Background: an optimization exercise with open tools, aiming at small area, a short achievable clock period and few clock cycles per item. Do not read the settings as production practice. RTL that was checked went through simulation tests only; none was proved equivalent to the original. The series may have gaps, and a smaller design here may also do less where the tests do not look. Function not checked in runs 2 to 4: the RTL went through the layout flow alone. Power is estimated from default activity; no workload was simulated.

## flow/config.mk

```make
export PLATFORM = sky130hd
export DESIGN_NAME = mp_adder
export DESIGN_NICKNAME = mp_adder
export VERILOG_FILES = /design/flow/design.v
export SDC_FILE = /design/flow/constraint.sdc
export NUM_CORES = 4
export LEC_CHECK = 0
export CAP_MARGIN = 20
export CORE_AREA = 10 10 550 550
export DIE_AREA = 0 0 560 560
export SLEW_MARGIN = 20
```

## flow/constraint.sdc

```tcl
create_clock -name core_clock -period 5.0 [get_ports {iClk}]
set_input_delay 1.0000 -clock core_clock [delete_from_list [all_inputs] [get_ports {iClk}]]
set_output_delay 1.0000 -clock core_clock [all_outputs]
set_load 0.01 [all_outputs]
```

## flow/design.v

```verilog
module mux2X1 #(parameter ADDER_WIDTH=1)(
    input wire[ADDER_WIDTH-1:0] iIn0,
    input wire[ADDER_WIDTH-1:0] iIn1,
    input iSel,
    output wire[ADDER_WIDTH-1:0] oOut
    );
    assign oOut = (iSel == 1)?iIn1:iIn0;
endmodule
module carry_lookahead_adder_8_bit(a,b,cin,sum,cout);
  input [7:0] a,b;
  input cin;
  output [7:0] sum;
  output cout;
  wire [7:0] p,g,c;
  assign p=a^b;
  assign g=a&b;
  assign c[0]=cin;
  assign c[1]=g[0]|(p[0]&c[0]);
  assign c[2]=g[1]|(p[1]&g[0])|(p[1]&p[0]&c[0]);
  assign c[3]=g[2]|(p[2]&g[1])|(p[2]&p[1]&g[0])|(p[2]&p[1]&p[0]&c[0]);
  assign c[4]=g[3]|(p[3]&g[2])|(p[3]&p[2]&g[1])|(p[3]&p[2]&p[1]&g[0])|(p[3]&p[2]&p[1]&p[0]&c[0]);
  assign c[5]=g[4]|(p[4]&g[3])|(p[4]&p[3]&g[2])|(p[4]&p[3]&p[2]&g[1])|(p[4]&p[3]&p[2]&p[1]&g[0])|(p[4]&p[3]&p[2]&p[1]&p[0]&c[0]);
  assign c[6]=g[5]|(p[5]&g[4])|(p[5]&p[4]&g[3])|(p[5]&p[4]&p[3]&g[2])|(p[5]&p[4]&p[3]&p[2]&g[1])|(p[5]&p[4]&p[3]&p[2]&p[1]&g[0])|(p[5]&p[4]&p[3]&p[2]&p[1]&p[0]&c[0]);
  assign c[7]=g[6]|(p[6]&g[5])|(p[6]&p[5]&g[4])|(p[6]&p[5]&p[4]&g[3])|(p[6]&p[5]&p[4]&p[3]&g[2])|(p[6]&p[5]&p[4]&p[3]&p[2]&g[1])|(p[6]&p[5]&p[4]&p[3]&p[2]&p[1]&g[0])|(p[6]&p[5]&p[4]&p[3]&p[2]&p[1]&p[0]&c[0]);
  assign cout=g[7]|(p[7]&g[6])|(p[7]&p[6]&g[5])|(p[7]&p[6]&p[5]&g[4])|(p[7]&p[6]&p[5]&p[4]&g[3])|(p[7]&p[6]&p[5]&p[4]&p[3]&g[2])|(p[7]&p[6]&p[5]&p[4]&p[3]&p[2]&g[1])|(p[7]&p[6]&p[5]&p[4]&p[3]&p[2]&p[1]&g[0])|(p[7]&p[6]&p[5]&p[4]&p[3]&p[2]&p[1]&p[0]&c[0]);
assign sum=p^c; 
endmodule
module CLA_8bit_slice#(
    parameter   ADDER_WIDTH = 8
    )
    (
    input   wire [ADDER_WIDTH-1:0]  iA, iB, 
    input   wire                    iCarry,
    output  wire [ADDER_WIDTH-1:0]  oSum, 
    output  wire                    oCarry
    );
    wire [ADDER_WIDTH-1:0] wS0, wS1;
    wire wC0, wC1;
    carry_lookahead_adder_8_bit carry_lookahead_adder_8b_inst1 (
        .a( iA ), 
        .b( iB ),
        .cin( 1'b0 ),
        .sum( wS0 ),
        .cout( wC0 )
        );
    carry_lookahead_adder_8_bit carry_lookahead_adder_8b_inst2 (
        .a( iA ), 
        .b( iB ),
        .cin( 1'b1 ),
        .sum( wS1 ),
        .cout( wC1 )
        );
    mux2X1 #(ADDER_WIDTH) mux2X1_inst_sum(
        .iIn0( wS0 ),
        .iIn1( wS1 ),
        .iSel( iCarry ),
        .oOut( oSum )
        );
    mux2X1 #(1) mux2X1_inst_carry(
        .iIn0( wC0 ),
        .iIn1( wC1 ),
        .iSel( iCarry ),
        .oOut( oCarry )
        );
endmodule
module carry_lookahead_adder_32_bit(
    input wire[31:0] a,
    input wire[31:0] b,
    input wire cin,
    output wire[31:0] sum,
    output wire cout
);
wire c1,c2,c3,c4,c5,C6;
CLA_8bit_slice cla7(.iA(a[7:0]), .iB(b[7:0]), .iCarry(cin), .oSum(sum[7:0]), .oCarry(c1)); 
CLA_8bit_slice cla2(.iA(a[15:8]), .iB(b[15:8]), .iCarry(c1), .oSum(sum[15:8]), .oCarry(c2));
CLA_8bit_slice cla3(.iA(a[23:16]), .iB(b[23:16]), .iCarry(c2), .oSum(sum[23:16]), .oCarry(c3));
CLA_8bit_slice cla4(.iA(a[31:24]), .iB(b[31:24]), .iCarry(c3), .oSum(sum[31:24]), .oCarry(cout));
endmodule
`timescale 1ns / 1ps
module mp_adder (
    input  wire         iAddSub,
    input  wire         iClk,
    input  wire         iRst,
    input  wire         iStart,
    input  wire [511:0] iOpA,
    input  wire [511:0] iOpB,
    output wire [512:0] oRes,
    output wire         oDone);
    wire [511:0] bx = iOpB ^ {512{iAddSub}};
    wire [511:0] p  = iOpA ^ bx;
    wire [511:0] g  = iOpA & bx;
    wire [63:0] cg, cp;
    genvar j;
    generate for (j = 0; j < 64; j = j + 1) begin : grp
        wire [7:0] gg, pp;
        assign gg[0] = g[j*8];
        assign pp[0] = p[j*8];
        genvar i;
        for (i = 1; i < 8; i = i + 1) begin : r
            assign gg[i] = g[j*8+i] | (p[j*8+i] & gg[i-1]);
            assign pp[i] = p[j*8+i] & pp[i-1];
        end
        assign cg[j] = gg[7];
        assign cp[j] = pp[7];
    end endgenerate
    wire c0g = cg[0] | (cp[0] & iAddSub);
    wire sg0_1 = cg[1] | (cp[1] & c0g);
    wire sp0_1 = cp[1] & cp[0];
    wire sg0_3 = cg[3] | (cp[3] & cg[2]);
    wire sp0_3 = cp[3] & cp[2];
    wire sg0_5 = cg[5] | (cp[5] & cg[4]);
    wire sp0_5 = cp[5] & cp[4];
    wire sg0_7 = cg[7] | (cp[7] & cg[6]);
    wire sp0_7 = cp[7] & cp[6];
    wire sg0_9 = cg[9] | (cp[9] & cg[8]);
    wire sp0_9 = cp[9] & cp[8];
    wire sg0_11 = cg[11] | (cp[11] & cg[10]);
    wire sp0_11 = cp[11] & cp[10];
    wire sg0_13 = cg[13] | (cp[13] & cg[12]);
    wire sp0_13 = cp[13] & cp[12];
    wire sg0_15 = cg[15] | (cp[15] & cg[14]);
    wire sp0_15 = cp[15] & cp[14];
    wire sg0_17 = cg[17] | (cp[17] & cg[16]);
    wire sp0_17 = cp[17] & cp[16];
    wire sg0_19 = cg[19] | (cp[19] & cg[18]);
    wire sp0_19 = cp[19] & cp[18];
    wire sg0_21 = cg[21] | (cp[21] & cg[20]);
    wire sp0_21 = cp[21] & cp[20];
    wire sg0_23 = cg[23] | (cp[23] & cg[22]);
    wire sp0_23 = cp[23] & cp[22];
    wire sg0_25 = cg[25] | (cp[25] & cg[24]);
    wire sp0_25 = cp[25] & cp[24];
    wire sg0_27 = cg[27] | (cp[27] & cg[26]);
    wire sp0_27 = cp[27] & cp[26];
    wire sg0_29 = cg[29] | (cp[29] & cg[28]);
    wire sp0_29 = cp[29] & cp[28];
    wire sg0_31 = cg[31] | (cp[31] & cg[30]);
    wire sp0_31 = cp[31] & cp[30];
    wire sg0_33 = cg[33] | (cp[33] & cg[32]);
    wire sp0_33 = cp[33] & cp[32];
    wire sg0_35 = cg[35] | (cp[35] & cg[34]);
    wire sp0_35 = cp[35] & cp[34];
    wire sg0_37 = cg[37] | (cp[37] & cg[36]);
    wire sp0_37 = cp[37] & cp[36];
    wire sg0_39 = cg[39] | (cp[39] & cg[38]);
    wire sp0_39 = cp[39] & cp[38];
    wire sg0_41 = cg[41] | (cp[41] & cg[40]);
    wire sp0_41 = cp[41] & cp[40];
    wire sg0_43 = cg[43] | (cp[43] & cg[42]);
    wire sp0_43 = cp[43] & cp[42];
    wire sg0_45 = cg[45] | (cp[45] & cg[44]);
    wire sp0_45 = cp[45] & cp[44];
    wire sg0_47 = cg[47] | (cp[47] & cg[46]);
    wire sp0_47 = cp[47] & cp[46];
    wire sg0_49 = cg[49] | (cp[49] & cg[48]);
    wire sp0_49 = cp[49] & cp[48];
    wire sg0_51 = cg[51] | (cp[51] & cg[50]);
    wire sp0_51 = cp[51] & cp[50];
    wire sg0_53 = cg[53] | (cp[53] & cg[52]);
    wire sp0_53 = cp[53] & cp[52];
    wire sg0_55 = cg[55] | (cp[55] & cg[54]);
    wire sp0_55 = cp[55] & cp[54];
    wire sg0_57 = cg[57] | (cp[57] & cg[56]);
    wire sp0_57 = cp[57] & cp[56];
    wire sg0_59 = cg[59] | (cp[59] & cg[58]);
    wire sp0_59 = cp[59] & cp[58];
    wire sg0_61 = cg[61] | (cp[61] & cg[60]);
    wire sp0_61 = cp[61] & cp[60];
    wire sg0_63 = cg[63] | (cp[63] & cg[62]);
    wire sp0_63 = cp[63] & cp[62];
    wire sg1_2 = cg[2] | (cp[2] & sg0_1);
    wire sp1_2 = cp[2] & sp0_1;
    wire sg1_3 = sg0_3 | (sp0_3 & sg0_1);
    wire sp1_3 = sp0_3 & sp0_1;
    wire sg1_6 = cg[6] | (cp[6] & sg0_5);
    wire sp1_6 = cp[6] & sp0_5;
    wire sg1_7 = sg0_7 | (sp0_7 & sg0_5);
    wire sp1_7 = sp0_7 & sp0_5;
    wire sg1_10 = cg[10] | (cp[10] & sg0_9);
    wire sp1_10 = cp[10] & sp0_9;
    wire sg1_11 = sg0_11 | (sp0_11 & sg0_9);
    wire sp1_11 = sp0_11 & sp0_9;
    wire sg1_14 = cg[14] | (cp[14] & sg0_13);
    wire sp1_14 = cp[14] & sp0_13;
    wire sg1_15 = sg0_15 | (sp0_15 & sg0_13);
    wire sp1_15 = sp0_15 & sp0_13;
    wire sg1_18 = cg[18] | (cp[18] & sg0_17);
    wire sp1_18 = cp[18] & sp0_17;
    wire sg1_19 = sg0_19 | (sp0_19 & sg0_17);
    wire sp1_19 = sp0_19 & sp0_17;
    wire sg1_22 = cg[22] | (cp[22] & sg0_21);
    wire sp1_22 = cp[22] & sp0_21;
    wire sg1_23 = sg0_23 | (sp0_23 & sg0_21);
    wire sp1_23 = sp0_23 & sp0_21;
    wire sg1_26 = cg[26] | (cp[26] & sg0_25);
    wire sp1_26 = cp[26] & sp0_25;
    wire sg1_27 = sg0_27 | (sp0_27 & sg0_25);
    wire sp1_27 = sp0_27 & sp0_25;
    wire sg1_30 = cg[30] | (cp[30] & sg0_29);
    wire sp1_30 = cp[30] & sp0_29;
    wire sg1_31 = sg0_31 | (sp0_31 & sg0_29);
    wire sp1_31 = sp0_31 & sp0_29;
    wire sg1_34 = cg[34] | (cp[34] & sg0_33);
    wire sp1_34 = cp[34] & sp0_33;
    wire sg1_35 = sg0_35 | (sp0_35 & sg0_33);
    wire sp1_35 = sp0_35 & sp0_33;
    wire sg1_38 = cg[38] | (cp[38] & sg0_37);
    wire sp1_38 = cp[38] & sp0_37;
    wire sg1_39 = sg0_39 | (sp0_39 & sg0_37);
    wire sp1_39 = sp0_39 & sp0_37;
    wire sg1_42 = cg[42] | (cp[42] & sg0_41);
    wire sp1_42 = cp[42] & sp0_41;
    wire sg1_43 = sg0_43 | (sp0_43 & sg0_41);
    wire sp1_43 = sp0_43 & sp0_41;
    wire sg1_46 = cg[46] | (cp[46] & sg0_45);
    wire sp1_46 = cp[46] & sp0_45;
    wire sg1_47 = sg0_47 | (sp0_47 & sg0_45);
    wire sp1_47 = sp0_47 & sp0_45;
    wire sg1_50 = cg[50] | (cp[50] & sg0_49);
    wire sp1_50 = cp[50] & sp0_49;
    wire sg1_51 = sg0_51 | (sp0_51 & sg0_49);
    wire sp1_51 = sp0_51 & sp0_49;
    wire sg1_54 = cg[54] | (cp[54] & sg0_53);
    wire sp1_54 = cp[54] & sp0_53;
    wire sg1_55 = sg0_55 | (sp0_55 & sg0_53);
    wire sp1_55 = sp0_55 & sp0_53;
    wire sg1_58 = cg[58] | (cp[58] & sg0_57);
    wire sp1_58 = cp[58] & sp0_57;
    wire sg1_59 = sg0_59 | (sp0_59 & sg0_57);
    wire sp1_59 = sp0_59 & sp0_57;
    wire sg1_62 = cg[62] | (cp[62] & sg0_61);
    wire sp1_62 = cp[62] & sp0_61;
    wire sg1_63 = sg0_63 | (sp0_63 & sg0_61);
    wire sp1_63 = sp0_63 & sp0_61;
    wire sg2_4 = cg[4] | (cp[4] & sg1_3);
    wire sp2_4 = cp[4] & sp1_3;
    wire sg2_5 = sg0_5 | (sp0_5 & sg1_3);
    wire sp2_5 = sp0_5 & sp1_3;
    wire sg2_6 = sg1_6 | (sp1_6 & sg1_3);
    wire sp2_6 = sp1_6 & sp1_3;
    wire sg2_7 = sg1_7 | (sp1_7 & sg1_3);
    wire sp2_7 = sp1_7 & sp1_3;
    wire sg2_12 = cg[12] | (cp[12] & sg1_11);
    wire sp2_12 = cp[12] & sp1_11;
    wire sg2_13 = sg0_13 | (sp0_13 & sg1_11);
    wire sp2_13 = sp0_13 & sp1_11;
    wire sg2_14 = sg1_14 | (sp1_14 & sg1_11);
    wire sp2_14 = sp1_14 & sp1_11;
    wire sg2_15 = sg1_15 | (sp1_15 & sg1_11);
    wire sp2_15 = sp1_15 & sp1_11;
    wire sg2_20 = cg[20] | (cp[20] & sg1_19);
    wire sp2_20 = cp[20] & sp1_19;
    wire sg2_21 = sg0_21 | (sp0_21 & sg1_19);
    wire sp2_21 = sp0_21 & sp1_19;
    wire sg2_22 = sg1_22 | (sp1_22 & sg1_19);
    wire sp2_22 = sp1_22 & sp1_19;
    wire sg2_23 = sg1_23 | (sp1_23 & sg1_19);
    wire sp2_23 = sp1_23 & sp1_19;
    wire sg2_28 = cg[28] | (cp[28] & sg1_27);
    wire sp2_28 = cp[28] & sp1_27;
    wire sg2_29 = sg0_29 | (sp0_29 & sg1_27);
    wire sp2_29 = sp0_29 & sp1_27;
    wire sg2_30 = sg1_30 | (sp1_30 & sg1_27);
    wire sp2_30 = sp1_30 & sp1_27;
    wire sg2_31 = sg1_31 | (sp1_31 & sg1_27);
    wire sp2_31 = sp1_31 & sp1_27;
    wire sg2_36 = cg[36] | (cp[36] & sg1_35);
    wire sp2_36 = cp[36] & sp1_35;
    wire sg2_37 = sg0_37 | (sp0_37 & sg1_35);
    wire sp2_37 = sp0_37 & sp1_35;
    wire sg2_38 = sg1_38 | (sp1_38 & sg1_35);
    wire sp2_38 = sp1_38 & sp1_35;
    wire sg2_39 = sg1_39 | (sp1_39 & sg1_35);
    wire sp2_39 = sp1_39 & sp1_35;
    wire sg2_44 = cg[44] | (cp[44] & sg1_43);
    wire sp2_44 = cp[44] & sp1_43;
    wire sg2_45 = sg0_45 | (sp0_45 & sg1_43);
    wire sp2_45 = sp0_45 & sp1_43;
    wire sg2_46 = sg1_46 | (sp1_46 & sg1_43);
    wire sp2_46 = sp1_46 & sp1_43;
    wire sg2_47 = sg1_47 | (sp1_47 & sg1_43);
    wire sp2_47 = sp1_47 & sp1_43;
    wire sg2_52 = cg[52] | (cp[52] & sg1_51);
    wire sp2_52 = cp[52] & sp1_51;
    wire sg2_53 = sg0_53 | (sp0_53 & sg1_51);
    wire sp2_53 = sp0_53 & sp1_51;
    wire sg2_54 = sg1_54 | (sp1_54 & sg1_51);
    wire sp2_54 = sp1_54 & sp1_51;
    wire sg2_55 = sg1_55 | (sp1_55 & sg1_51);
    wire sp2_55 = sp1_55 & sp1_51;
    wire sg2_60 = cg[60] | (cp[60] & sg1_59);
    wire sp2_60 = cp[60] & sp1_59;
    wire sg2_61 = sg0_61 | (sp0_61 & sg1_59);
    wire sp2_61 = sp0_61 & sp1_59;
    wire sg2_62 = sg1_62 | (sp1_62 & sg1_59);
    wire sp2_62 = sp1_62 & sp1_59;
    wire sg2_63 = sg1_63 | (sp1_63 & sg1_59);
    wire sp2_63 = sp1_63 & sp1_59;
    wire sg3_8 = cg[8] | (cp[8] & sg2_7);
    wire sp3_8 = cp[8] & sp2_7;
    wire sg3_9 = sg0_9 | (sp0_9 & sg2_7);
    wire sp3_9 = sp0_9 & sp2_7;
    wire sg3_10 = sg1_10 | (sp1_10 & sg2_7);
    wire sp3_10 = sp1_10 & sp2_7;
    wire sg3_11 = sg1_11 | (sp1_11 & sg2_7);
    wire sp3_11 = sp1_11 & sp2_7;
    wire sg3_12 = sg2_12 | (sp2_12 & sg2_7);
    wire sp3_12 = sp2_12 & sp2_7;
    wire sg3_13 = sg2_13 | (sp2_13 & sg2_7);
    wire sp3_13 = sp2_13 & sp2_7;
    wire sg3_14 = sg2_14 | (sp2_14 & sg2_7);
    wire sp3_14 = sp2_14 & sp2_7;
    wire sg3_15 = sg2_15 | (sp2_15 & sg2_7);
    wire sp3_15 = sp2_15 & sp2_7;
    wire sg3_24 = cg[24] | (cp[24] & sg2_23);
    wire sp3_24 = cp[24] & sp2_23;
    wire sg3_25 = sg0_25 | (sp0_25 & sg2_23);
    wire sp3_25 = sp0_25 & sp2_23;
    wire sg3_26 = sg1_26 | (sp1_26 & sg2_23);
    wire sp3_26 = sp1_26 & sp2_23;
    wire sg3_27 = sg1_27 | (sp1_27 & sg2_23);
    wire sp3_27 = sp1_27 & sp2_23;
    wire sg3_28 = sg2_28 | (sp2_28 & sg2_23);
    wire sp3_28 = sp2_28 & sp2_23;
    wire sg3_29 = sg2_29 | (sp2_29 & sg2_23);
    wire sp3_29 = sp2_29 & sp2_23;
    wire sg3_30 = sg2_30 | (sp2_30 & sg2_23);
    wire sp3_30 = sp2_30 & sp2_23;
    wire sg3_31 = sg2_31 | (sp2_31 & sg2_23);
    wire sp3_31 = sp2_31 & sp2_23;
    wire sg3_40 = cg[40] | (cp[40] & sg2_39);
    wire sp3_40 = cp[40] & sp2_39;
    wire sg3_41 = sg0_41 | (sp0_41 & sg2_39);
    wire sp3_41 = sp0_41 & sp2_39;
    wire sg3_42 = sg1_42 | (sp1_42 & sg2_39);
    wire sp3_42 = sp1_42 & sp2_39;
    wire sg3_43 = sg1_43 | (sp1_43 & sg2_39);
    wire sp3_43 = sp1_43 & sp2_39;
    wire sg3_44 = sg2_44 | (sp2_44 & sg2_39);
    wire sp3_44 = sp2_44 & sp2_39;
    wire sg3_45 = sg2_45 | (sp2_45 & sg2_39);
    wire sp3_45 = sp2_45 & sp2_39;
    wire sg3_46 = sg2_46 | (sp2_46 & sg2_39);
    wire sp3_46 = sp2_46 & sp2_39;
    wire sg3_47 = sg2_47 | (sp2_47 & sg2_39);
    wire sp3_47 = sp2_47 & sp2_39;
    wire sg3_56 = cg[56] | (cp[56] & sg2_55);
    wire sp3_56 = cp[56] & sp2_55;
    wire sg3_57 = sg0_57 | (sp0_57 & sg2_55);
    wire sp3_57 = sp0_57 & sp2_55;
    wire sg3_58 = sg1_58 | (sp1_58 & sg2_55);
    wire sp3_58 = sp1_58 & sp2_55;
    wire sg3_59 = sg1_59 | (sp1_59 & sg2_55);
    wire sp3_59 = sp1_59 & sp2_55;
    wire sg3_60 = sg2_60 | (sp2_60 & sg2_55);
    wire sp3_60 = sp2_60 & sp2_55;
    wire sg3_61 = sg2_61 | (sp2_61 & sg2_55);
    wire sp3_61 = sp2_61 & sp2_55;
    wire sg3_62 = sg2_62 | (sp2_62 & sg2_55);
    wire sp3_62 = sp2_62 & sp2_55;
    wire sg3_63 = sg2_63 | (sp2_63 & sg2_55);
    wire sp3_63 = sp2_63 & sp2_55;
    wire sg4_16 = cg[16] | (cp[16] & sg3_15);
    wire sp4_16 = cp[16] & sp3_15;
    wire sg4_17 = sg0_17 | (sp0_17 & sg3_15);
    wire sp4_17 = sp0_17 & sp3_15;
    wire sg4_18 = sg1_18 | (sp1_18 & sg3_15);
    wire sp4_18 = sp1_18 & sp3_15;
    wire sg4_19 = sg1_19 | (sp1_19 & sg3_15);
    wire sp4_19 = sp1_19 & sp3_15;
    wire sg4_20 = sg2_20 | (sp2_20 & sg3_15);
    wire sp4_20 = sp2_20 & sp3_15;
    wire sg4_21 = sg2_21 | (sp2_21 & sg3_15);
    wire sp4_21 = sp2_21 & sp3_15;
    wire sg4_22 = sg2_22 | (sp2_22 & sg3_15);
    wire sp4_22 = sp2_22 & sp3_15;
    wire sg4_23 = sg2_23 | (sp2_23 & sg3_15);
    wire sp4_23 = sp2_23 & sp3_15;
    wire sg4_24 = sg3_24 | (sp3_24 & sg3_15);
    wire sp4_24 = sp3_24 & sp3_15;
    wire sg4_25 = sg3_25 | (sp3_25 & sg3_15);
    wire sp4_25 = sp3_25 & sp3_15;
    wire sg4_26 = sg3_26 | (sp3_26 & sg3_15);
    wire sp4_26 = sp3_26 & sp3_15;
    wire sg4_27 = sg3_27 | (sp3_27 & sg3_15);
    wire sp4_27 = sp3_27 & sp3_15;
    wire sg4_28 = sg3_28 | (sp3_28 & sg3_15);
    wire sp4_28 = sp3_28 & sp3_15;
    wire sg4_29 = sg3_29 | (sp3_29 & sg3_15);
    wire sp4_29 = sp3_29 & sp3_15;
    wire sg4_30 = sg3_30 | (sp3_30 & sg3_15);
    wire sp4_30 = sp3_30 & sp3_15;
    wire sg4_31 = sg3_31 | (sp3_31 & sg3_15);
    wire sp4_31 = sp3_31 & sp3_15;
    wire sg4_48 = cg[48] | (cp[48] & sg3_47);
    wire sp4_48 = cp[48] & sp3_47;
    wire sg4_49 = sg0_49 | (sp0_49 & sg3_47);
    wire sp4_49 = sp0_49 & sp3_47;
    wire sg4_50 = sg1_50 | (sp1_50 & sg3_47);
    wire sp4_50 = sp1_50 & sp3_47;
    wire sg4_51 = sg1_51 | (sp1_51 & sg3_47);
    wire sp4_51 = sp1_51 & sp3_47;
    wire sg4_52 = sg2_52 | (sp2_52 & sg3_47);
    wire sp4_52 = sp2_52 & sp3_47;
    wire sg4_53 = sg2_53 | (sp2_53 & sg3_47);
    wire sp4_53 = sp2_53 & sp3_47;
    wire sg4_54 = sg2_54 | (sp2_54 & sg3_47);
    wire sp4_54 = sp2_54 & sp3_47;
    wire sg4_55 = sg2_55 | (sp2_55 & sg3_47);
    wire sp4_55 = sp2_55 & sp3_47;
    wire sg4_56 = sg3_56 | (sp3_56 & sg3_47);
    wire sp4_56 = sp3_56 & sp3_47;
    wire sg4_57 = sg3_57 | (sp3_57 & sg3_47);
    wire sp4_57 = sp3_57 & sp3_47;
    wire sg4_58 = sg3_58 | (sp3_58 & sg3_47);
    wire sp4_58 = sp3_58 & sp3_47;
    wire sg4_59 = sg3_59 | (sp3_59 & sg3_47);
    wire sp4_59 = sp3_59 & sp3_47;
    wire sg4_60 = sg3_60 | (sp3_60 & sg3_47);
    wire sp4_60 = sp3_60 & sp3_47;
    wire sg4_61 = sg3_61 | (sp3_61 & sg3_47);
    wire sp4_61 = sp3_61 & sp3_47;
    wire sg4_62 = sg3_62 | (sp3_62 & sg3_47);
    wire sp4_62 = sp3_62 & sp3_47;
    wire sg4_63 = sg3_63 | (sp3_63 & sg3_47);
    wire sp4_63 = sp3_63 & sp3_47;
    wire sg5_32 = cg[32] | (cp[32] & sg4_31);
    wire sp5_32 = cp[32] & sp4_31;
    wire sg5_33 = sg0_33 | (sp0_33 & sg4_31);
    wire sp5_33 = sp0_33 & sp4_31;
    wire sg5_34 = sg1_34 | (sp1_34 & sg4_31);
    wire sp5_34 = sp1_34 & sp4_31;
    wire sg5_35 = sg1_35 | (sp1_35 & sg4_31);
    wire sp5_35 = sp1_35 & sp4_31;
    wire sg5_36 = sg2_36 | (sp2_36 & sg4_31);
    wire sp5_36 = sp2_36 & sp4_31;
    wire sg5_37 = sg2_37 | (sp2_37 & sg4_31);
    wire sp5_37 = sp2_37 & sp4_31;
    wire sg5_38 = sg2_38 | (sp2_38 & sg4_31);
    wire sp5_38 = sp2_38 & sp4_31;
    wire sg5_39 = sg2_39 | (sp2_39 & sg4_31);
    wire sp5_39 = sp2_39 & sp4_31;
    wire sg5_40 = sg3_40 | (sp3_40 & sg4_31);
    wire sp5_40 = sp3_40 & sp4_31;
    wire sg5_41 = sg3_41 | (sp3_41 & sg4_31);
    wire sp5_41 = sp3_41 & sp4_31;
    wire sg5_42 = sg3_42 | (sp3_42 & sg4_31);
    wire sp5_42 = sp3_42 & sp4_31;
    wire sg5_43 = sg3_43 | (sp3_43 & sg4_31);
    wire sp5_43 = sp3_43 & sp4_31;
    wire sg5_44 = sg3_44 | (sp3_44 & sg4_31);
    wire sp5_44 = sp3_44 & sp4_31;
    wire sg5_45 = sg3_45 | (sp3_45 & sg4_31);
    wire sp5_45 = sp3_45 & sp4_31;
    wire sg5_46 = sg3_46 | (sp3_46 & sg4_31);
    wire sp5_46 = sp3_46 & sp4_31;
    wire sg5_47 = sg3_47 | (sp3_47 & sg4_31);
    wire sp5_47 = sp3_47 & sp4_31;
    wire sg5_48 = sg4_48 | (sp4_48 & sg4_31);
    wire sp5_48 = sp4_48 & sp4_31;
    wire sg5_49 = sg4_49 | (sp4_49 & sg4_31);
    wire sp5_49 = sp4_49 & sp4_31;
    wire sg5_50 = sg4_50 | (sp4_50 & sg4_31);
    wire sp5_50 = sp4_50 & sp4_31;
    wire sg5_51 = sg4_51 | (sp4_51 & sg4_31);
    wire sp5_51 = sp4_51 & sp4_31;
    wire sg5_52 = sg4_52 | (sp4_52 & sg4_31);
    wire sp5_52 = sp4_52 & sp4_31;
    wire sg5_53 = sg4_53 | (sp4_53 & sg4_31);
    wire sp5_53 = sp4_53 & sp4_31;
    wire sg5_54 = sg4_54 | (sp4_54 & sg4_31);
    wire sp5_54 = sp4_54 & sp4_31;
    wire sg5_55 = sg4_55 | (sp4_55 & sg4_31);
    wire sp5_55 = sp4_55 & sp4_31;
    wire sg5_56 = sg4_56 | (sp4_56 & sg4_31);
    wire sp5_56 = sp4_56 & sp4_31;
    wire sg5_57 = sg4_57 | (sp4_57 & sg4_31);
    wire sp5_57 = sp4_57 & sp4_31;
    wire sg5_58 = sg4_58 | (sp4_58 & sg4_31);
    wire sp5_58 = sp4_58 & sp4_31;
    wire sg5_59 = sg4_59 | (sp4_59 & sg4_31);
    wire sp5_59 = sp4_59 & sp4_31;
    wire sg5_60 = sg4_60 | (sp4_60 & sg4_31);
    wire sp5_60 = sp4_60 & sp4_31;
    wire sg5_61 = sg4_61 | (sp4_61 & sg4_31);
    wire sp5_61 = sp4_61 & sp4_31;
    wire sg5_62 = sg4_62 | (sp4_62 & sg4_31);
    wire sp5_62 = sp4_62 & sp4_31;
    wire sg5_63 = sg4_63 | (sp4_63 & sg4_31);
    wire sp5_63 = sp4_63 & sp4_31;
    wire [63:0] cc;   
    assign cc[0] = c0g;
    assign cc[1] = sg0_1;
    assign cc[2] = sg1_2;
    assign cc[3] = sg1_3;
    assign cc[4] = sg2_4;
    assign cc[5] = sg2_5;
    assign cc[6] = sg2_6;
    assign cc[7] = sg2_7;
    assign cc[8] = sg3_8;
    assign cc[9] = sg3_9;
    assign cc[10] = sg3_10;
    assign cc[11] = sg3_11;
    assign cc[12] = sg3_12;
    assign cc[13] = sg3_13;
    assign cc[14] = sg3_14;
    assign cc[15] = sg3_15;
    assign cc[16] = sg4_16;
    assign cc[17] = sg4_17;
    assign cc[18] = sg4_18;
    assign cc[19] = sg4_19;
    assign cc[20] = sg4_20;
    assign cc[21] = sg4_21;
    assign cc[22] = sg4_22;
    assign cc[23] = sg4_23;
    assign cc[24] = sg4_24;
    assign cc[25] = sg4_25;
    assign cc[26] = sg4_26;
    assign cc[27] = sg4_27;
    assign cc[28] = sg4_28;
    assign cc[29] = sg4_29;
    assign cc[30] = sg4_30;
    assign cc[31] = sg4_31;
    assign cc[32] = sg5_32;
    assign cc[33] = sg5_33;
    assign cc[34] = sg5_34;
    assign cc[35] = sg5_35;
    assign cc[36] = sg5_36;
    assign cc[37] = sg5_37;
    assign cc[38] = sg5_38;
    assign cc[39] = sg5_39;
    assign cc[40] = sg5_40;
    assign cc[41] = sg5_41;
    assign cc[42] = sg5_42;
    assign cc[43] = sg5_43;
    assign cc[44] = sg5_44;
    assign cc[45] = sg5_45;
    assign cc[46] = sg5_46;
    assign cc[47] = sg5_47;
    assign cc[48] = sg5_48;
    assign cc[49] = sg5_49;
    assign cc[50] = sg5_50;
    assign cc[51] = sg5_51;
    assign cc[52] = sg5_52;
    assign cc[53] = sg5_53;
    assign cc[54] = sg5_54;
    assign cc[55] = sg5_55;
    assign cc[56] = sg5_56;
    assign cc[57] = sg5_57;
    assign cc[58] = sg5_58;
    assign cc[59] = sg5_59;
    assign cc[60] = sg5_60;
    assign cc[61] = sg5_61;
    assign cc[62] = sg5_62;
    assign cc[63] = sg5_63;
    reg [63:1] rC;
    reg        rCout;
    reg        rDone;
    always @(posedge iClk) begin
        rC    <= cc[62:0];
        rCout <= cc[63] & ~iAddSub;
        if (iRst) rDone <= 1'b0;
        else      rDone <= iStart;
    end
    wire [63:0] cin = {rC, iAddSub};
    wire [511:0] c;   
    generate for (j = 0; j < 64; j = j + 1) begin : sum
        assign c[j*8] = cin[j];
        genvar i;
        for (i = 1; i < 8; i = i + 1) begin : r
            assign c[j*8+i] = g[j*8+i-1] | (p[j*8+i-1] & c[j*8+i-1]);
        end
    end endgenerate
    assign oRes  = {rCout, p ^ c};
    assign oDone = rDone;
endmodule
```

## flow/run.sh

```bash
#!/bin/bash
# synth_recipe.tcl (not shown) runs the flow's synth.tcl, then flattens the netlist and writes it again
# the make line also repeats each setting of config.mk as NAME=value (left out here)
make -C /OpenROAD-flow-scripts/flow DESIGN_CONFIG=/design/flow/config.mk WORK_HOME=/design/flow/orfs CLKGATE_MAP_FILE= SYNTH_SCRIPT=/design/flow/synth_recipe.tcl finish
```

### The metal 1 layer, run 1

Scale: 1.5 px per um.
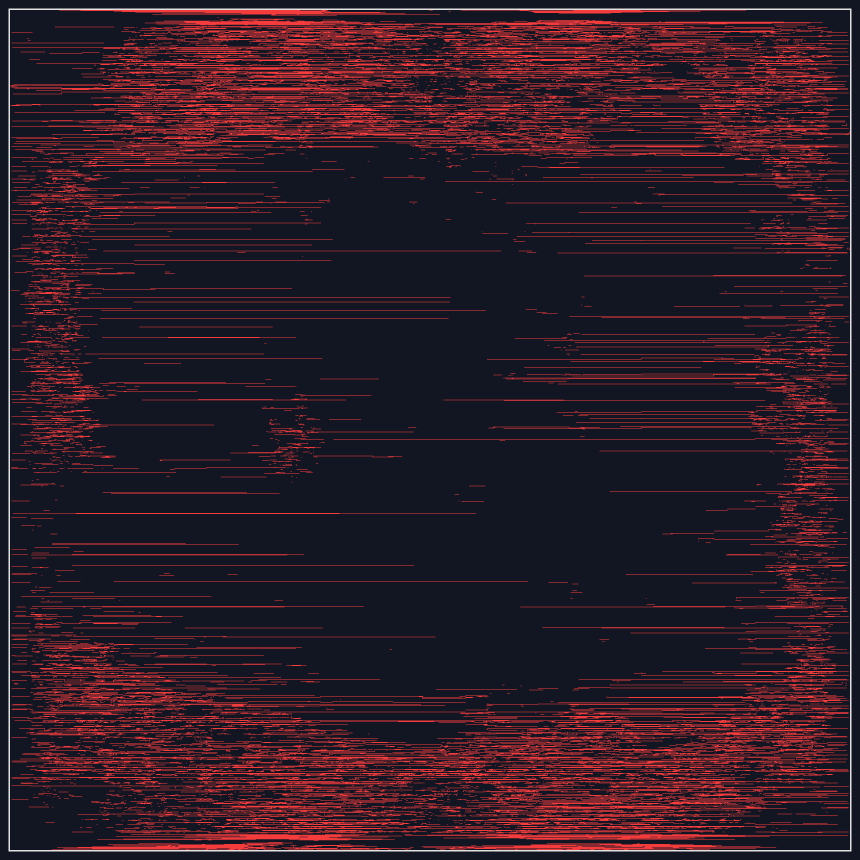
nets with wire on the layer: 7847
share of all routed wire: 38%

### Metal 4, run 1

Scale: 1.5 px per um.
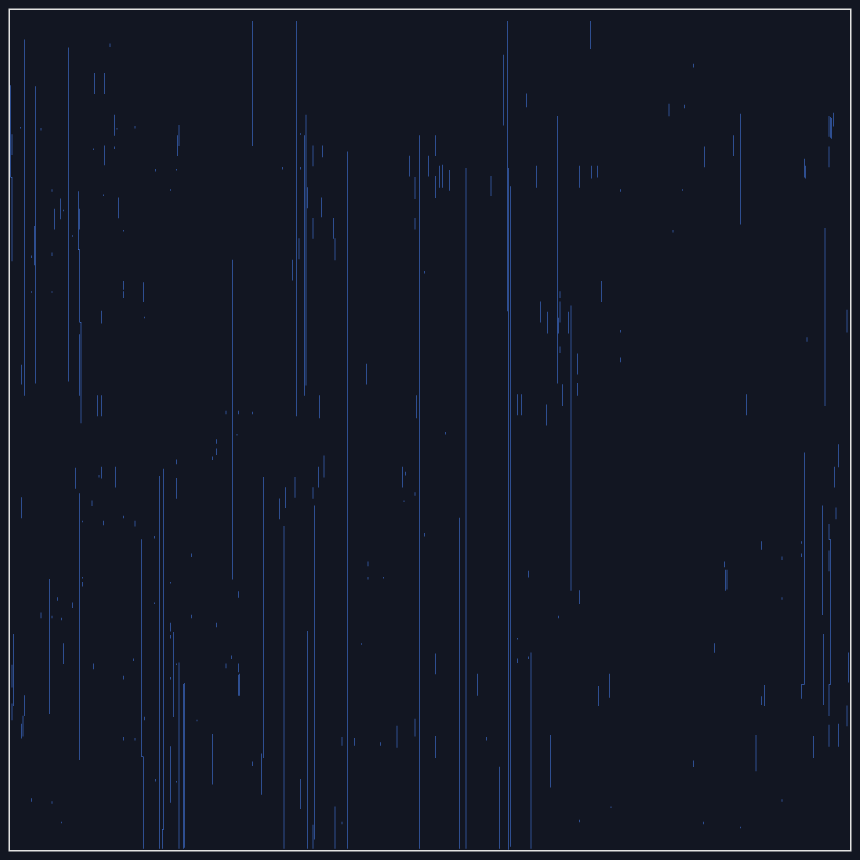
longest straight run: 475 um
wire length on this layer: 9870 um

### Clock tree branches, run 1

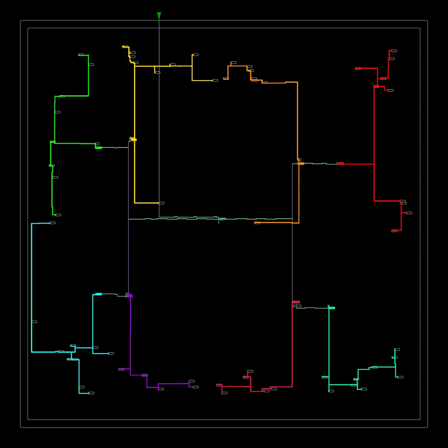
htree depth: 3
root buf cell: clkbuf_16
Num CTS Buffers: 9

==> metrics.cfg, run 1 <==
[outcome]
status = finished with violations
check.faults = setup timing

[timing]
setup_viol = 204
fin_crit_sh = 1.14
tightest_slew_ns = 0.739
post-route-min-period_ns = 5.70
report.final.slew_viol_count = 0
fin_ws_ns = -0.702
rsz0062_at_grt = true
fmax_mhz = 175
hold_viol = 0
maxSlewHeadroom = 0.505

[floorplanning]
fp.coreArea_sq_mm = 0.291
row_count = 198
fp.dieH_um = 560
die_x_um = 560
start_util = 0.112
io-pin-count = 1542
die_area_sq_mm = 0.314

[route]
wl_per_cell_um = 31.2
vias_per_cell = 3.68
route.detailed.drc = 0
first_pass_iters = 5
wl_um = 324000
vias = 38107
drtAntennaViolNets = 0
drtIter0Drc = 2476

[logic_synthesis]
synthArstFlopShare = 0
ys_types = 74
ys.flop_type = dfxtp_1
ys_ff_latch = 65
muxShareOfSynthArea = 0.000307
synth_area_leader_cell = fa_1
synth.area.top_cells = fa_1 27%, ha_1 20%, inv_1 15%, xor2_1 14%, dfxtp_1 4.0%
synth_xor_area_frac = 0.155
synth_edf_count = 0
synth_fa_ha_area_frac = 0.471
synthesis.nets = 5900
synth-simple-area-share = 0.0745
netlist.area_leader.share = 0.274
synth_common_cells = 1263 x inv_1, 513 x xor2_1, 512 x ha_1, 447 x fa_1, 114 x a21oi_1
synth_top_family_by_area = adder cells
ys_seq_area_frac = 0.0399
synth.most_common_cell = inv_1
yosys_warnings = 1
synthCells = 3913
synth_compound_area_frac = 0.107
avgSynthCellArea_sq_um = 8.34
synth_area_sq_mm = 0.0326

[pwr]
p_int_mw = 7.71
combPwrFrac = 0.894
p_total_mw = 15.3
seqPwrFrac = 0.047
power.share.clock = 0.060
switching_share = 0.497
power_switching_mw = 7.61
ir_worst_vdd_mv = 0.150
powerDensity_mw_per_mm2 = 230
p_leak_nw = 31.3

[grt]
grt_max_degree = 19
antenna_found_initial = 319
grt_pass1_wl_um = 408000
grt_pass1_vias = 39444
grt_usage = 0.198
overflow = 0

[cells_and_area]
areaGrowthSynthToFinish_pct = 104
layout_common_cells = 1139 x clkdlybuf4s50_1, 1056 x inv_1, 840 x buf_4
stdcell_count = 10360
multi_input_area_sq_mm = 0.0302
fin_nets = 8333
ff_latch_area_sq_mm = 0.00130
layout-drive-gt1-share = 0.350
final_common_cell = clkdlybuf4s50_1
fill_cells = 31806

[min_path]
hp-class = in2reg

[setup_path]
required_ns = 4.00
cp-end-kind = output port
crit_path_start = iAddSub
cp_max_fo = 8
cp.arrival_ns = 4.70
worstSetupEndpoint = oRes[486]
cp-start-kind = input pin
critical_path_class = in2out

[placement]
gp_congestion = 1.01
port_buffers = 1541
dp.cells = 10049
dp.final_hpwl_um = 304000
place_ws_ns = -1.21

[flow_run]
drv_cap = 0

[clock_tree]
path_clk_slew_ns = 0.12
cts_tree = yes
cts_hold_buf = 0
clockBufferDepth = 2
clock_sinks = 65

Testbench counts for the RTL of run 1, summed over its fixed seeds: cycles 768, items 384.
## run 1: cells by family after synthesis
| kind of cell | after synthesis |
|---|---|
| AOI/OAI and AO/OA | 509 |
| xor gates and xnor gates | 577 |
| adders and majority gates | 959 |
| buffers and inverters | 1324 |
| DFF | 65 |
| muxes | 1 |
| and+or+nand+nor | 478 |
## run 1: layout make-up
class	instances	share of cell area
clock buffers	13	0.00391
well taps	3900	0.0734
clock inverters	2	0.000564
flip-flops and latches	65	0.0196
repair buffers	2483	0.373
inverters	1263	0.0714
multi-input cells	2524	0.454
diodes	110	0.00414
## run 1: worst min path at each step
stage | endpoint | cells after the start | slack [ns] | start
2_1_floorplan | rDone | 1 | 1.07 | iRst
5_1_grt | rDone | 2 | 1.07 | iStart
4_1_cts | rDone | 2 | 1.00 | iStart
3_5_place_dp | rDone | 2 | 1.57 | iStart
3_3_place_gp | rDone | 2 | 1.56 | iStart
6_report | rDone | 2 | 1.08 | iStart
## run 1: flip-flops by register name (all words and copies together), names as in the netlist
| name | cells |
|---|---|
| rDone | 1 |
| rCout | 1 |
| rC | 63 |
## run 1: routing by layer
layer	global-route usage	share of wire
met1	0.224	0.38
met5	0	0.0047
met3	0.114	0.13
met2	0.322	0.45
met4	0.0471	0.030
## run 1: power by group through the flow
stage	registers [mW]	clock network, mW	logic [mW]
6_report	0.714	0.915	13.7
5_1_grt	0.726	0.976	14.6
4_1_cts	0.713	1.01	13.7
3_5_place_dp	0.730	0	13.3
3_3_place_gp	0.734	0	13.3
2_1_floorplan	0.694	0	4.72
## run 1: metrics by stage
stage | setup TNS [ns] | cell area [sq um] | hold WS (ns) | utilization
finish | -84.57 | 66500 | 1.08 | 0.229
global route | -100.14 | 66400 | 1.07 | 0.228
CTS | -93.07 | 65300 | 1.00 | 0.225
detailed placement | -225.58 | 62100 | 1.57 | 0.214
global placement | -217.66 | 62100 | 1.56 | 0.214
floorplan | -35.18 | 35300 | 1.07 | -
## run 1: worst max-delay path: stages
cell and delay [ns]:
buf_16 0.15, buf_4 0.17, buf_8 0.12, buf_12 0.12, xor2_4 0.29, fa_2 0.27
inv_2 0.04, fa_2 0.35, fa_2 0.35, fa_2 0.36, fa_2 0.35, fa_2 0.36
fa_2 0.55, inv_2 0.05, buf_6 0.11
## run 1: what timing repair did
item	in CTS	in global routing
pin swaps	185	194
gates resized for setup	1082	241
setup buffers	152	56
cloned	6	0
endpoints found under the setup margin	314	276
### Signal wires on met2, run 1

Scale: 1 px per um.
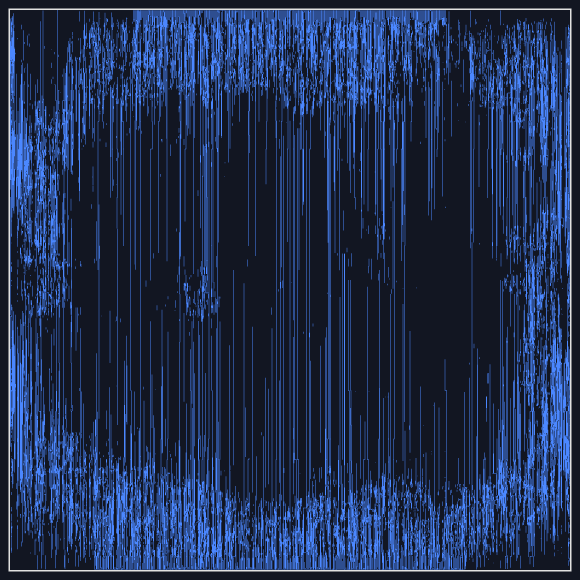

--- run 2 (changed files replaced; the others as in run 1) ---
removed: flow/run.sh
==> flow/design.v <==
module mux2X1 #(parameter ADDER_WIDTH=1)(
    input wire[ADDER_WIDTH-1:0] iIn0,
    input wire[ADDER_WIDTH-1:0] iIn1,
    input iSel,
    output wire[ADDER_WIDTH-1:0] oOut
    );
    assign oOut = (iSel == 1)?iIn1:iIn0;
endmodule
module carry_lookahead_adder_8_bit(a,b,cin,sum,cout);
  input [7:0] a,b;
  input cin;
  output [7:0] sum;
  output cout;
  wire [7:0] p,g,c;
  assign p=a^b;
  assign g=a&b;
  assign c[0]=cin;
  assign c[1]=g[0]|(p[0]&c[0]);
  assign c[2]=g[1]|(p[1]&g[0])|(p[1]&p[0]&c[0]);
  assign c[3]=g[2]|(p[2]&g[1])|(p[2]&p[1]&g[0])|(p[2]&p[1]&p[0]&c[0]);
  assign c[4]=g[3]|(p[3]&g[2])|(p[3]&p[2]&g[1])|(p[3]&p[2]&p[1]&g[0])|(p[3]&p[2]&p[1]&p[0]&c[0]);
  assign c[5]=g[4]|(p[4]&g[3])|(p[4]&p[3]&g[2])|(p[4]&p[3]&p[2]&g[1])|(p[4]&p[3]&p[2]&p[1]&g[0])|(p[4]&p[3]&p[2]&p[1]&p[0]&c[0]);
  assign c[6]=g[5]|(p[5]&g[4])|(p[5]&p[4]&g[3])|(p[5]&p[4]&p[3]&g[2])|(p[5]&p[4]&p[3]&p[2]&g[1])|(p[5]&p[4]&p[3]&p[2]&p[1]&g[0])|(p[5]&p[4]&p[3]&p[2]&p[1]&p[0]&c[0]);
  assign c[7]=g[6]|(p[6]&g[5])|(p[6]&p[5]&g[4])|(p[6]&p[5]&p[4]&g[3])|(p[6]&p[5]&p[4]&p[3]&g[2])|(p[6]&p[5]&p[4]&p[3]&p[2]&g[1])|(p[6]&p[5]&p[4]&p[3]&p[2]&p[1]&g[0])|(p[6]&p[5]&p[4]&p[3]&p[2]&p[1]&p[0]&c[0]);
  assign cout=g[7]|(p[7]&g[6])|(p[7]&p[6]&g[5])|(p[7]&p[6]&p[5]&g[4])|(p[7]&p[6]&p[5]&p[4]&g[3])|(p[7]&p[6]&p[5]&p[4]&p[3]&g[2])|(p[7]&p[6]&p[5]&p[4]&p[3]&p[2]&g[1])|(p[7]&p[6]&p[5]&p[4]&p[3]&p[2]&p[1]&g[0])|(p[7]&p[6]&p[5]&p[4]&p[3]&p[2]&p[1]&p[0]&c[0]);
assign sum=p^c; 
endmodule
module CLA_8bit_slice#(
    parameter   ADDER_WIDTH = 8
    )
    (
    input   wire [ADDER_WIDTH-1:0]  iA, iB, 
    input   wire                    iCarry,
    output  wire [ADDER_WIDTH-1:0]  oSum, 
    output  wire                    oCarry
    );
    wire [ADDER_WIDTH-1:0] wS0, wS1;
    wire wC0, wC1;
    carry_lookahead_adder_8_bit carry_lookahead_adder_8b_inst1 (
        .a( iA ), 
        .b( iB ),
        .cin( 1'b0 ),
        .sum( wS0 ),
        .cout( wC0 )
        );
    carry_lookahead_adder_8_bit carry_lookahead_adder_8b_inst2 (
        .a( iA ), 
        .b( iB ),
        .cin( 1'b1 ),
        .sum( wS1 ),
        .cout( wC1 )
        );
    mux2X1 #(ADDER_WIDTH) mux2X1_inst_sum(
        .iIn0( wS0 ),
        .iIn1( wS1 ),
        .iSel( iCarry ),
        .oOut( oSum )
        );
    mux2X1 #(1) mux2X1_inst_carry(
        .iIn0( wC0 ),
        .iIn1( wC1 ),
        .iSel( iCarry ),
        .oOut( oCarry )
        );
endmodule
module carry_lookahead_adder_32_bit(
    input wire[31:0] a,
    input wire[31:0] b,
    input wire cin,
    output wire[31:0] sum,
    output wire cout
);
wire c1,c2,c3,c4,c5,C6;
CLA_8bit_slice cla7(.iA(a[7:0]), .iB(b[7:0]), .iCarry(cin), .oSum(sum[7:0]), .oCarry(c1)); 
CLA_8bit_slice cla2(.iA(a[15:8]), .iB(b[15:8]), .iCarry(c1), .oSum(sum[15:8]), .oCarry(c2));
CLA_8bit_slice cla3(.iA(a[23:16]), .iB(b[23:16]), .iCarry(c2), .oSum(sum[23:16]), .oCarry(c3));
CLA_8bit_slice cla4(.iA(a[31:24]), .iB(b[31:24]), .iCarry(c3), .oSum(sum[31:24]), .oCarry(cout));
endmodule
`timescale 1ns / 1ps
module mpa_pg (
    input  wire         s,
    input  wire [3:0] a, b,
    output wire [3:0] p, g);
    wire [3:0] bx = b ^ {4{s}};
    assign p = a ^ bx;
    assign g = a & bx;
endmodule
module mpa_gp (
    input  wire [3:0] p, g,
    output wire        G, Pc);
    assign G  = g[3] | g[2] & p[3] | g[1] & p[2] & p[3] | g[0] & p[1] & p[2] & p[3];
    assign Pc = &p;
endmodule
module mpa_sum (
    input  wire        ci,
    input  wire [3:0] p,
    input  wire [2:0] g,
    output wire [3:0] s);
    wire [3:0] c;
    assign c[0] = ci;
    assign c[1] = g[0] | (p[0] & c[0]);
    assign c[2] = g[1] | (p[1] & c[1]);
    assign c[3] = g[2] | (p[2] & c[2]);
    assign s = p ^ c;
endmodule
module mpa_pfx (
    input  wire        cin,
    input  wire [127:0] g, p,
    output wire [127:0] c);
    wire G0c = g[0] | (p[0] & cin);
    wire G0 = g[1] | (p[1] & G0c);
    wire G1 = g[3] | (p[3] & g[2]);
    wire P1 = p[3] & p[2];
    wire G2 = g[5] | (p[5] & g[4]);
    wire P2 = p[5] & p[4];
    wire G3 = g[7] | (p[7] & g[6]);
    wire P3 = p[7] & p[6];
    wire G4 = g[9] | (p[9] & g[8]);
    wire P4 = p[9] & p[8];
    wire G5 = g[11] | (p[11] & g[10]);
    wire P5 = p[11] & p[10];
    wire G6 = g[13] | (p[13] & g[12]);
    wire P6 = p[13] & p[12];
    wire G7 = g[15] | (p[15] & g[14]);
    wire P7 = p[15] & p[14];
    wire G8 = g[17] | (p[17] & g[16]);
    wire P8 = p[17] & p[16];
    wire G9 = g[19] | (p[19] & g[18]);
    wire P9 = p[19] & p[18];
    wire G10 = g[21] | (p[21] & g[20]);
    wire P10 = p[21] & p[20];
    wire G11 = g[23] | (p[23] & g[22]);
    wire P11 = p[23] & p[22];
    wire G12 = g[25] | (p[25] & g[24]);
    wire P12 = p[25] & p[24];
    wire G13 = g[27] | (p[27] & g[26]);
    wire P13 = p[27] & p[26];
    wire G14 = g[29] | (p[29] & g[28]);
    wire P14 = p[29] & p[28];
    wire G15 = g[31] | (p[31] & g[30]);
    wire P15 = p[31] & p[30];
    wire G16 = g[33] | (p[33] & g[32]);
    wire P16 = p[33] & p[32];
    wire G17 = g[35] | (p[35] & g[34]);
    wire P17 = p[35] & p[34];
    wire G18 = g[37] | (p[37] & g[36]);
    wire P18 = p[37] & p[36];
    wire G19 = g[39] | (p[39] & g[38]);
    wire P19 = p[39] & p[38];
    wire G20 = g[41] | (p[41] & g[40]);
    wire P20 = p[41] & p[40];
    wire G21 = g[43] | (p[43] & g[42]);
    wire P21 = p[43] & p[42];
    wire G22 = g[45] | (p[45] & g[44]);
    wire P22 = p[45] & p[44];
    wire G23 = g[47] | (p[47] & g[46]);
    wire P23 = p[47] & p[46];
    wire G24 = g[49] | (p[49] & g[48]);
    wire P24 = p[49] & p[48];
    wire G25 = g[51] | (p[51] & g[50]);
    wire P25 = p[51] & p[50];
    wire G26 = g[53] | (p[53] & g[52]);
    wire P26 = p[53] & p[52];
    wire G27 = g[55] | (p[55] & g[54]);
    wire P27 = p[55] & p[54];
    wire G28 = g[57] | (p[57] & g[56]);
    wire P28 = p[57] & p[56];
    wire G29 = g[59] | (p[59] & g[58]);
    wire P29 = p[59] & p[58];
    wire G30 = g[61] | (p[61] & g[60]);
    wire P30 = p[61] & p[60];
    wire G31 = g[63] | (p[63] & g[62]);
    wire P31 = p[63] & p[62];
    wire G32 = g[65] | (p[65] & g[64]);
    wire P32 = p[65] & p[64];
    wire G33 = g[67] | (p[67] & g[66]);
    wire P33 = p[67] & p[66];
    wire G34 = g[69] | (p[69] & g[68]);
    wire P34 = p[69] & p[68];
    wire G35 = g[71] | (p[71] & g[70]);
    wire P35 = p[71] & p[70];
    wire G36 = g[73] | (p[73] & g[72]);
    wire P36 = p[73] & p[72];
    wire G37 = g[75] | (p[75] & g[74]);
    wire P37 = p[75] & p[74];
    wire G38 = g[77] | (p[77] & g[76]);
    wire P38 = p[77] & p[76];
    wire G39 = g[79] | (p[79] & g[78]);
    wire P39 = p[79] & p[78];
    wire G40 = g[81] | (p[81] & g[80]);
    wire P40 = p[81] & p[80];
    wire G41 = g[83] | (p[83] & g[82]);
    wire P41 = p[83] & p[82];
    wire G42 = g[85] | (p[85] & g[84]);
    wire P42 = p[85] & p[84];
    wire G43 = g[87] | (p[87] & g[86]);
    wire P43 = p[87] & p[86];
    wire G44 = g[89] | (p[89] & g[88]);
    wire P44 = p[89] & p[88];
    wire G45 = g[91] | (p[91] & g[90]);
    wire P45 = p[91] & p[90];
    wire G46 = g[93] | (p[93] & g[92]);
    wire P46 = p[93] & p[92];
    wire G47 = g[95] | (p[95] & g[94]);
    wire P47 = p[95] & p[94];
    wire G48 = g[97] | (p[97] & g[96]);
    wire P48 = p[97] & p[96];
    wire G49 = g[99] | (p[99] & g[98]);
    wire P49 = p[99] & p[98];
    wire G50 = g[101] | (p[101] & g[100]);
    wire P50 = p[101] & p[100];
    wire G51 = g[103] | (p[103] & g[102]);
    wire P51 = p[103] & p[102];
    wire G52 = g[105] | (p[105] & g[104]);
    wire P52 = p[105] & p[104];
    wire G53 = g[107] | (p[107] & g[106]);
    wire P53 = p[107] & p[106];
    wire G54 = g[109] | (p[109] & g[108]);
    wire P54 = p[109] & p[108];
    wire G55 = g[111] | (p[111] & g[110]);
    wire P55 = p[111] & p[110];
    wire G56 = g[113] | (p[113] & g[112]);
    wire P56 = p[113] & p[112];
    wire G57 = g[115] | (p[115] & g[114]);
    wire P57 = p[115] & p[114];
    wire G58 = g[117] | (p[117] & g[116]);
    wire P58 = p[117] & p[116];
    wire G59 = g[119] | (p[119] & g[118]);
    wire P59 = p[119] & p[118];
    wire G60 = g[121] | (p[121] & g[120]);
    wire P60 = p[121] & p[120];
    wire G61 = g[123] | (p[123] & g[122]);
    wire P61 = p[123] & p[122];
    wire G62 = g[125] | (p[125] & g[124]);
    wire P62 = p[125] & p[124];
    wire G63 = g[127] | (p[127] & g[126]);
    wire P63 = p[127] & p[126];
    wire G64 = g[2] | (p[2] & G0);
    wire G65 = G1 | (P1 & G0);
    wire G66 = g[6] | (p[6] & G2);
    wire P66 = p[6] & P2;
    wire G67 = G3 | (P3 & G2);
    wire P67 = P3 & P2;
    wire G68 = g[10] | (p[10] & G4);
    wire P68 = p[10] & P4;
    wire G69 = G5 | (P5 & G4);
    wire P69 = P5 & P4;
    wire G70 = g[14] | (p[14] & G6);
    wire P70 = p[14] & P6;
    wire G71 = G7 | (P7 & G6);
    wire P71 = P7 & P6;
    wire G72 = g[18] | (p[18] & G8);
    wire P72 = p[18] & P8;
    wire G73 = G9 | (P9 & G8);
    wire P73 = P9 & P8;
    wire G74 = g[22] | (p[22] & G10);
    wire P74 = p[22] & P10;
    wire G75 = G11 | (P11 & G10);
    wire P75 = P11 & P10;
    wire G76 = g[26] | (p[26] & G12);
    wire P76 = p[26] & P12;
    wire G77 = G13 | (P13 & G12);
    wire P77 = P13 & P12;
    wire G78 = g[30] | (p[30] & G14);
    wire P78 = p[30] & P14;
    wire G79 = G15 | (P15 & G14);
    wire P79 = P15 & P14;
    wire G80 = g[34] | (p[34] & G16);
    wire P80 = p[34] & P16;
    wire G81 = G17 | (P17 & G16);
    wire P81 = P17 & P16;
    wire G82 = g[38] | (p[38] & G18);
    wire P82 = p[38] & P18;
    wire G83 = G19 | (P19 & G18);
    wire P83 = P19 & P18;
    wire G84 = g[42] | (p[42] & G20);
    wire P84 = p[42] & P20;
    wire G85 = G21 | (P21 & G20);
    wire P85 = P21 & P20;
    wire G86 = g[46] | (p[46] & G22);
    wire P86 = p[46] & P22;
    wire G87 = G23 | (P23 & G22);
    wire P87 = P23 & P22;
    wire G88 = g[50] | (p[50] & G24);
    wire P88 = p[50] & P24;
    wire G89 = G25 | (P25 & G24);
    wire P89 = P25 & P24;
    wire G90 = g[54] | (p[54] & G26);
    wire P90 = p[54] & P26;
    wire G91 = G27 | (P27 & G26);
    wire P91 = P27 & P26;
    wire G92 = g[58] | (p[58] & G28);
    wire P92 = p[58] & P28;
    wire G93 = G29 | (P29 & G28);
    wire P93 = P29 & P28;
    wire G94 = g[62] | (p[62] & G30);
    wire P94 = p[62] & P30;
    wire G95 = G31 | (P31 & G30);
    wire P95 = P31 & P30;
    wire G96 = g[66] | (p[66] & G32);
    wire P96 = p[66] & P32;
    wire G97 = G33 | (P33 & G32);
    wire P97 = P33 & P32;
    wire G98 = g[70] | (p[70] & G34);
    wire P98 = p[70] & P34;
    wire G99 = G35 | (P35 & G34);
    wire P99 = P35 & P34;
    wire G100 = g[74] | (p[74] & G36);
    wire P100 = p[74] & P36;
    wire G101 = G37 | (P37 & G36);
    wire P101 = P37 & P36;
    wire G102 = g[78] | (p[78] & G38);
    wire P102 = p[78] & P38;
    wire G103 = G39 | (P39 & G38);
    wire P103 = P39 & P38;
    wire G104 = g[82] | (p[82] & G40);
    wire P104 = p[82] & P40;
    wire G105 = G41 | (P41 & G40);
    wire P105 = P41 & P40;
    wire G106 = g[86] | (p[86] & G42);
    wire P106 = p[86] & P42;
    wire G107 = G43 | (P43 & G42);
    wire P107 = P43 & P42;
    wire G108 = g[90] | (p[90] & G44);
    wire P108 = p[90] & P44;
    wire G109 = G45 | (P45 & G44);
    wire P109 = P45 & P44;
    wire G110 = g[94] | (p[94] & G46);
    wire P110 = p[94] & P46;
    wire G111 = G47 | (P47 & G46);
    wire P111 = P47 & P46;
    wire G112 = g[98] | (p[98] & G48);
    wire P112 = p[98] & P48;
    wire G113 = G49 | (P49 & G48);
    wire P113 = P49 & P48;
    wire G114 = g[102] | (p[102] & G50);
    wire P114 = p[102] & P50;
    wire G115 = G51 | (P51 & G50);
    wire P115 = P51 & P50;
    wire G116 = g[106] | (p[106] & G52);
    wire P116 = p[106] & P52;
    wire G117 = G53 | (P53 & G52);
    wire P117 = P53 & P52;
    wire G118 = g[110] | (p[110] & G54);
    wire P118 = p[110] & P54;
    wire G119 = G55 | (P55 & G54);
    wire P119 = P55 & P54;
    wire G120 = g[114] | (p[114] & G56);
    wire P120 = p[114] & P56;
    wire G121 = G57 | (P57 & G56);
    wire P121 = P57 & P56;
    wire G122 = g[118] | (p[118] & G58);
    wire P122 = p[118] & P58;
    wire G123 = G59 | (P59 & G58);
    wire P123 = P59 & P58;
    wire G124 = g[122] | (p[122] & G60);
    wire P124 = p[122] & P60;
    wire G125 = G61 | (P61 & G60);
    wire P125 = P61 & P60;
    wire G126 = g[126] | (p[126] & G62);
    wire P126 = p[126] & P62;
    wire G127 = G63 | (P63 & G62);
    wire P127 = P63 & P62;
    wire G128 = g[4] | (p[4] & G65);
    wire G129 = G2 | (P2 & G65);
    wire G130 = G66 | (P66 & G65);
    wire G131 = G67 | (P67 & G65);
    wire G132 = g[12] | (p[12] & G69);
    wire P132 = p[12] & P69;
    wire G133 = G6 | (P6 & G69);
    wire P133 = P6 & P69;
    wire G134 = G70 | (P70 & G69);
    wire P134 = P70 & P69;
    wire G135 = G71 | (P71 & G69);
    wire P135 = P71 & P69;
    wire G136 = g[20] | (p[20] & G73);
    wire P136 = p[20] & P73;
    wire G137 = G10 | (P10 & G73);
    wire P137 = P10 & P73;
    wire G138 = G74 | (P74 & G73);
    wire P138 = P74 & P73;
    wire G139 = G75 | (P75 & G73);
    wire P139 = P75 & P73;
    wire G140 = g[28] | (p[28] & G77);
    wire P140 = p[28] & P77;
    wire G141 = G14 | (P14 & G77);
    wire P141 = P14 & P77;
    wire G142 = G78 | (P78 & G77);
    wire P142 = P78 & P77;
    wire G143 = G79 | (P79 & G77);
    wire P143 = P79 & P77;
    wire G144 = g[36] | (p[36] & G81);
    wire P144 = p[36] & P81;
    wire G145 = G18 | (P18 & G81);
    wire P145 = P18 & P81;
    wire G146 = G82 | (P82 & G81);
    wire P146 = P82 & P81;
    wire G147 = G83 | (P83 & G81);
    wire P147 = P83 & P81;
    wire G148 = g[44] | (p[44] & G85);
    wire P148 = p[44] & P85;
    wire G149 = G22 | (P22 & G85);
    wire P149 = P22 & P85;
    wire G150 = G86 | (P86 & G85);
    wire P150 = P86 & P85;
    wire G151 = G87 | (P87 & G85);
    wire P151 = P87 & P85;
    wire G152 = g[52] | (p[52] & G89);
    wire P152 = p[52] & P89;
    wire G153 = G26 | (P26 & G89);
    wire P153 = P26 & P89;
    wire G154 = G90 | (P90 & G89);
    wire P154 = P90 & P89;
    wire G155 = G91 | (P91 & G89);
    wire P155 = P91 & P89;
    wire G156 = g[60] | (p[60] & G93);
    wire P156 = p[60] & P93;
    wire G157 = G30 | (P30 & G93);
    wire P157 = P30 & P93;
    wire G158 = G94 | (P94 & G93);
    wire P158 = P94 & P93;
    wire G159 = G95 | (P95 & G93);
    wire P159 = P95 & P93;
    wire G160 = g[68] | (p[68] & G97);
    wire P160 = p[68] & P97;
    wire G161 = G34 | (P34 & G97);
    wire P161 = P34 & P97;
    wire G162 = G98 | (P98 & G97);
    wire P162 = P98 & P97;
    wire G163 = G99 | (P99 & G97);
    wire P163 = P99 & P97;
    wire G164 = g[76] | (p[76] & G101);
    wire P164 = p[76] & P101;
    wire G165 = G38 | (P38 & G101);
    wire P165 = P38 & P101;
    wire G166 = G102 | (P102 & G101);
    wire P166 = P102 & P101;
    wire G167 = G103 | (P103 & G101);
    wire P167 = P103 & P101;
    wire G168 = g[84] | (p[84] & G105);
    wire P168 = p[84] & P105;
    wire G169 = G42 | (P42 & G105);
    wire P169 = P42 & P105;
    wire G170 = G106 | (P106 & G105);
    wire P170 = P106 & P105;
    wire G171 = G107 | (P107 & G105);
    wire P171 = P107 & P105;
    wire G172 = g[92] | (p[92] & G109);
    wire P172 = p[92] & P109;
    wire G173 = G46 | (P46 & G109);
    wire P173 = P46 & P109;
    wire G174 = G110 | (P110 & G109);
    wire P174 = P110 & P109;
    wire G175 = G111 | (P111 & G109);
    wire P175 = P111 & P109;
    wire G176 = g[100] | (p[100] & G113);
    wire P176 = p[100] & P113;
    wire G177 = G50 | (P50 & G113);
    wire P177 = P50 & P113;
    wire G178 = G114 | (P114 & G113);
    wire P178 = P114 & P113;
    wire G179 = G115 | (P115 & G113);
    wire P179 = P115 & P113;
    wire G180 = g[108] | (p[108] & G117);
    wire P180 = p[108] & P117;
    wire G181 = G54 | (P54 & G117);
    wire P181 = P54 & P117;
    wire G182 = G118 | (P118 & G117);
    wire P182 = P118 & P117;
    wire G183 = G119 | (P119 & G117);
    wire P183 = P119 & P117;
    wire G184 = g[116] | (p[116] & G121);
    wire P184 = p[116] & P121;
    wire G185 = G58 | (P58 & G121);
    wire P185 = P58 & P121;
    wire G186 = G122 | (P122 & G121);
    wire P186 = P122 & P121;
    wire G187 = G123 | (P123 & G121);
    wire P187 = P123 & P121;
    wire G188 = g[124] | (p[124] & G125);
    wire P188 = p[124] & P125;
    wire G189 = G62 | (P62 & G125);
    wire P189 = P62 & P125;
    wire G190 = G126 | (P126 & G125);
    wire P190 = P126 & P125;
    wire G191 = G127 | (P127 & G125);
    wire P191 = P127 & P125;
    wire G192 = g[8] | (p[8] & G131);
    wire G193 = G4 | (P4 & G131);
    wire G194 = G68 | (P68 & G131);
    wire G195 = G69 | (P69 & G131);
    wire G196 = G132 | (P132 & G131);
    wire G197 = G133 | (P133 & G131);
    wire G198 = G134 | (P134 & G131);
    wire G199 = G135 | (P135 & G131);
    wire G200 = g[24] | (p[24] & G139);
    wire P200 = p[24] & P139;
    wire G201 = G12 | (P12 & G139);
    wire P201 = P12 & P139;
    wire G202 = G76 | (P76 & G139);
    wire P202 = P76 & P139;
    wire G203 = G77 | (P77 & G139);
    wire P203 = P77 & P139;
    wire G204 = G140 | (P140 & G139);
    wire P204 = P140 & P139;
    wire G205 = G141 | (P141 & G139);
    wire P205 = P141 & P139;
    wire G206 = G142 | (P142 & G139);
    wire P206 = P142 & P139;
    wire G207 = G143 | (P143 & G139);
    wire P207 = P143 & P139;
    wire G208 = g[40] | (p[40] & G147);
    wire P208 = p[40] & P147;
    wire G209 = G20 | (P20 & G147);
    wire P209 = P20 & P147;
    wire G210 = G84 | (P84 & G147);
    wire P210 = P84 & P147;
    wire G211 = G85 | (P85 & G147);
    wire P211 = P85 & P147;
    wire G212 = G148 | (P148 & G147);
    wire P212 = P148 & P147;
    wire G213 = G149 | (P149 & G147);
    wire P213 = P149 & P147;
    wire G214 = G150 | (P150 & G147);
    wire P214 = P150 & P147;
    wire G215 = G151 | (P151 & G147);
    wire P215 = P151 & P147;
    wire G216 = g[56] | (p[56] & G155);
    wire P216 = p[56] & P155;
    wire G217 = G28 | (P28 & G155);
    wire P217 = P28 & P155;
    wire G218 = G92 | (P92 & G155);
    wire P218 = P92 & P155;
    wire G219 = G93 | (P93 & G155);
    wire P219 = P93 & P155;
    wire G220 = G156 | (P156 & G155);
    wire P220 = P156 & P155;
    wire G221 = G157 | (P157 & G155);
    wire P221 = P157 & P155;
    wire G222 = G158 | (P158 & G155);
    wire P222 = P158 & P155;
    wire G223 = G159 | (P159 & G155);
    wire P223 = P159 & P155;
    wire G224 = g[72] | (p[72] & G163);
    wire P224 = p[72] & P163;
    wire G225 = G36 | (P36 & G163);
    wire P225 = P36 & P163;
    wire G226 = G100 | (P100 & G163);
    wire P226 = P100 & P163;
    wire G227 = G101 | (P101 & G163);
    wire P227 = P101 & P163;
    wire G228 = G164 | (P164 & G163);
    wire P228 = P164 & P163;
    wire G229 = G165 | (P165 & G163);
    wire P229 = P165 & P163;
    wire G230 = G166 | (P166 & G163);
    wire P230 = P166 & P163;
    wire G231 = G167 | (P167 & G163);
    wire P231 = P167 & P163;
    wire G232 = g[88] | (p[88] & G171);
    wire P232 = p[88] & P171;
    wire G233 = G44 | (P44 & G171);
    wire P233 = P44 & P171;
    wire G234 = G108 | (P108 & G171);
    wire P234 = P108 & P171;
    wire G235 = G109 | (P109 & G171);
    wire P235 = P109 & P171;
    wire G236 = G172 | (P172 & G171);
    wire P236 = P172 & P171;
    wire G237 = G173 | (P173 & G171);
    wire P237 = P173 & P171;
    wire G238 = G174 | (P174 & G171);
    wire P238 = P174 & P171;
    wire G239 = G175 | (P175 & G171);
    wire P239 = P175 & P171;
    wire G240 = g[104] | (p[104] & G179);
    wire P240 = p[104] & P179;
    wire G241 = G52 | (P52 & G179);
    wire P241 = P52 & P179;
    wire G242 = G116 | (P116 & G179);
    wire P242 = P116 & P179;
    wire G243 = G117 | (P117 & G179);
    wire P243 = P117 & P179;
    wire G244 = G180 | (P180 & G179);
    wire P244 = P180 & P179;
    wire G245 = G181 | (P181 & G179);
    wire P245 = P181 & P179;
    wire G246 = G182 | (P182 & G179);
    wire P246 = P182 & P179;
    wire G247 = G183 | (P183 & G179);
    wire P247 = P183 & P179;
    wire G248 = g[120] | (p[120] & G187);
    wire P248 = p[120] & P187;
    wire G249 = G60 | (P60 & G187);
    wire P249 = P60 & P187;
    wire G250 = G124 | (P124 & G187);
    wire P250 = P124 & P187;
    wire G251 = G125 | (P125 & G187);
    wire P251 = P125 & P187;
    wire G252 = G188 | (P188 & G187);
    wire P252 = P188 & P187;
    wire G253 = G189 | (P189 & G187);
    wire P253 = P189 & P187;
    wire G254 = G190 | (P190 & G187);
    wire P254 = P190 & P187;
    wire G255 = G191 | (P191 & G187);
    wire P255 = P191 & P187;
    wire G256 = g[16] | (p[16] & G199);
    wire G257 = G8 | (P8 & G199);
    wire G258 = G72 | (P72 & G199);
    wire G259 = G73 | (P73 & G199);
    wire G260 = G136 | (P136 & G199);
    wire G261 = G137 | (P137 & G199);
    wire G262 = G138 | (P138 & G199);
    wire G263 = G139 | (P139 & G199);
    wire G264 = G200 | (P200 & G199);
    wire G265 = G201 | (P201 & G199);
    wire G266 = G202 | (P202 & G199);
    wire G267 = G203 | (P203 & G199);
    wire G268 = G204 | (P204 & G199);
    wire G269 = G205 | (P205 & G199);
    wire G270 = G206 | (P206 & G199);
    wire G271 = G207 | (P207 & G199);
    wire G272 = g[48] | (p[48] & G215);
    wire P272 = p[48] & P215;
    wire G273 = G24 | (P24 & G215);
    wire P273 = P24 & P215;
    wire G274 = G88 | (P88 & G215);
    wire P274 = P88 & P215;
    wire G275 = G89 | (P89 & G215);
    wire P275 = P89 & P215;
    wire G276 = G152 | (P152 & G215);
    wire P276 = P152 & P215;
    wire G277 = G153 | (P153 & G215);
    wire P277 = P153 & P215;
    wire G278 = G154 | (P154 & G215);
    wire P278 = P154 & P215;
    wire G279 = G155 | (P155 & G215);
    wire P279 = P155 & P215;
    wire G280 = G216 | (P216 & G215);
    wire P280 = P216 & P215;
    wire G281 = G217 | (P217 & G215);
    wire P281 = P217 & P215;
    wire G282 = G218 | (P218 & G215);
    wire P282 = P218 & P215;
    wire G283 = G219 | (P219 & G215);
    wire P283 = P219 & P215;
    wire G284 = G220 | (P220 & G215);
    wire P284 = P220 & P215;
    wire G285 = G221 | (P221 & G215);
    wire P285 = P221 & P215;
    wire G286 = G222 | (P222 & G215);
    wire P286 = P222 & P215;
    wire G287 = G223 | (P223 & G215);
    wire P287 = P223 & P215;
    wire G288 = g[80] | (p[80] & G231);
    wire P288 = p[80] & P231;
    wire G289 = G40 | (P40 & G231);
    wire P289 = P40 & P231;
    wire G290 = G104 | (P104 & G231);
    wire P290 = P104 & P231;
    wire G291 = G105 | (P105 & G231);
    wire P291 = P105 & P231;
    wire G292 = G168 | (P168 & G231);
    wire P292 = P168 & P231;
    wire G293 = G169 | (P169 & G231);
    wire P293 = P169 & P231;
    wire G294 = G170 | (P170 & G231);
    wire P294 = P170 & P231;
    wire G295 = G171 | (P171 & G231);
    wire P295 = P171 & P231;
    wire G296 = G232 | (P232 & G231);
    wire P296 = P232 & P231;
    wire G297 = G233 | (P233 & G231);
    wire P297 = P233 & P231;
    wire G298 = G234 | (P234 & G231);
    wire P298 = P234 & P231;
    wire G299 = G235 | (P235 & G231);
    wire P299 = P235 & P231;
    wire G300 = G236 | (P236 & G231);
    wire P300 = P236 & P231;
    wire G301 = G237 | (P237 & G231);
    wire P301 = P237 & P231;
    wire G302 = G238 | (P238 & G231);
    wire P302 = P238 & P231;
    wire G303 = G239 | (P239 & G231);
    wire P303 = P239 & P231;
    wire G304 = g[112] | (p[112] & G247);
    wire P304 = p[112] & P247;
    wire G305 = G56 | (P56 & G247);
    wire P305 = P56 & P247;
    wire G306 = G120 | (P120 & G247);
    wire P306 = P120 & P247;
    wire G307 = G121 | (P121 & G247);
    wire P307 = P121 & P247;
    wire G308 = G184 | (P184 & G247);
    wire P308 = P184 & P247;
    wire G309 = G185 | (P185 & G247);
    wire P309 = P185 & P247;
    wire G310 = G186 | (P186 & G247);
    wire P310 = P186 & P247;
    wire G311 = G187 | (P187 & G247);
    wire P311 = P187 & P247;
    wire G312 = G248 | (P248 & G247);
    wire P312 = P248 & P247;
    wire G313 = G249 | (P249 & G247);
    wire P313 = P249 & P247;
    wire G314 = G250 | (P250 & G247);
    wire P314 = P250 & P247;
    wire G315 = G251 | (P251 & G247);
    wire P315 = P251 & P247;
    wire G316 = G252 | (P252 & G247);
    wire P316 = P252 & P247;
    wire G317 = G253 | (P253 & G247);
    wire P317 = P253 & P247;
    wire G318 = G254 | (P254 & G247);
    wire P318 = P254 & P247;
    wire G319 = G255 | (P255 & G247);
    wire P319 = P255 & P247;
    wire G320 = g[32] | (p[32] & G271);
    wire G321 = G16 | (P16 & G271);
    wire G322 = G80 | (P80 & G271);
    wire G323 = G81 | (P81 & G271);
    wire G324 = G144 | (P144 & G271);
    wire G325 = G145 | (P145 & G271);
    wire G326 = G146 | (P146 & G271);
    wire G327 = G147 | (P147 & G271);
    wire G328 = G208 | (P208 & G271);
    wire G329 = G209 | (P209 & G271);
    wire G330 = G210 | (P210 & G271);
    wire G331 = G211 | (P211 & G271);
    wire G332 = G212 | (P212 & G271);
    wire G333 = G213 | (P213 & G271);
    wire G334 = G214 | (P214 & G271);
    wire G335 = G215 | (P215 & G271);
    wire G336 = G272 | (P272 & G271);
    wire G337 = G273 | (P273 & G271);
    wire G338 = G274 | (P274 & G271);
    wire G339 = G275 | (P275 & G271);
    wire G340 = G276 | (P276 & G271);
    wire G341 = G277 | (P277 & G271);
    wire G342 = G278 | (P278 & G271);
    wire G343 = G279 | (P279 & G271);
    wire G344 = G280 | (P280 & G271);
    wire G345 = G281 | (P281 & G271);
    wire G346 = G282 | (P282 & G271);
    wire G347 = G283 | (P283 & G271);
    wire G348 = G284 | (P284 & G271);
    wire G349 = G285 | (P285 & G271);
    wire G350 = G286 | (P286 & G271);
    wire G351 = G287 | (P287 & G271);
    wire G352 = g[96] | (p[96] & G303);
    wire P352 = p[96] & P303;
    wire G353 = G48 | (P48 & G303);
    wire P353 = P48 & P303;
    wire G354 = G112 | (P112 & G303);
    wire P354 = P112 & P303;
    wire G355 = G113 | (P113 & G303);
    wire P355 = P113 & P303;
    wire G356 = G176 | (P176 & G303);
    wire P356 = P176 & P303;
    wire G357 = G177 | (P177 & G303);
    wire P357 = P177 & P303;
    wire G358 = G178 | (P178 & G303);
    wire P358 = P178 & P303;
    wire G359 = G179 | (P179 & G303);
    wire P359 = P179 & P303;
    wire G360 = G240 | (P240 & G303);
    wire P360 = P240 & P303;
    wire G361 = G241 | (P241 & G303);
    wire P361 = P241 & P303;
    wire G362 = G242 | (P242 & G303);
    wire P362 = P242 & P303;
    wire G363 = G243 | (P243 & G303);
    wire P363 = P243 & P303;
    wire G364 = G244 | (P244 & G303);
    wire P364 = P244 & P303;
    wire G365 = G245 | (P245 & G303);
    wire P365 = P245 & P303;
    wire G366 = G246 | (P246 & G303);
    wire P366 = P246 & P303;
    wire G367 = G247 | (P247 & G303);
    wire P367 = P247 & P303;
    wire G368 = G304 | (P304 & G303);
    wire P368 = P304 & P303;
    wire G369 = G305 | (P305 & G303);
    wire P369 = P305 & P303;
    wire G370 = G306 | (P306 & G303);
    wire P370 = P306 & P303;
    wire G371 = G307 | (P307 & G303);
    wire P371 = P307 & P303;
    wire G372 = G308 | (P308 & G303);
    wire P372 = P308 & P303;
    wire G373 = G309 | (P309 & G303);
    wire P373 = P309 & P303;
    wire G374 = G310 | (P310 & G303);
    wire P374 = P310 & P303;
    wire G375 = G311 | (P311 & G303);
    wire P375 = P311 & P303;
    wire G376 = G312 | (P312 & G303);
    wire P376 = P312 & P303;
    wire G377 = G313 | (P313 & G303);
    wire P377 = P313 & P303;
    wire G378 = G314 | (P314 & G303);
    wire P378 = P314 & P303;
    wire G379 = G315 | (P315 & G303);
    wire P379 = P315 & P303;
    wire G380 = G316 | (P316 & G303);
    wire P380 = P316 & P303;
    wire G381 = G317 | (P317 & G303);
    wire P381 = P317 & P303;
    wire G382 = G318 | (P318 & G303);
    wire P382 = P318 & P303;
    wire G383 = G319 | (P319 & G303);
    wire P383 = P319 & P303;
    wire G384 = g[64] | (p[64] & G351);
    wire G385 = G32 | (P32 & G351);
    wire G386 = G96 | (P96 & G351);
    wire G387 = G97 | (P97 & G351);
    wire G388 = G160 | (P160 & G351);
    wire G389 = G161 | (P161 & G351);
    wire G390 = G162 | (P162 & G351);
    wire G391 = G163 | (P163 & G351);
    wire G392 = G224 | (P224 & G351);
    wire G393 = G225 | (P225 & G351);
    wire G394 = G226 | (P226 & G351);
    wire G395 = G227 | (P227 & G351);
    wire G396 = G228 | (P228 & G351);
    wire G397 = G229 | (P229 & G351);
    wire G398 = G230 | (P230 & G351);
    wire G399 = G231 | (P231 & G351);
    wire G400 = G288 | (P288 & G351);
    wire G401 = G289 | (P289 & G351);
    wire G402 = G290 | (P290 & G351);
    wire G403 = G291 | (P291 & G351);
    wire G404 = G292 | (P292 & G351);
    wire G405 = G293 | (P293 & G351);
    wire G406 = G294 | (P294 & G351);
    wire G407 = G295 | (P295 & G351);
    wire G408 = G296 | (P296 & G351);
    wire G409 = G297 | (P297 & G351);
    wire G410 = G298 | (P298 & G351);
    wire G411 = G299 | (P299 & G351);
    wire G412 = G300 | (P300 & G351);
    wire G413 = G301 | (P301 & G351);
    wire G414 = G302 | (P302 & G351);
    wire G415 = G303 | (P303 & G351);
    wire G416 = G352 | (P352 & G351);
    wire G417 = G353 | (P353 & G351);
    wire G418 = G354 | (P354 & G351);
    wire G419 = G355 | (P355 & G351);
    wire G420 = G356 | (P356 & G351);
    wire G421 = G357 | (P357 & G351);
    wire G422 = G358 | (P358 & G351);
    wire G423 = G359 | (P359 & G351);
    wire G424 = G360 | (P360 & G351);
    wire G425 = G361 | (P361 & G351);
    wire G426 = G362 | (P362 & G351);
    wire G427 = G363 | (P363 & G351);
    wire G428 = G364 | (P364 & G351);
    wire G429 = G365 | (P365 & G351);
    wire G430 = G366 | (P366 & G351);
    wire G431 = G367 | (P367 & G351);
    wire G432 = G368 | (P368 & G351);
    wire G433 = G369 | (P369 & G351);
    wire G434 = G370 | (P370 & G351);
    wire G435 = G371 | (P371 & G351);
    wire G436 = G372 | (P372 & G351);
    wire G437 = G373 | (P373 & G351);
    wire G438 = G374 | (P374 & G351);
    wire G439 = G375 | (P375 & G351);
    wire G440 = G376 | (P376 & G351);
    wire G441 = G377 | (P377 & G351);
    wire G442 = G378 | (P378 & G351);
    wire G443 = G379 | (P379 & G351);
    wire G444 = G380 | (P380 & G351);
    wire G445 = G381 | (P381 & G351);
    wire G446 = G382 | (P382 & G351);
    wire G447 = G383 | (P383 & G351);
    assign c[0] = G0c;
    assign c[1] = G0;
    assign c[2] = G64;
    assign c[3] = G65;
    assign c[4] = G128;
    assign c[5] = G129;
    assign c[6] = G130;
    assign c[7] = G131;
    assign c[8] = G192;
    assign c[9] = G193;
    assign c[10] = G194;
    assign c[11] = G195;
    assign c[12] = G196;
    assign c[13] = G197;
    assign c[14] = G198;
    assign c[15] = G199;
    assign c[16] = G256;
    assign c[17] = G257;
    assign c[18] = G258;
    assign c[19] = G259;
    assign c[20] = G260;
    assign c[21] = G261;
    assign c[22] = G262;
    assign c[23] = G263;
    assign c[24] = G264;
    assign c[25] = G265;
    assign c[26] = G266;
    assign c[27] = G267;
    assign c[28] = G268;
    assign c[29] = G269;
    assign c[30] = G270;
    assign c[31] = G271;
    assign c[32] = G320;
    assign c[33] = G321;
    assign c[34] = G322;
    assign c[35] = G323;
    assign c[36] = G324;
    assign c[37] = G325;
    assign c[38] = G326;
    assign c[39] = G327;
    assign c[40] = G328;
    assign c[41] = G329;
    assign c[42] = G330;
    assign c[43] = G331;
    assign c[44] = G332;
    assign c[45] = G333;
    assign c[46] = G334;
    assign c[47] = G335;
    assign c[48] = G336;
    assign c[49] = G337;
    assign c[50] = G338;
    assign c[51] = G339;
    assign c[52] = G340;
    assign c[53] = G341;
    assign c[54] = G342;
    assign c[55] = G343;
    assign c[56] = G344;
    assign c[57] = G345;
    assign c[58] = G346;
    assign c[59] = G347;
    assign c[60] = G348;
    assign c[61] = G349;
    assign c[62] = G350;
    assign c[63] = G351;
    assign c[64] = G384;
    assign c[65] = G385;
    assign c[66] = G386;
    assign c[67] = G387;
    assign c[68] = G388;
    assign c[69] = G389;
    assign c[70] = G390;
    assign c[71] = G391;
    assign c[72] = G392;
    assign c[73] = G393;
    assign c[74] = G394;
    assign c[75] = G395;
    assign c[76] = G396;
    assign c[77] = G397;
    assign c[78] = G398;
    assign c[79] = G399;
    assign c[80] = G400;
    assign c[81] = G401;
    assign c[82] = G402;
    assign c[83] = G403;
    assign c[84] = G404;
    assign c[85] = G405;
    assign c[86] = G406;
    assign c[87] = G407;
    assign c[88] = G408;
    assign c[89] = G409;
    assign c[90] = G410;
    assign c[91] = G411;
    assign c[92] = G412;
    assign c[93] = G413;
    assign c[94] = G414;
    assign c[95] = G415;
    assign c[96] = G416;
    assign c[97] = G417;
    assign c[98] = G418;
    assign c[99] = G419;
    assign c[100] = G420;
    assign c[101] = G421;
    assign c[102] = G422;
    assign c[103] = G423;
    assign c[104] = G424;
    assign c[105] = G425;
    assign c[106] = G426;
    assign c[107] = G427;
    assign c[108] = G428;
    assign c[109] = G429;
    assign c[110] = G430;
    assign c[111] = G431;
    assign c[112] = G432;
    assign c[113] = G433;
    assign c[114] = G434;
    assign c[115] = G435;
    assign c[116] = G436;
    assign c[117] = G437;
    assign c[118] = G438;
    assign c[119] = G439;
    assign c[120] = G440;
    assign c[121] = G441;
    assign c[122] = G442;
    assign c[123] = G443;
    assign c[124] = G444;
    assign c[125] = G445;
    assign c[126] = G446;
    assign c[127] = G447;
endmodule
module mp_adder (
    input  wire         iAddSub,
    input  wire         iClk,
    input  wire         iRst,
    input  wire         iStart,
    input  wire [511:0] iOpA,
    input  wire [511:0] iOpB,
    output wire [512:0] oRes,
    output wire         oDone);
    wire [511:0] p, g, sum;
    wire [127:0] cg, cp, cc;
    reg  [127:1] rC;      
    reg         rCout;
    reg         rDone;
    wire [127:0] ci = {rC, iAddSub};
    genvar j;
    generate for (j = 0; j < 128; j = j + 1) begin : chunk
        mpa_pg  u_pg  (.s(iAddSub), .a(iOpA[4*j +: 4]), .b(iOpB[4*j +: 4]), .p(p[4*j +: 4]), .g(g[4*j +: 4]));
        mpa_gp  u_gp  (.p(p[4*j +: 4]), .g(g[4*j +: 4]), .G(cg[j]), .Pc(cp[j]));
        mpa_sum u_sum (.ci(ci[j]), .p(p[4*j +: 4]), .g(g[4*j +: 3]), .s(sum[4*j +: 4]));
    end endgenerate
    mpa_pfx u_pfx (.cin(iAddSub), .g(cg), .p(cp), .c(cc));
    always @(posedge iClk) begin
        rC    <= cc[126:0];
        rCout <= cc[127] & ~iAddSub;
        if (iRst) rDone <= 1'b0;
        else      rDone <= iStart;
    end
    assign oRes  = {rCout, sum};
    assign oDone = rDone;
endmodule
==> flow/flow/run.sh <==
#!/bin/bash
# Standard ORFS layout (standard.sh), with the port buffers that
# buffer_ports inserts on every input and output made buf_1 cells instead of
# the cell it picks by default; the resizer still sizes them as timing needs.
set -euo pipefail
export BUFFER_PORTS_ARGS="-buffer_cell sky130_fd_sc_hd__buf_1"
bash standard.sh > standard_flow.log 2>&1
==> flow/standard.sh <==
#!/bin/bash
# synth_recipe.tcl (not shown) runs the flow's synth.tcl, then flattens the netlist and writes it again
# the make line also repeats each setting of config.mk as NAME=value (left out here)
make -C /OpenROAD-flow-scripts/flow DESIGN_CONFIG=/design/flow/config.mk WORK_HOME=/design/flow/orfs CLKGATE_MAP_FILE= SYNTH_SCRIPT=/design/flow/synth_recipe.tcl "${@:-finish}"
==> flow/config.mk <==
export PLATFORM = sky130hd
export DESIGN_NAME = mp_adder
export DESIGN_NICKNAME = mp_adder
export VERILOG_FILES = /design/flow/design.v
export SDC_FILE = /design/flow/constraint.sdc
export NUM_CORES = 4
export LEC_CHECK = 0
export CAP_MARGIN = 20
export CORE_AREA = 10 10 550 550
export DIE_AREA = 0 0 560 560
export SLEW_MARGIN = 20
export SYNTH_HIERARCHICAL = 1
### Signal wires on met2, run 2

Scale: 1 px per um.
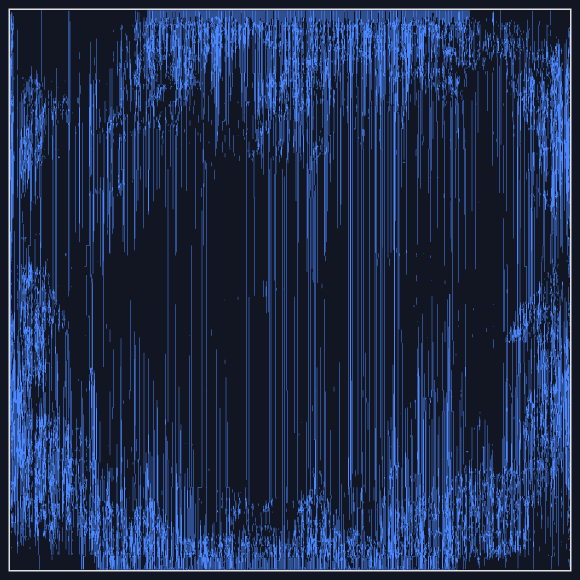
main direction: vertical
wire length on this layer: 140 mm
longest straight run: 481 um

### The metal 1 layer, run 2

Scale: 1.5 px per um.
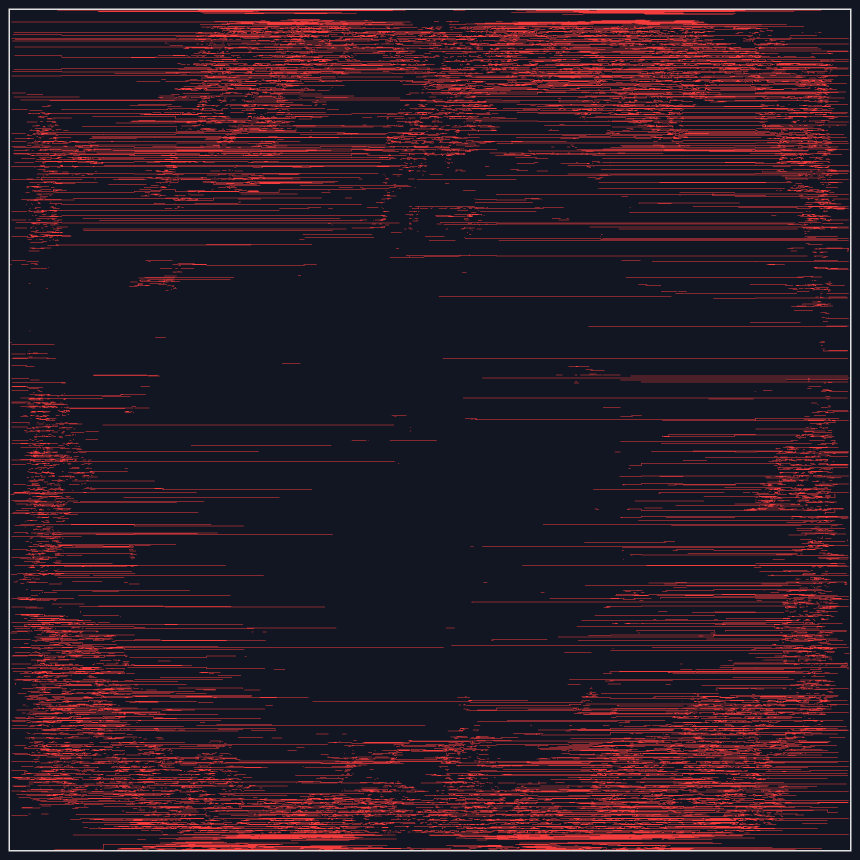
nets with wire on the layer: 7136
wire length on this layer: 116 mm
share of all routed wire: 37%
main direction: horizontal
longest straight run: 270 um

==> metrics.cfg, run 2 <==
[grt]
grt_pass1_vias = 35454
grt_max_degree = 44
antenna_found_initial = 320
grt_pass1_wl_um = 390000
overflow = 0
grt_usage = 0.192

[cells_and_area]
largest_reg_flops = 127
areaGrowthSynthToFinish_pct = 75.0
layout_common_cells = 1258 x buf_1, 1088 x buf_4, 891 x ha_1
fill_cells = 33257
layout-drive-gt1-share = 0.260
top_regs = rC (127), rCout (1), rDone (1)
final_common_cell = buf_1
fin_nets = 7726
top_register = rC

[logic_synthesis]
ys.flop_type = dfxtp_1
synth_xor_area_frac = 0.195
synth_common_cells = 896 x ha_1, 512 x xor2_1, 303 x a21oi_1, 297 x nand2_1, 257 x or2_1
synth_top_family_by_area = adder cells
synth.most_common_cell = ha_1
ys_types = 65
synth-simple-area-share = 0.162
synthArstFlopShare = 0
synth_area_leader_cell = ha_1
synthCells = 3392
ys_seq_area_frac = 0.0896
synth_fa_ha_area_frac = 0.389
synthesis.nets = 5316
yosys_warnings = 7
synth_area_sq_mm = 0.0288
muxShareOfSynthArea = 0
ys_ff_latch = 129
synth_compound_area_frac = 0.126
avgSynthCellArea_sq_um = 8.49
synth_edf_count = 0
synth.area.top_cells = ha_1 39%, xor2_1 16%, dfxtp_1 9.0%, or2_1 5.6%, a21oi_1 5.3%
netlist.area_leader.share = 0.389

[outcome]
status = timing/DRC/antenna clean

[flow_run]
drv_cap = 0

[setup_path]
cp-start-kind = input pin
required_ns = 4.00
critical_path_class = in2out
cp-end-kind = output port
path_cells = clkbuf_16 > buf_16 > buf_12 > buf_12 > buf_6 > xor2_1 > ha_1 > buf_4 > ha_1 > or2_1 > ha_1 > or2_1 > ha_2 > nor2_4 > xnor2_2 > buf_12
path_buf_inv = 7
cp_max_fo = 17
cp.arrival_ns = 3.94
cp_slowest_cell = ha_1
crit_family = buffers and inverters
max_stage_delay_ns = 0.32

[pwr]
power.share.clock = 0.113
ir_worst_vdd_mv = 0.162
combPwrFrac = 0.804
switching_share = 0.524
seqPwrFrac = 0.084
p_leak_nw = 23.1

[floorplanning]
fp.dieH_um = 560
io-pin-count = 1542
die_x_um = 560
die_area_sq_mm = 0.314
fp.coreArea_sq_mm = 0.291
start_util = 0.0991
row_count = 198

[route]
drtAntennaViolNets = 0
drtIter0Drc = 2657
wl_per_cell_um = 32.4
route.detailed.drc = 0
wl_um = 318000
vias = 36266
vias_per_cell = 3.69
first_pass_iters = 5

[clock_tree]
cts_hold_buf = 0
root_buffer = clkbuf_16
path_clk_slew_ns = 0.06
clockBufferDepth = 3
cts_tree = yes

[placement]
dp.final_hpwl_um = 300000
port_buffers = 1541
place_ws_ns = -1.28
gp_congestion = 1.04

[min_path]
whs_endpoint = rDone
hp-class = in2reg
min-delay-start = iRst
hold_path_depth = 2

[timing]
fin_crit_sh = 0.989
report.final.slew_viol_count = 0
tightest_slew_ns = 0.722
setup_viol = 0
hold_viol = 0
fmax_mhz = 202
fin_ws_ns = 0.0561
post-route-min-period_ns = 4.94
maxSlewHeadroom = 0.517
rsz0062_at_grt = true

### IR drop over the die, run 2

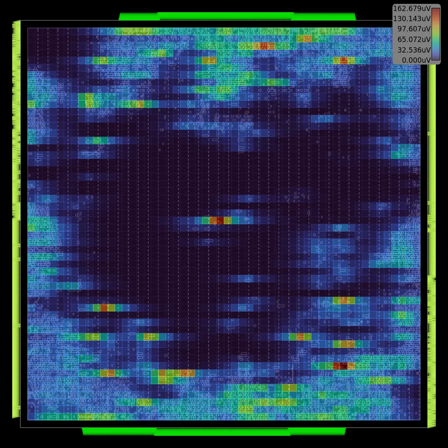
Switch Pwr: 8.35 mW
internal power: 7.59 mW
power per cell area: 316 mW/mm^2
Design Power: 15.9 mW

### Clock tree branches, run 2

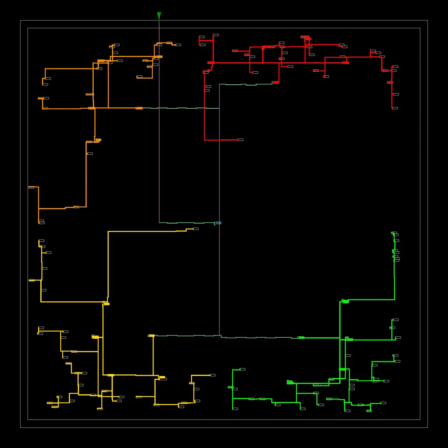
htree depth: 4
CTS sink count: 129
Num CTS Buffers: 21
Seq cells: 129

run 2: cell types whose count changed in the layout (fill, tap and decap cells not counted), moves of 200 or more:
cell             previous run  this run
buf_1                       0      1258
clkdlybuf4s50_1          1139         0
inv_1                    1056        31
fa_2                      447         0
ha_1                      507       891
or2_1                       0       257
buf_4                     840      1088
nand2_1                    94       297
inv_2                     204         4
run 2: worst max path at each step:
stage,start,endpoint,cells past startpoint,slack [ns]
CTS,iAddSub,oRes[359],15,-0.07
detailed placement,iAddSub,rCout,23,-1.28
global route,iAddSub,oRes[151],16,-0.06
finish,iAddSub,oRes[11],16,0.06
global placement,iAddSub,rC[118],23,-1.24
floorplan,iAddSub,rCout,16,0.91
run 2: power groups by stage:
stage | clock network [mW] | registers, mW | logic, mW
CTS | 1.92 | 1.34 | 12.9
global route | 1.90 | 1.35 | 13.7
floorplan | 0 | 1.31 | 4.57
global placement | 0 | 1.36 | 12.7
finish | 1.80 | 1.33 | 12.8
detailed placement | 0 | 1.36 | 12.7
run 2: what timing repair did:
action,CTS,global route
buffers inserted,9,29
pin swaps,4,27
setup endpoints to repair,214,93
gates cloned,2,2
hold endpoints to repair,0,0
gates resized for setup,57,89
run 2: layout make-up:
cell class                 count  area [sq um]  area share
tap                         3900          4880      0.0968
multi-input combinational   3098         25600       0.508
antenna                      103           258     0.00511
clock buffer                  23           543      0.0108
inverter                      35           131     0.00261
timing repair buffer        2517         16300       0.323
clock inverter                10           143     0.00283
sequential                   129          2580      0.0512
run 2: layer usage:
metal,routed length (um),vias up,part of all wire,global-route usage
met5,1240,-,0.0039,0
met4,11500,188,0.036,0.0594
met3,48900,635,0.15,0.129
met2,140000,2066,0.44,0.306
met1,116000,16585,0.37,0.206
li1,-,16792,-,-
run 2: stage by stage:
| step | area [sq um] | TNS [ns] | hold WS (ns) | cells | utilization |
|---|---|---|---|---|---|
| after global routing | 50300 | -0.278 | 0.592 | 9750 | 0.173 |
| after floorplan | 28800 | 0 | 1.06 | 3392 | - |
| after global placement | 48300 | -110.13 | 1.22 | 9637 | 0.166 |
| after CTS | 49400 | -0.306 | 0.547 | 9681 | 0.170 |
| final | 50400 | 0 | 0.617 | 9815 | 0.174 |
| after detailed placement | 48300 | -104.64 | 1.22 | 9637 | 0.166 |
==> inputs of run 3 (changes only) <==
--- a/flow/design.v
+++ b/flow/design.v
@@ -77,13 +77,21 @@
 CLA_8bit_slice cla4(.iA(a[31:24]), .iB(b[31:24]), .iCarry(c3), .oSum(sum[31:24]), .oCarry(cout));
 endmodule
 `timescale 1ns / 1ps
-module mpa_pg (
+module mpa_bx (
     input  wire         s,
+    input  wire [3:0] b,
+    output wire [3:0] bx);
+    assign bx = b ^ {4{s}};
+endmodule
+module mpa_xor (
+    input  wire [3:0] a, b,
+    output wire [3:0] y);
+    assign y = a ^ b;
+endmodule
+module mpa_and (
     input  wire [3:0] a, b,
-    output wire [3:0] p, g);
-    wire [3:0] bx = b ^ {4{s}};
-    assign p = a ^ bx;
-    assign g = a & bx;
+    output wire [3:0] y);
+    assign y = a & b;
 endmodule
 module mpa_gp (
     input  wire [3:0] p, g,
@@ -91,17 +99,14 @@
     assign G  = g[3] | g[2] & p[3] | g[1] & p[2] & p[3] | g[0] & p[1] & p[2] & p[3];
     assign Pc = &p;
 endmodule
-module mpa_sum (
+module mpa_cy (
     input  wire        ci,
-    input  wire [3:0] p,
-    input  wire [2:0] g,
-    output wire [3:0] s);
-    wire [3:0] c;
+    input  wire [2:0] p, g,
+    output wire [3:0] c);
     assign c[0] = ci;
     assign c[1] = g[0] | (p[0] & c[0]);
     assign c[2] = g[1] | (p[1] & c[1]);
     assign c[3] = g[2] | (p[2] & c[2]);
-    assign s = p ^ c;
 endmodule
 module mpa_pfx (
     input  wire        cin,
@@ -1015,7 +1020,7 @@
     input  wire [511:0] iOpB,
     output wire [512:0] oRes,
     output wire         oDone);
-    wire [511:0] p, g, sum;
+    wire [511:0] bx, p, g, c, sum;
     wire [127:0] cg, cp, cc;
     reg  [127:1] rC;      
     reg         rCout;
@@ -1023,9 +1028,12 @@
     wire [127:0] ci = {rC, iAddSub};
     genvar j;
     generate for (j = 0; j < 128; j = j + 1) begin : chunk
-        mpa_pg  u_pg  (.s(iAddSub), .a(iOpA[4*j +: 4]), .b(iOpB[4*j +: 4]), .p(p[4*j +: 4]), .g(g[4*j +: 4]));
+        mpa_bx  u_bx  (.s(iAddSub), .b(iOpB[4*j +: 4]), .bx(bx[4*j +: 4]));
+        mpa_xor u_p   (.a(iOpA[4*j +: 4]), .b(bx[4*j +: 4]), .y(p[4*j +: 4]));
+        mpa_and u_g   (.a(iOpA[4*j +: 4]), .b(bx[4*j +: 4]), .y(g[4*j +: 4]));
         mpa_gp  u_gp  (.p(p[4*j +: 4]), .g(g[4*j +: 4]), .G(cg[j]), .Pc(cp[j]));
-        mpa_sum u_sum (.ci(ci[j]), .p(p[4*j +: 4]), .g(g[4*j +: 3]), .s(sum[4*j +: 4]));
+        mpa_cy  u_cy  (.ci(ci[j]), .p(p[4*j +: 3]), .g(g[4*j +: 3]), .c(c[4*j +: 4]));
+        mpa_xor u_s   (.a(p[4*j +: 4]), .b(c[4*j +: 4]), .y(sum[4*j +: 4]));
     end endgenerate
     mpa_pfx u_pfx (.cin(iAddSub), .g(cg), .p(cp), .c(cc));
     always @(posedge iClk) begin
--- a/flow/config.mk
+++ b/flow/config.mk
@@ -8,5 +8,6 @@
 export CAP_MARGIN = 20
 export CORE_AREA = 10 10 550 550
 export DIE_AREA = 0 0 560 560
+export GPL_TIMING_DRIVEN = 0
 export SLEW_MARGIN = 20
 export SYNTH_HIERARCHICAL = 1
### The metal 1 layer, run 3

Scale: 1.5 px per um.
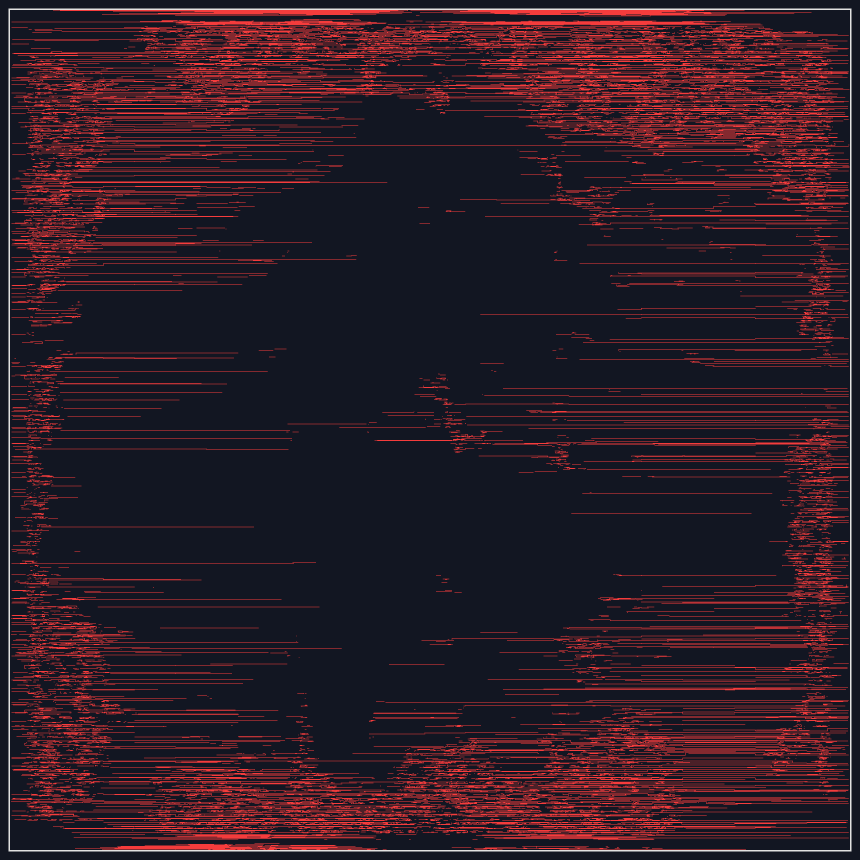
share of all routed wire: 38%
wire length on this layer: 117 mm
nets with wire on the layer: 6512
longest straight run: 331 um
main direction: horizontal

### Clock tree branches, run 3

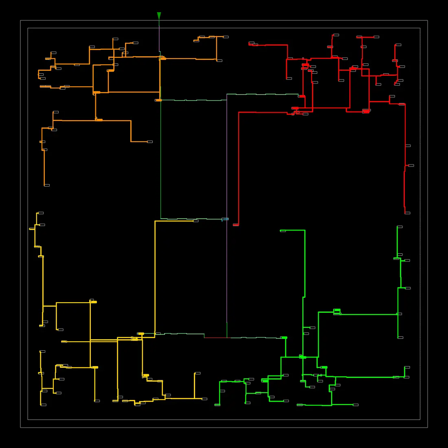

### IR drop over the die, run 3

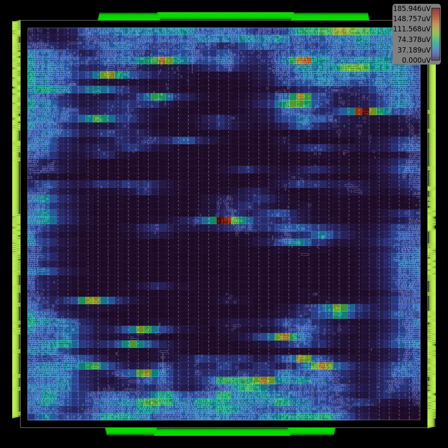
internal power: 5.73 mW
Switch Pwr: 8.80 mW
power per cell area: 296 mW/mm^2
Design Power: 14.5 mW

### Metal 4, run 3

Scale: 1.5 px per um.
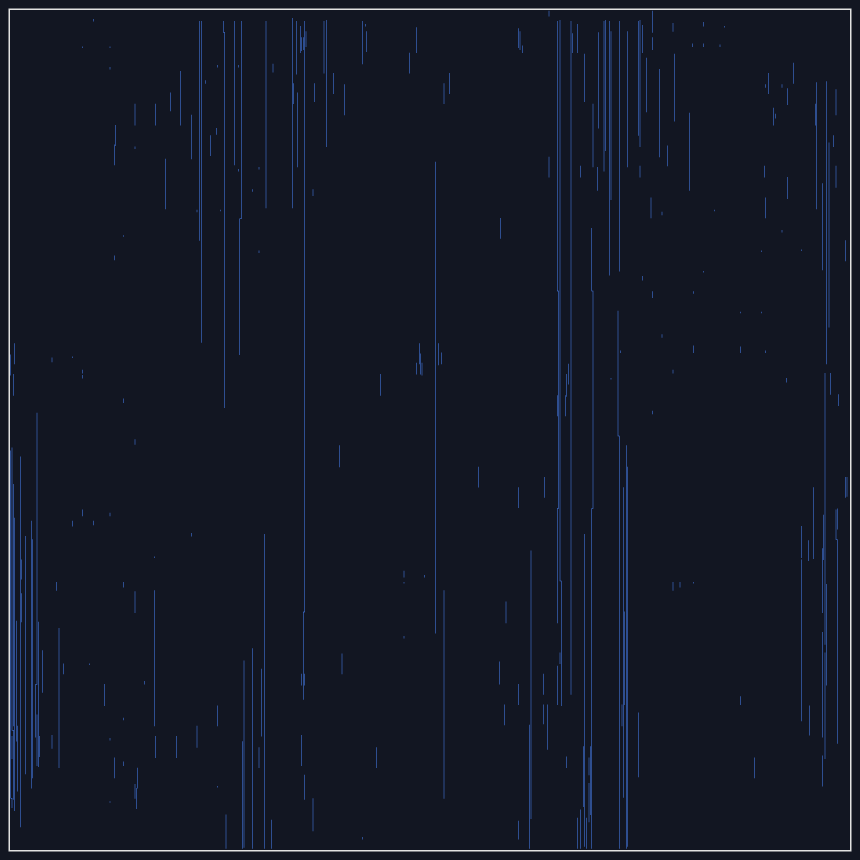
longest straight run: 449 um
share of all routed wire: 4.2%
main direction: vertical
nets with wire on the layer: 237
wire length on this layer: 13000 um

==> metrics.cfg, run 3 <==
[clock_tree]
clock_sinks = 129
root_buffer = clkbuf_16
htreeDepth = 4
path_clk_slew_ns = 0.09
numCtsBuffers = 21
clockBufferDepth = 3
cts_tree = yes
cts_hold_buf = 0

[logic_synthesis]
ys.flop_type = dfxtp_1
synth_top_family_by_area = XOR/XNOR gates
ys_ff_latch = 129
synth_fa_ha_area_frac = 0
synth_compound_area_frac = 0.245
synth_area_leader_cell = xor2_1
yosys_warnings = 7
synth_xor_area_frac = 0.431
ys_seq_area_frac = 0.0827
synth_area_sq_mm = 0.0312
synth_edf_count = 0
synthesis.nets = 5188
ys_types = 62
netlist.area_leader.share = 0.431
synth-simple-area-share = 0.175
synth.area.top_cells = xor2_1 43%, a21o_1 11%, and2_1 10%, dfxtp_1 8.3%, buf_4 6.2%
synth_common_cells = 1536 x xor2_1, 516 x and2_1, 457 x a21o_1, 303 x a21oi_1, 297 x nand2_1
synth.most_common_cell = xor2_1
avgSynthCellArea_sq_um = 7.50
muxShareOfSynthArea = 0
synthArstFlopShare = 0
synthCells = 4160

[setup_path]
critical_path_class = in2reg
cp-end-kind = register
cp_slowest_cell = xor2_4
cp-start-kind = input pin
cp.arrival_ns = 5.56
cp_max_fo = 7
max_stage_delay_ns = 0.34
required_ns = 5.51
cp_common_cell = buf_16

[placement]
placed_area_sq_mm = 0.0425
gp_congestion = 1.02
port_buffers = 1541
dp.cells = 9628
dp.final_hpwl_um = 280000
place_ws_ns = -4.07

[timing]
hold_viol = 0
fin_ws_ns = -0.0452
setup_viol = 4
rsz0062_at_grt = true
post-route-min-period_ns = 5.05
fin_crit_sh = 1.01
report.final.slew_viol_count = 0
fmax_mhz = 198
tns_ns = -0.109
tightest_slew_ns = 1.00
maxSlewHeadroom = 0.333

[pwr]
p_leak_nw = 20.8
ir_worst_vdd_mv = 0.148

[min_path]
hp-class = in2reg

[cells_and_area]
stdcell_count = 9964
layout-drive-gt1-share = 0.157
areaGrowthSynthToFinish_pct = 57.2
fin_nets = 6955
final_common_cell = buf_1
fin_area_sq_mm = 0.0491
top_register = rC
largest_reg_flops = 127
layout_common_cells = 1536 x buf_1, 1306 x xor2_1, 511 x and2_1
top_regs = rC (127), rCout (1), rDone (1)

[route]
wl_um = 310000
first_pass_iters = 6
vias = 38455
vias_per_cell = 3.86
drtIter0Drc = 3410
drtAntennaViolNets = 0
route.detailed.drc = 0
wl_per_cell_um = 31.1

[floorplanning]
die_area_sq_mm = 0.314
start_util = 0.107
row_count = 198
io-pin-count = 1542
fp.coreArea_sq_mm = 0.291
die_x_um = 560
fp.dieH_um = 560

[grt]
grt_pass1_wl_um = 381000
grt_usage = 0.185
grt_pass1_vias = 36052
overflow = 0
grt_max_degree = 26
antenna_found_initial = 267

[flow_run]
drv_cap = 0

[outcome]
check.faults = setup timing
status = finished with violations

==> run 3: cell count changes in the layout (fill, tap and decap cells not counted), sizes merged, moves of 128 or more <==
cell   change
or2      -256
xor2    +1024
buf      -529
ha       -896
nor2     -128
a31o     +128
and2     +512
xnor2    -128
a21o     +384
==> run 3: logic make-up (layout without fill, tap and decap cells) <==
group,after synthesis,count (layout)
other,0,127
buffers and inverters,293,2070
XOR/XNOR,1536,1536
flip-flops,129,129
AO/OA/AOI/OAI,1143,1143
AND/OR/NAND/NOR,1059,1059
==> run 3: per-stage QoR <==
step / hold slack [ns] / util / power (mW)
6_report: 0.622 / 0.169 / 14.5
5_1_grt: 0.587 / 0.168 / 15.4
4_1_cts: 0.551 / 0.160 / 14.5
3_5_place_dp: 1.23 / 0.146 / 12.0
3_3_place_gp: 1.23 / 0.144 / 12.1
2_1_floorplan: 1.06 / - / 6.50
==> run 3: critical path, delay by kind of cell <==
family	cells	cell delay [ns]
AO/OA/AOI/OAI	5	0.85
XOR/XNOR	2	0.58
buffers and inverters	12	1.83
AND/OR/NAND/NOR	6	1.15
==> run 3: power by group <==
part | switching [mW] | total, mW | internal (mW)
clock network | 0.911 | 1.82 | 0.911
logic | 7.76 | 11.3 | 3.58
registers | 0.130 | 1.37 | 1.24
==> run 3: cell type report <==
class	count	area, sq um
tap	3900	4880
sequential	129	2580
fill	33432	242000
clock inverter	9	106
multi-input combinational	3738	30000
clock buffer	24	557
timing repair buffer	1762	8680
antenna	127	318
buffer	240	1810
inverter	35	136
==> run 3: path summary, 6_finish.rpt <==
check                 startpoint       to  slack, ns  cells past startpoint
worst min-delay path        iRst    rDone       0.62                      2
worst max-delay path     iAddSub  rC[122]      -0.05                     25
==> run 3: Yosys stat by module (local to each module, per instance) <==
module,times used,cells inside,flops+latches
mpa_and,128,4,0
mpa_bx,128,4,0
mpa_gp,128,6,0
mp_adder,1,132,129
mpa_cy,128,5,0
mpa_xor,256,4,0
mpa_pfx,1,572,0
==> run 3: layer usage <==
layer	wire, um	global-route usage	vias to the layer above
met2	138000	0.295	2247
met4	13000	0.0660	164
met3	40700	0.102	570
met1	117000	0.207	18194
li1	-	-	17280
met5	1100	0	-
==> run 3: repair_timing <==
action / CTS / global route
setup buffers: 104 / 69
cloned: 19 / 5
hold endpoints to repair: 0 / 0
setup endpoints to repair: 361 / 81
pin swaps: 111 / 135
gates resized for setup: 343 / 252
==> inputs of run 4 (changes only) <==
--- a/flow/config.mk
+++ b/flow/config.mk
@@ -8,6 +8,5 @@
 export CAP_MARGIN = 20
 export CORE_AREA = 10 10 550 550
 export DIE_AREA = 0 0 560 560
-export GPL_TIMING_DRIVEN = 0
 export SLEW_MARGIN = 20
 export SYNTH_HIERARCHICAL = 1
==> metrics.cfg, run 4 <==
[logic_synthesis]
synth_area_leader_cell = xor2_1
synth.most_common_cell = xor2_1
netlist.area_leader.share = 0.431
synth.area.top_cells = xor2_1 43%, a21o_1 11%, and2_1 10%, dfxtp_1 8.3%, buf_4 6.2%
yosys_warnings = 7
synth_edf_count = 0
synthArstFlopShare = 0
ys_ff_latch = 129
ys.flop_type = dfxtp_1
synthCells = 4160
synth_common_cells = 1536 x xor2_1, 516 x and2_1, 457 x a21o_1, 303 x a21oi_1, 297 x nand2_1
synthesis.nets = 5188
ys_seq_area_frac = 0.0827
synth_area_sq_mm = 0.0312
avgSynthCellArea_sq_um = 7.50
ys_types = 62

[clock_tree]
cts_hold_buf = 0
root_buffer = clkbuf_16
numCtsBuffers = 21
clock_sinks = 129
htreeDepth = 4
path_clk_slew_ns = 0.09
clockBufferDepth = 3
cts_tree = yes

[pwr]
powerDensity_mw_per_mm2 = 308
ir_worst_vdd_mv = 0.149
p_leak_nw = 23.5

[setup_path]
cp-end-kind = register
cp_common_cell = buf_4
cp_max_fo = 17
crit_family = compound AO/OA/AOI/OAI gates
cp.arrival_ns = 5.37
max_stage_delay_ns = 0.47
critical_path_class = in2reg
required_ns = 5.46
cp_slowest_cell = a21oi_1
path_cells = buf_6 > buf_16 > buf_4 > buf_4 > xor2_1 > xor2_1 > nand2_1 > nor2_1 > a21oi_1 > o21a_1 > o21ai_1 > a221oi_4 > o2bb2ai_4 > a221oi_4 > buf_12 > buf_4 > nand2_2 > buf_4 > a31o_2 > a21o_1
cp-start-kind = input pin
path_buf_inv = 7

[grt]
met3_usage = 0.0923
grtUsageMet1 = 0.215
overflow = 0
grt_usage = 0.185
grt_pass1_wl_um = 387000
grt_pass1_vias = 38307
grt_max_degree = 34
antenna_found_initial = 245
grt-busiest-layer = met2
use_met2 = 0.294

[cells_and_area]
top_regs = rC (127), rCout (1), rDone (1)
top_register = rC
fin_nets = 7498
areaGrowthSynthToFinish_pct = 63.4
largest_reg_flops = 127
final_common_cell = xor2_1
layout_common_cells = 1502 x xor2_1, 1356 x buf_1, 1081 x buf_4
layout-drive-gt1-share = 0.202
final_util = 0.175

[min_path]
min-delay-start = iRst
hp-class = in2reg
hold_path_depth = 2
whs_endpoint = rDone

[timing]
report.final.slew_viol_count = 0
fmax_mhz = 204
hold_viol = 0
post-route-min-period_ns = 4.91
fin_crit_sh = 0.981
tightest_slew_ns = 0.769
rsz0062_at_grt = true
tns_ns = 0
setup_viol = 0
maxSlewHeadroom = 0.485

[floorplanning]
start_util = 0.107
io-pin-count = 1542
fp.dieH_um = 560
die_area_sq_mm = 0.314
fp.coreArea_sq_mm = 0.291
row_count = 198
die_x_um = 560

[placement]
dp.final_hpwl_um = 289000
port_buffers = 1541
gp_congestion = 1.02

[route]
vias = 40025
vias_per_cell = 3.81
wl_um = 309000
first_pass_iters = 6
wl_per_cell_um = 29.5
wl_met2_um = 136000
drtIter0Drc = 3319
route.detailed.drc = 0
drtAntennaViolNets = 0
wl_met1_um = 123000
top_layer = met5
wl_met3_um = 37600

[outcome]
status = timing/DRC/antenna clean

[flow_run]
drv_cap = 0

-- run 4: cell types whose count changed in the layout (fill, tap and decap cells not counted), moves of 33 or more --
cell	change
nor2_1	+33
a21oi_1	+35
xor2_4	-42
buf_12	+73
xor2_2	-154
buf_1	-180
buf_4	+699
xor2_1	+196
-- run 4: kinds of logic after synthesis --
family	Yosys count	synth area share
xor+xnor	1536	0.431
compound gates	1143	0.245
simple gates	1059	0.175
buf+inv	293	0.0662
flops	129	0.0827
-- run 4: worst max-delay path by stage --
stage	startpoint	endpoint	slack, ns	depth (start not counted)
floorplan	iAddSub	rCout	0.98	16
global placement	iAddSub	rCout	-0.93	19
detailed placement	iAddSub	rCout	-0.89	19
CTS	iAddSub	rCout	-0.01	19
global route	iAddSub	rC[87]	0.001	21
finish	iAddSub	rC[91]	0.09	20
-- run 4: report_power, final --
group	switching, mW	internal [mW]
combinational	7.64	4.82
sequential	0.182	1.24
clock	0.874	0.976
-- run 4: repair_timing --
item	4_1_cts	5_1_grt
pin swaps	2	22
hold endpoints to repair	0	0
endpoints found under the setup margin	14	50
gates cloned	1	4
buffers inserted	0	10
resized for setup	12	89
-- run 4: metrics by stage --
step                      hold slack [ns]  std cells  total power [mW]  instance area (sq um)  worst slack [ns]
after global routing                0.575      10448              16.7                  50900           0.00148
after CTS                           0.540      10366              15.9                  50000           -0.0128
after detailed placement             1.23      10332              13.9                  49200            -0.888
final                               0.614      10497              15.7                  51000            0.0945
after global placement               1.23      10332              13.9                  49200            -0.933
after floorplan                      1.06       4160              6.50                  31200             0.977
-- run 4: Yosys stat by module, one instance, submodules excluded --
| module | flops+latches | area, sq um |
|---|---|---|
| mpa_and | 0 | 25.0 |
| mp_adder | 129 | 2620 |
| mpa_cy | 0 | 38.8 |
| mpa_pfx | 0 | 3610 |
| mpa_bx | 0 | 35.0 |
| mpa_gp | 0 | 26.3 |
| mpa_xor | 0 | 35.0 |
-- run 4: cell type report --
type / count / area [sq um]
clock buffers: 24 / 567
diodes: 117 / 293
repair buffers: 2545 / 15400
clock inverters: 9 / 133
flip-flops and latches: 129 / 2580
multi-input cells: 3738 / 27000
fillers: 33571 / 240000
inverters: 35 / 131
well taps: 3900 / 4880
### The metal 1 layer, run 4

Scale: 1.5 px per um.
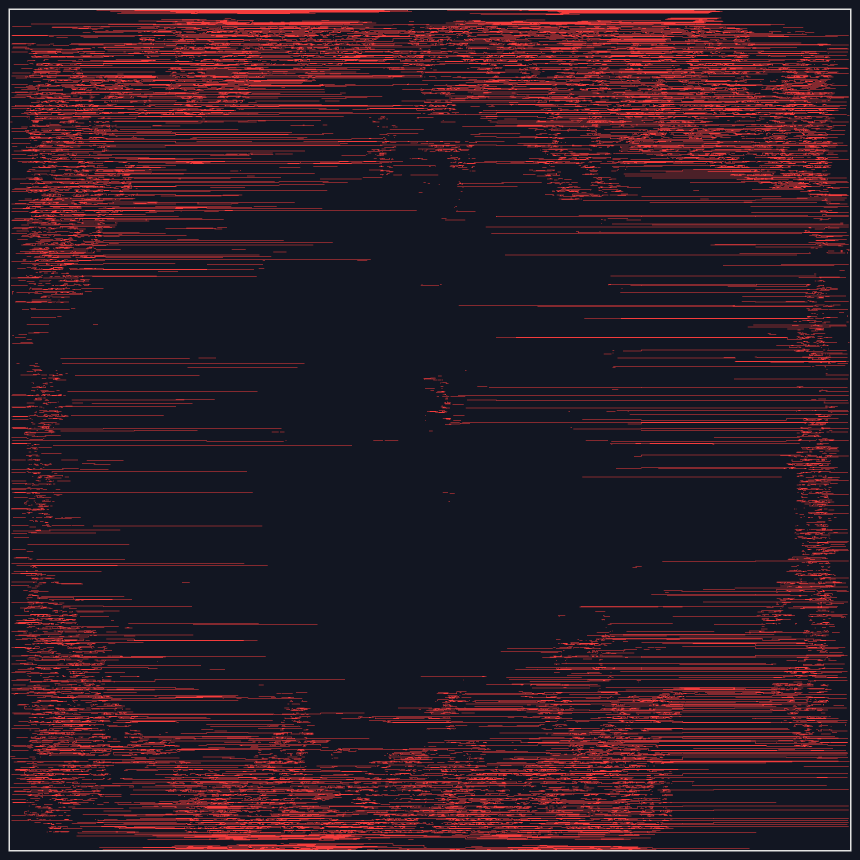
main direction: horizontal
share of all routed wire: 40%
longest straight run: 260 um

### Clock tree branches, run 4

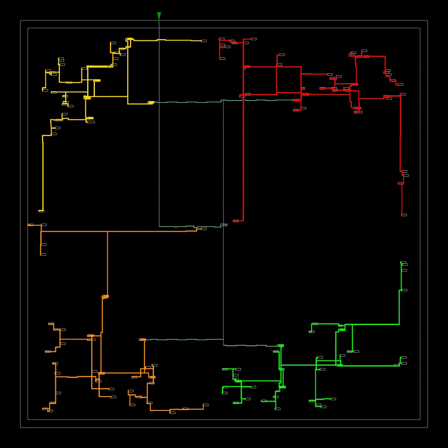

### Signal wires on met2, run 4

Scale: 1 px per um.
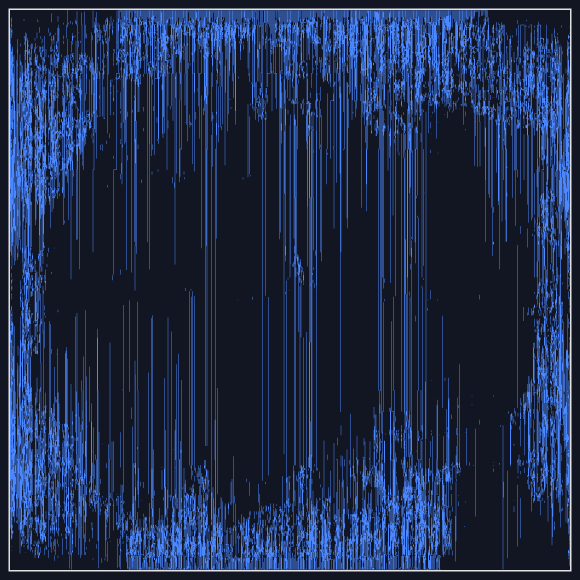
wire length on this layer: 136 mm
main direction: vertical
share of all routed wire: 44%
nets with wire on the layer: 6679

### Met3 routing, run 4

Scale: 1 px per um.
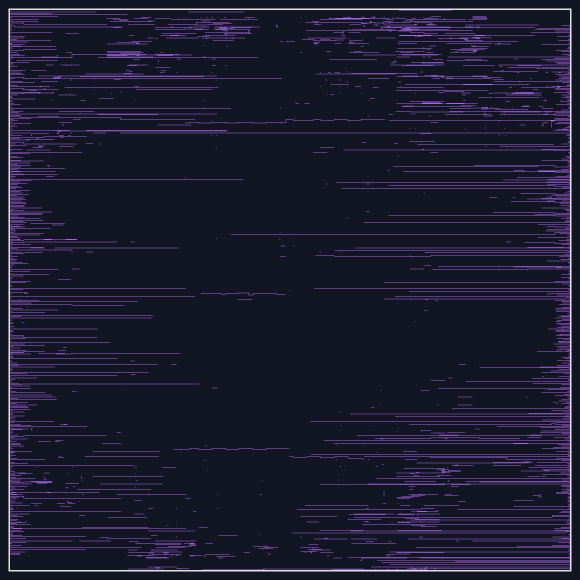
nets with wire on the layer: 1268
share of all routed wire: 12%
main direction: horizontal


==> notes/layouts.md <==
Pictures saved along the way, in no particular order.

Met3 routing.
Scale: 1 px per um.
picture 1
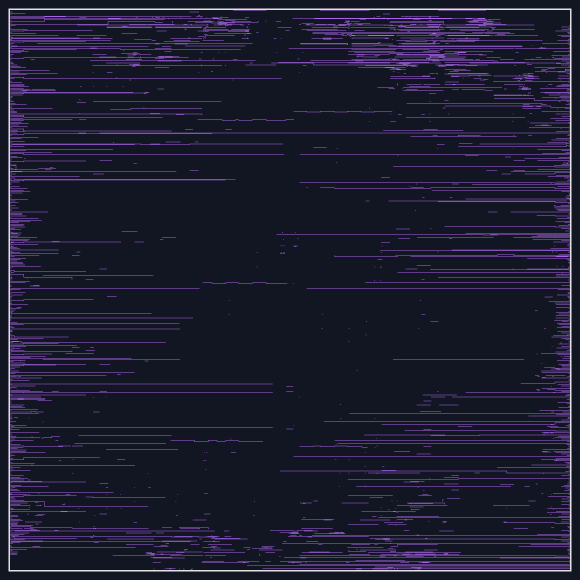
picture 2
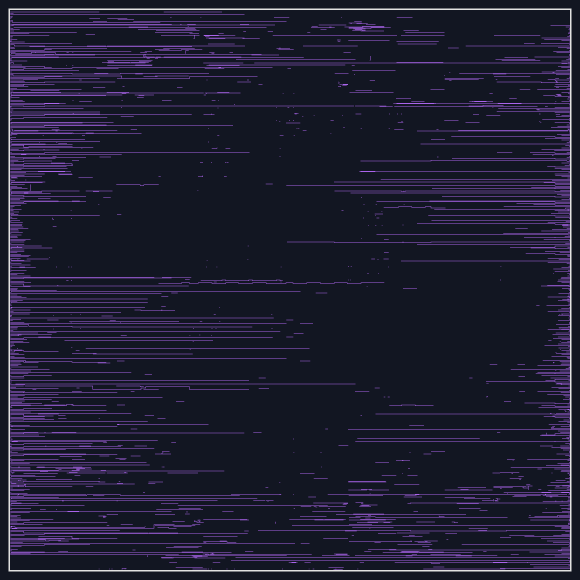
picture 3
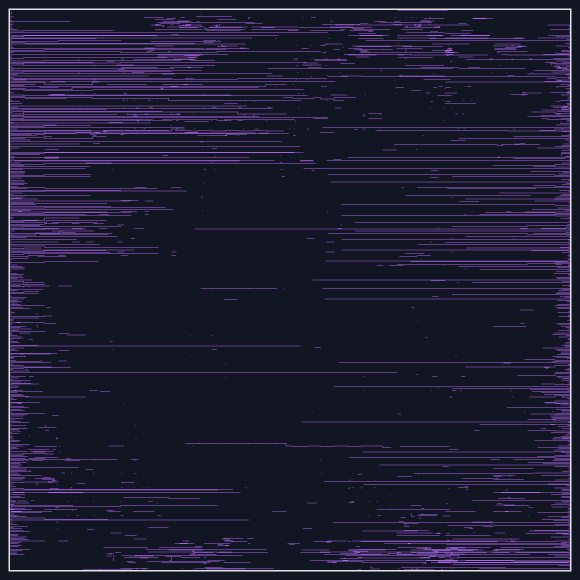
picture 2 -> run 1
picture 3 -> run 2
picture 1 -> run 3

Key to picture 3:
wire length on this layer: 48.9 mm
share of all routed wire: 15%

-- what the ideal ports hide --
How much do the figures lean on ideal ports? The routed layouts below were timed once more, with nothing changed but the port constraints.
Step 1, drivers: a clkbuf_16 drives iClk and a buf_2 each remaining input, both assumed.
Step 2 adds t to the input delays and takes it off the output delays; t is the mean of the earliest and latest rising clock arrival at the registers after step 1. Input paths then give back, and output paths get back, about the clock's delay inside the block.
Three values: no drivers, after step 1, after step 2; two values: the first two.
| run | shift t [ns] | setup WS [ns] | worst setup path at the end | worst slew at a driven data input, ns |
|---|---|---|---|---|
| run 1 | 0.530 | -0.702 / -0.912 / -0.912 | input to output | 0.44 |
| run 2 | 0.660 | 0.056 / 0.000 / -0.500 | input to register | 0.39 |
| run 3 | 0.641 | -0.045 / -0.126 / -0.766 | input to register | 0.42 |
| run 4 | 0.651 | 0.094 / 0.126 / -0.526 | input to register | 0.43 |
With both steps, setup timing fails in run 2 and run 4, where it was met with ideal ports. For run 3, which loses most, drivers alone change the setup slack by -0.081 ns; drivers and shift together by -0.721 ns.
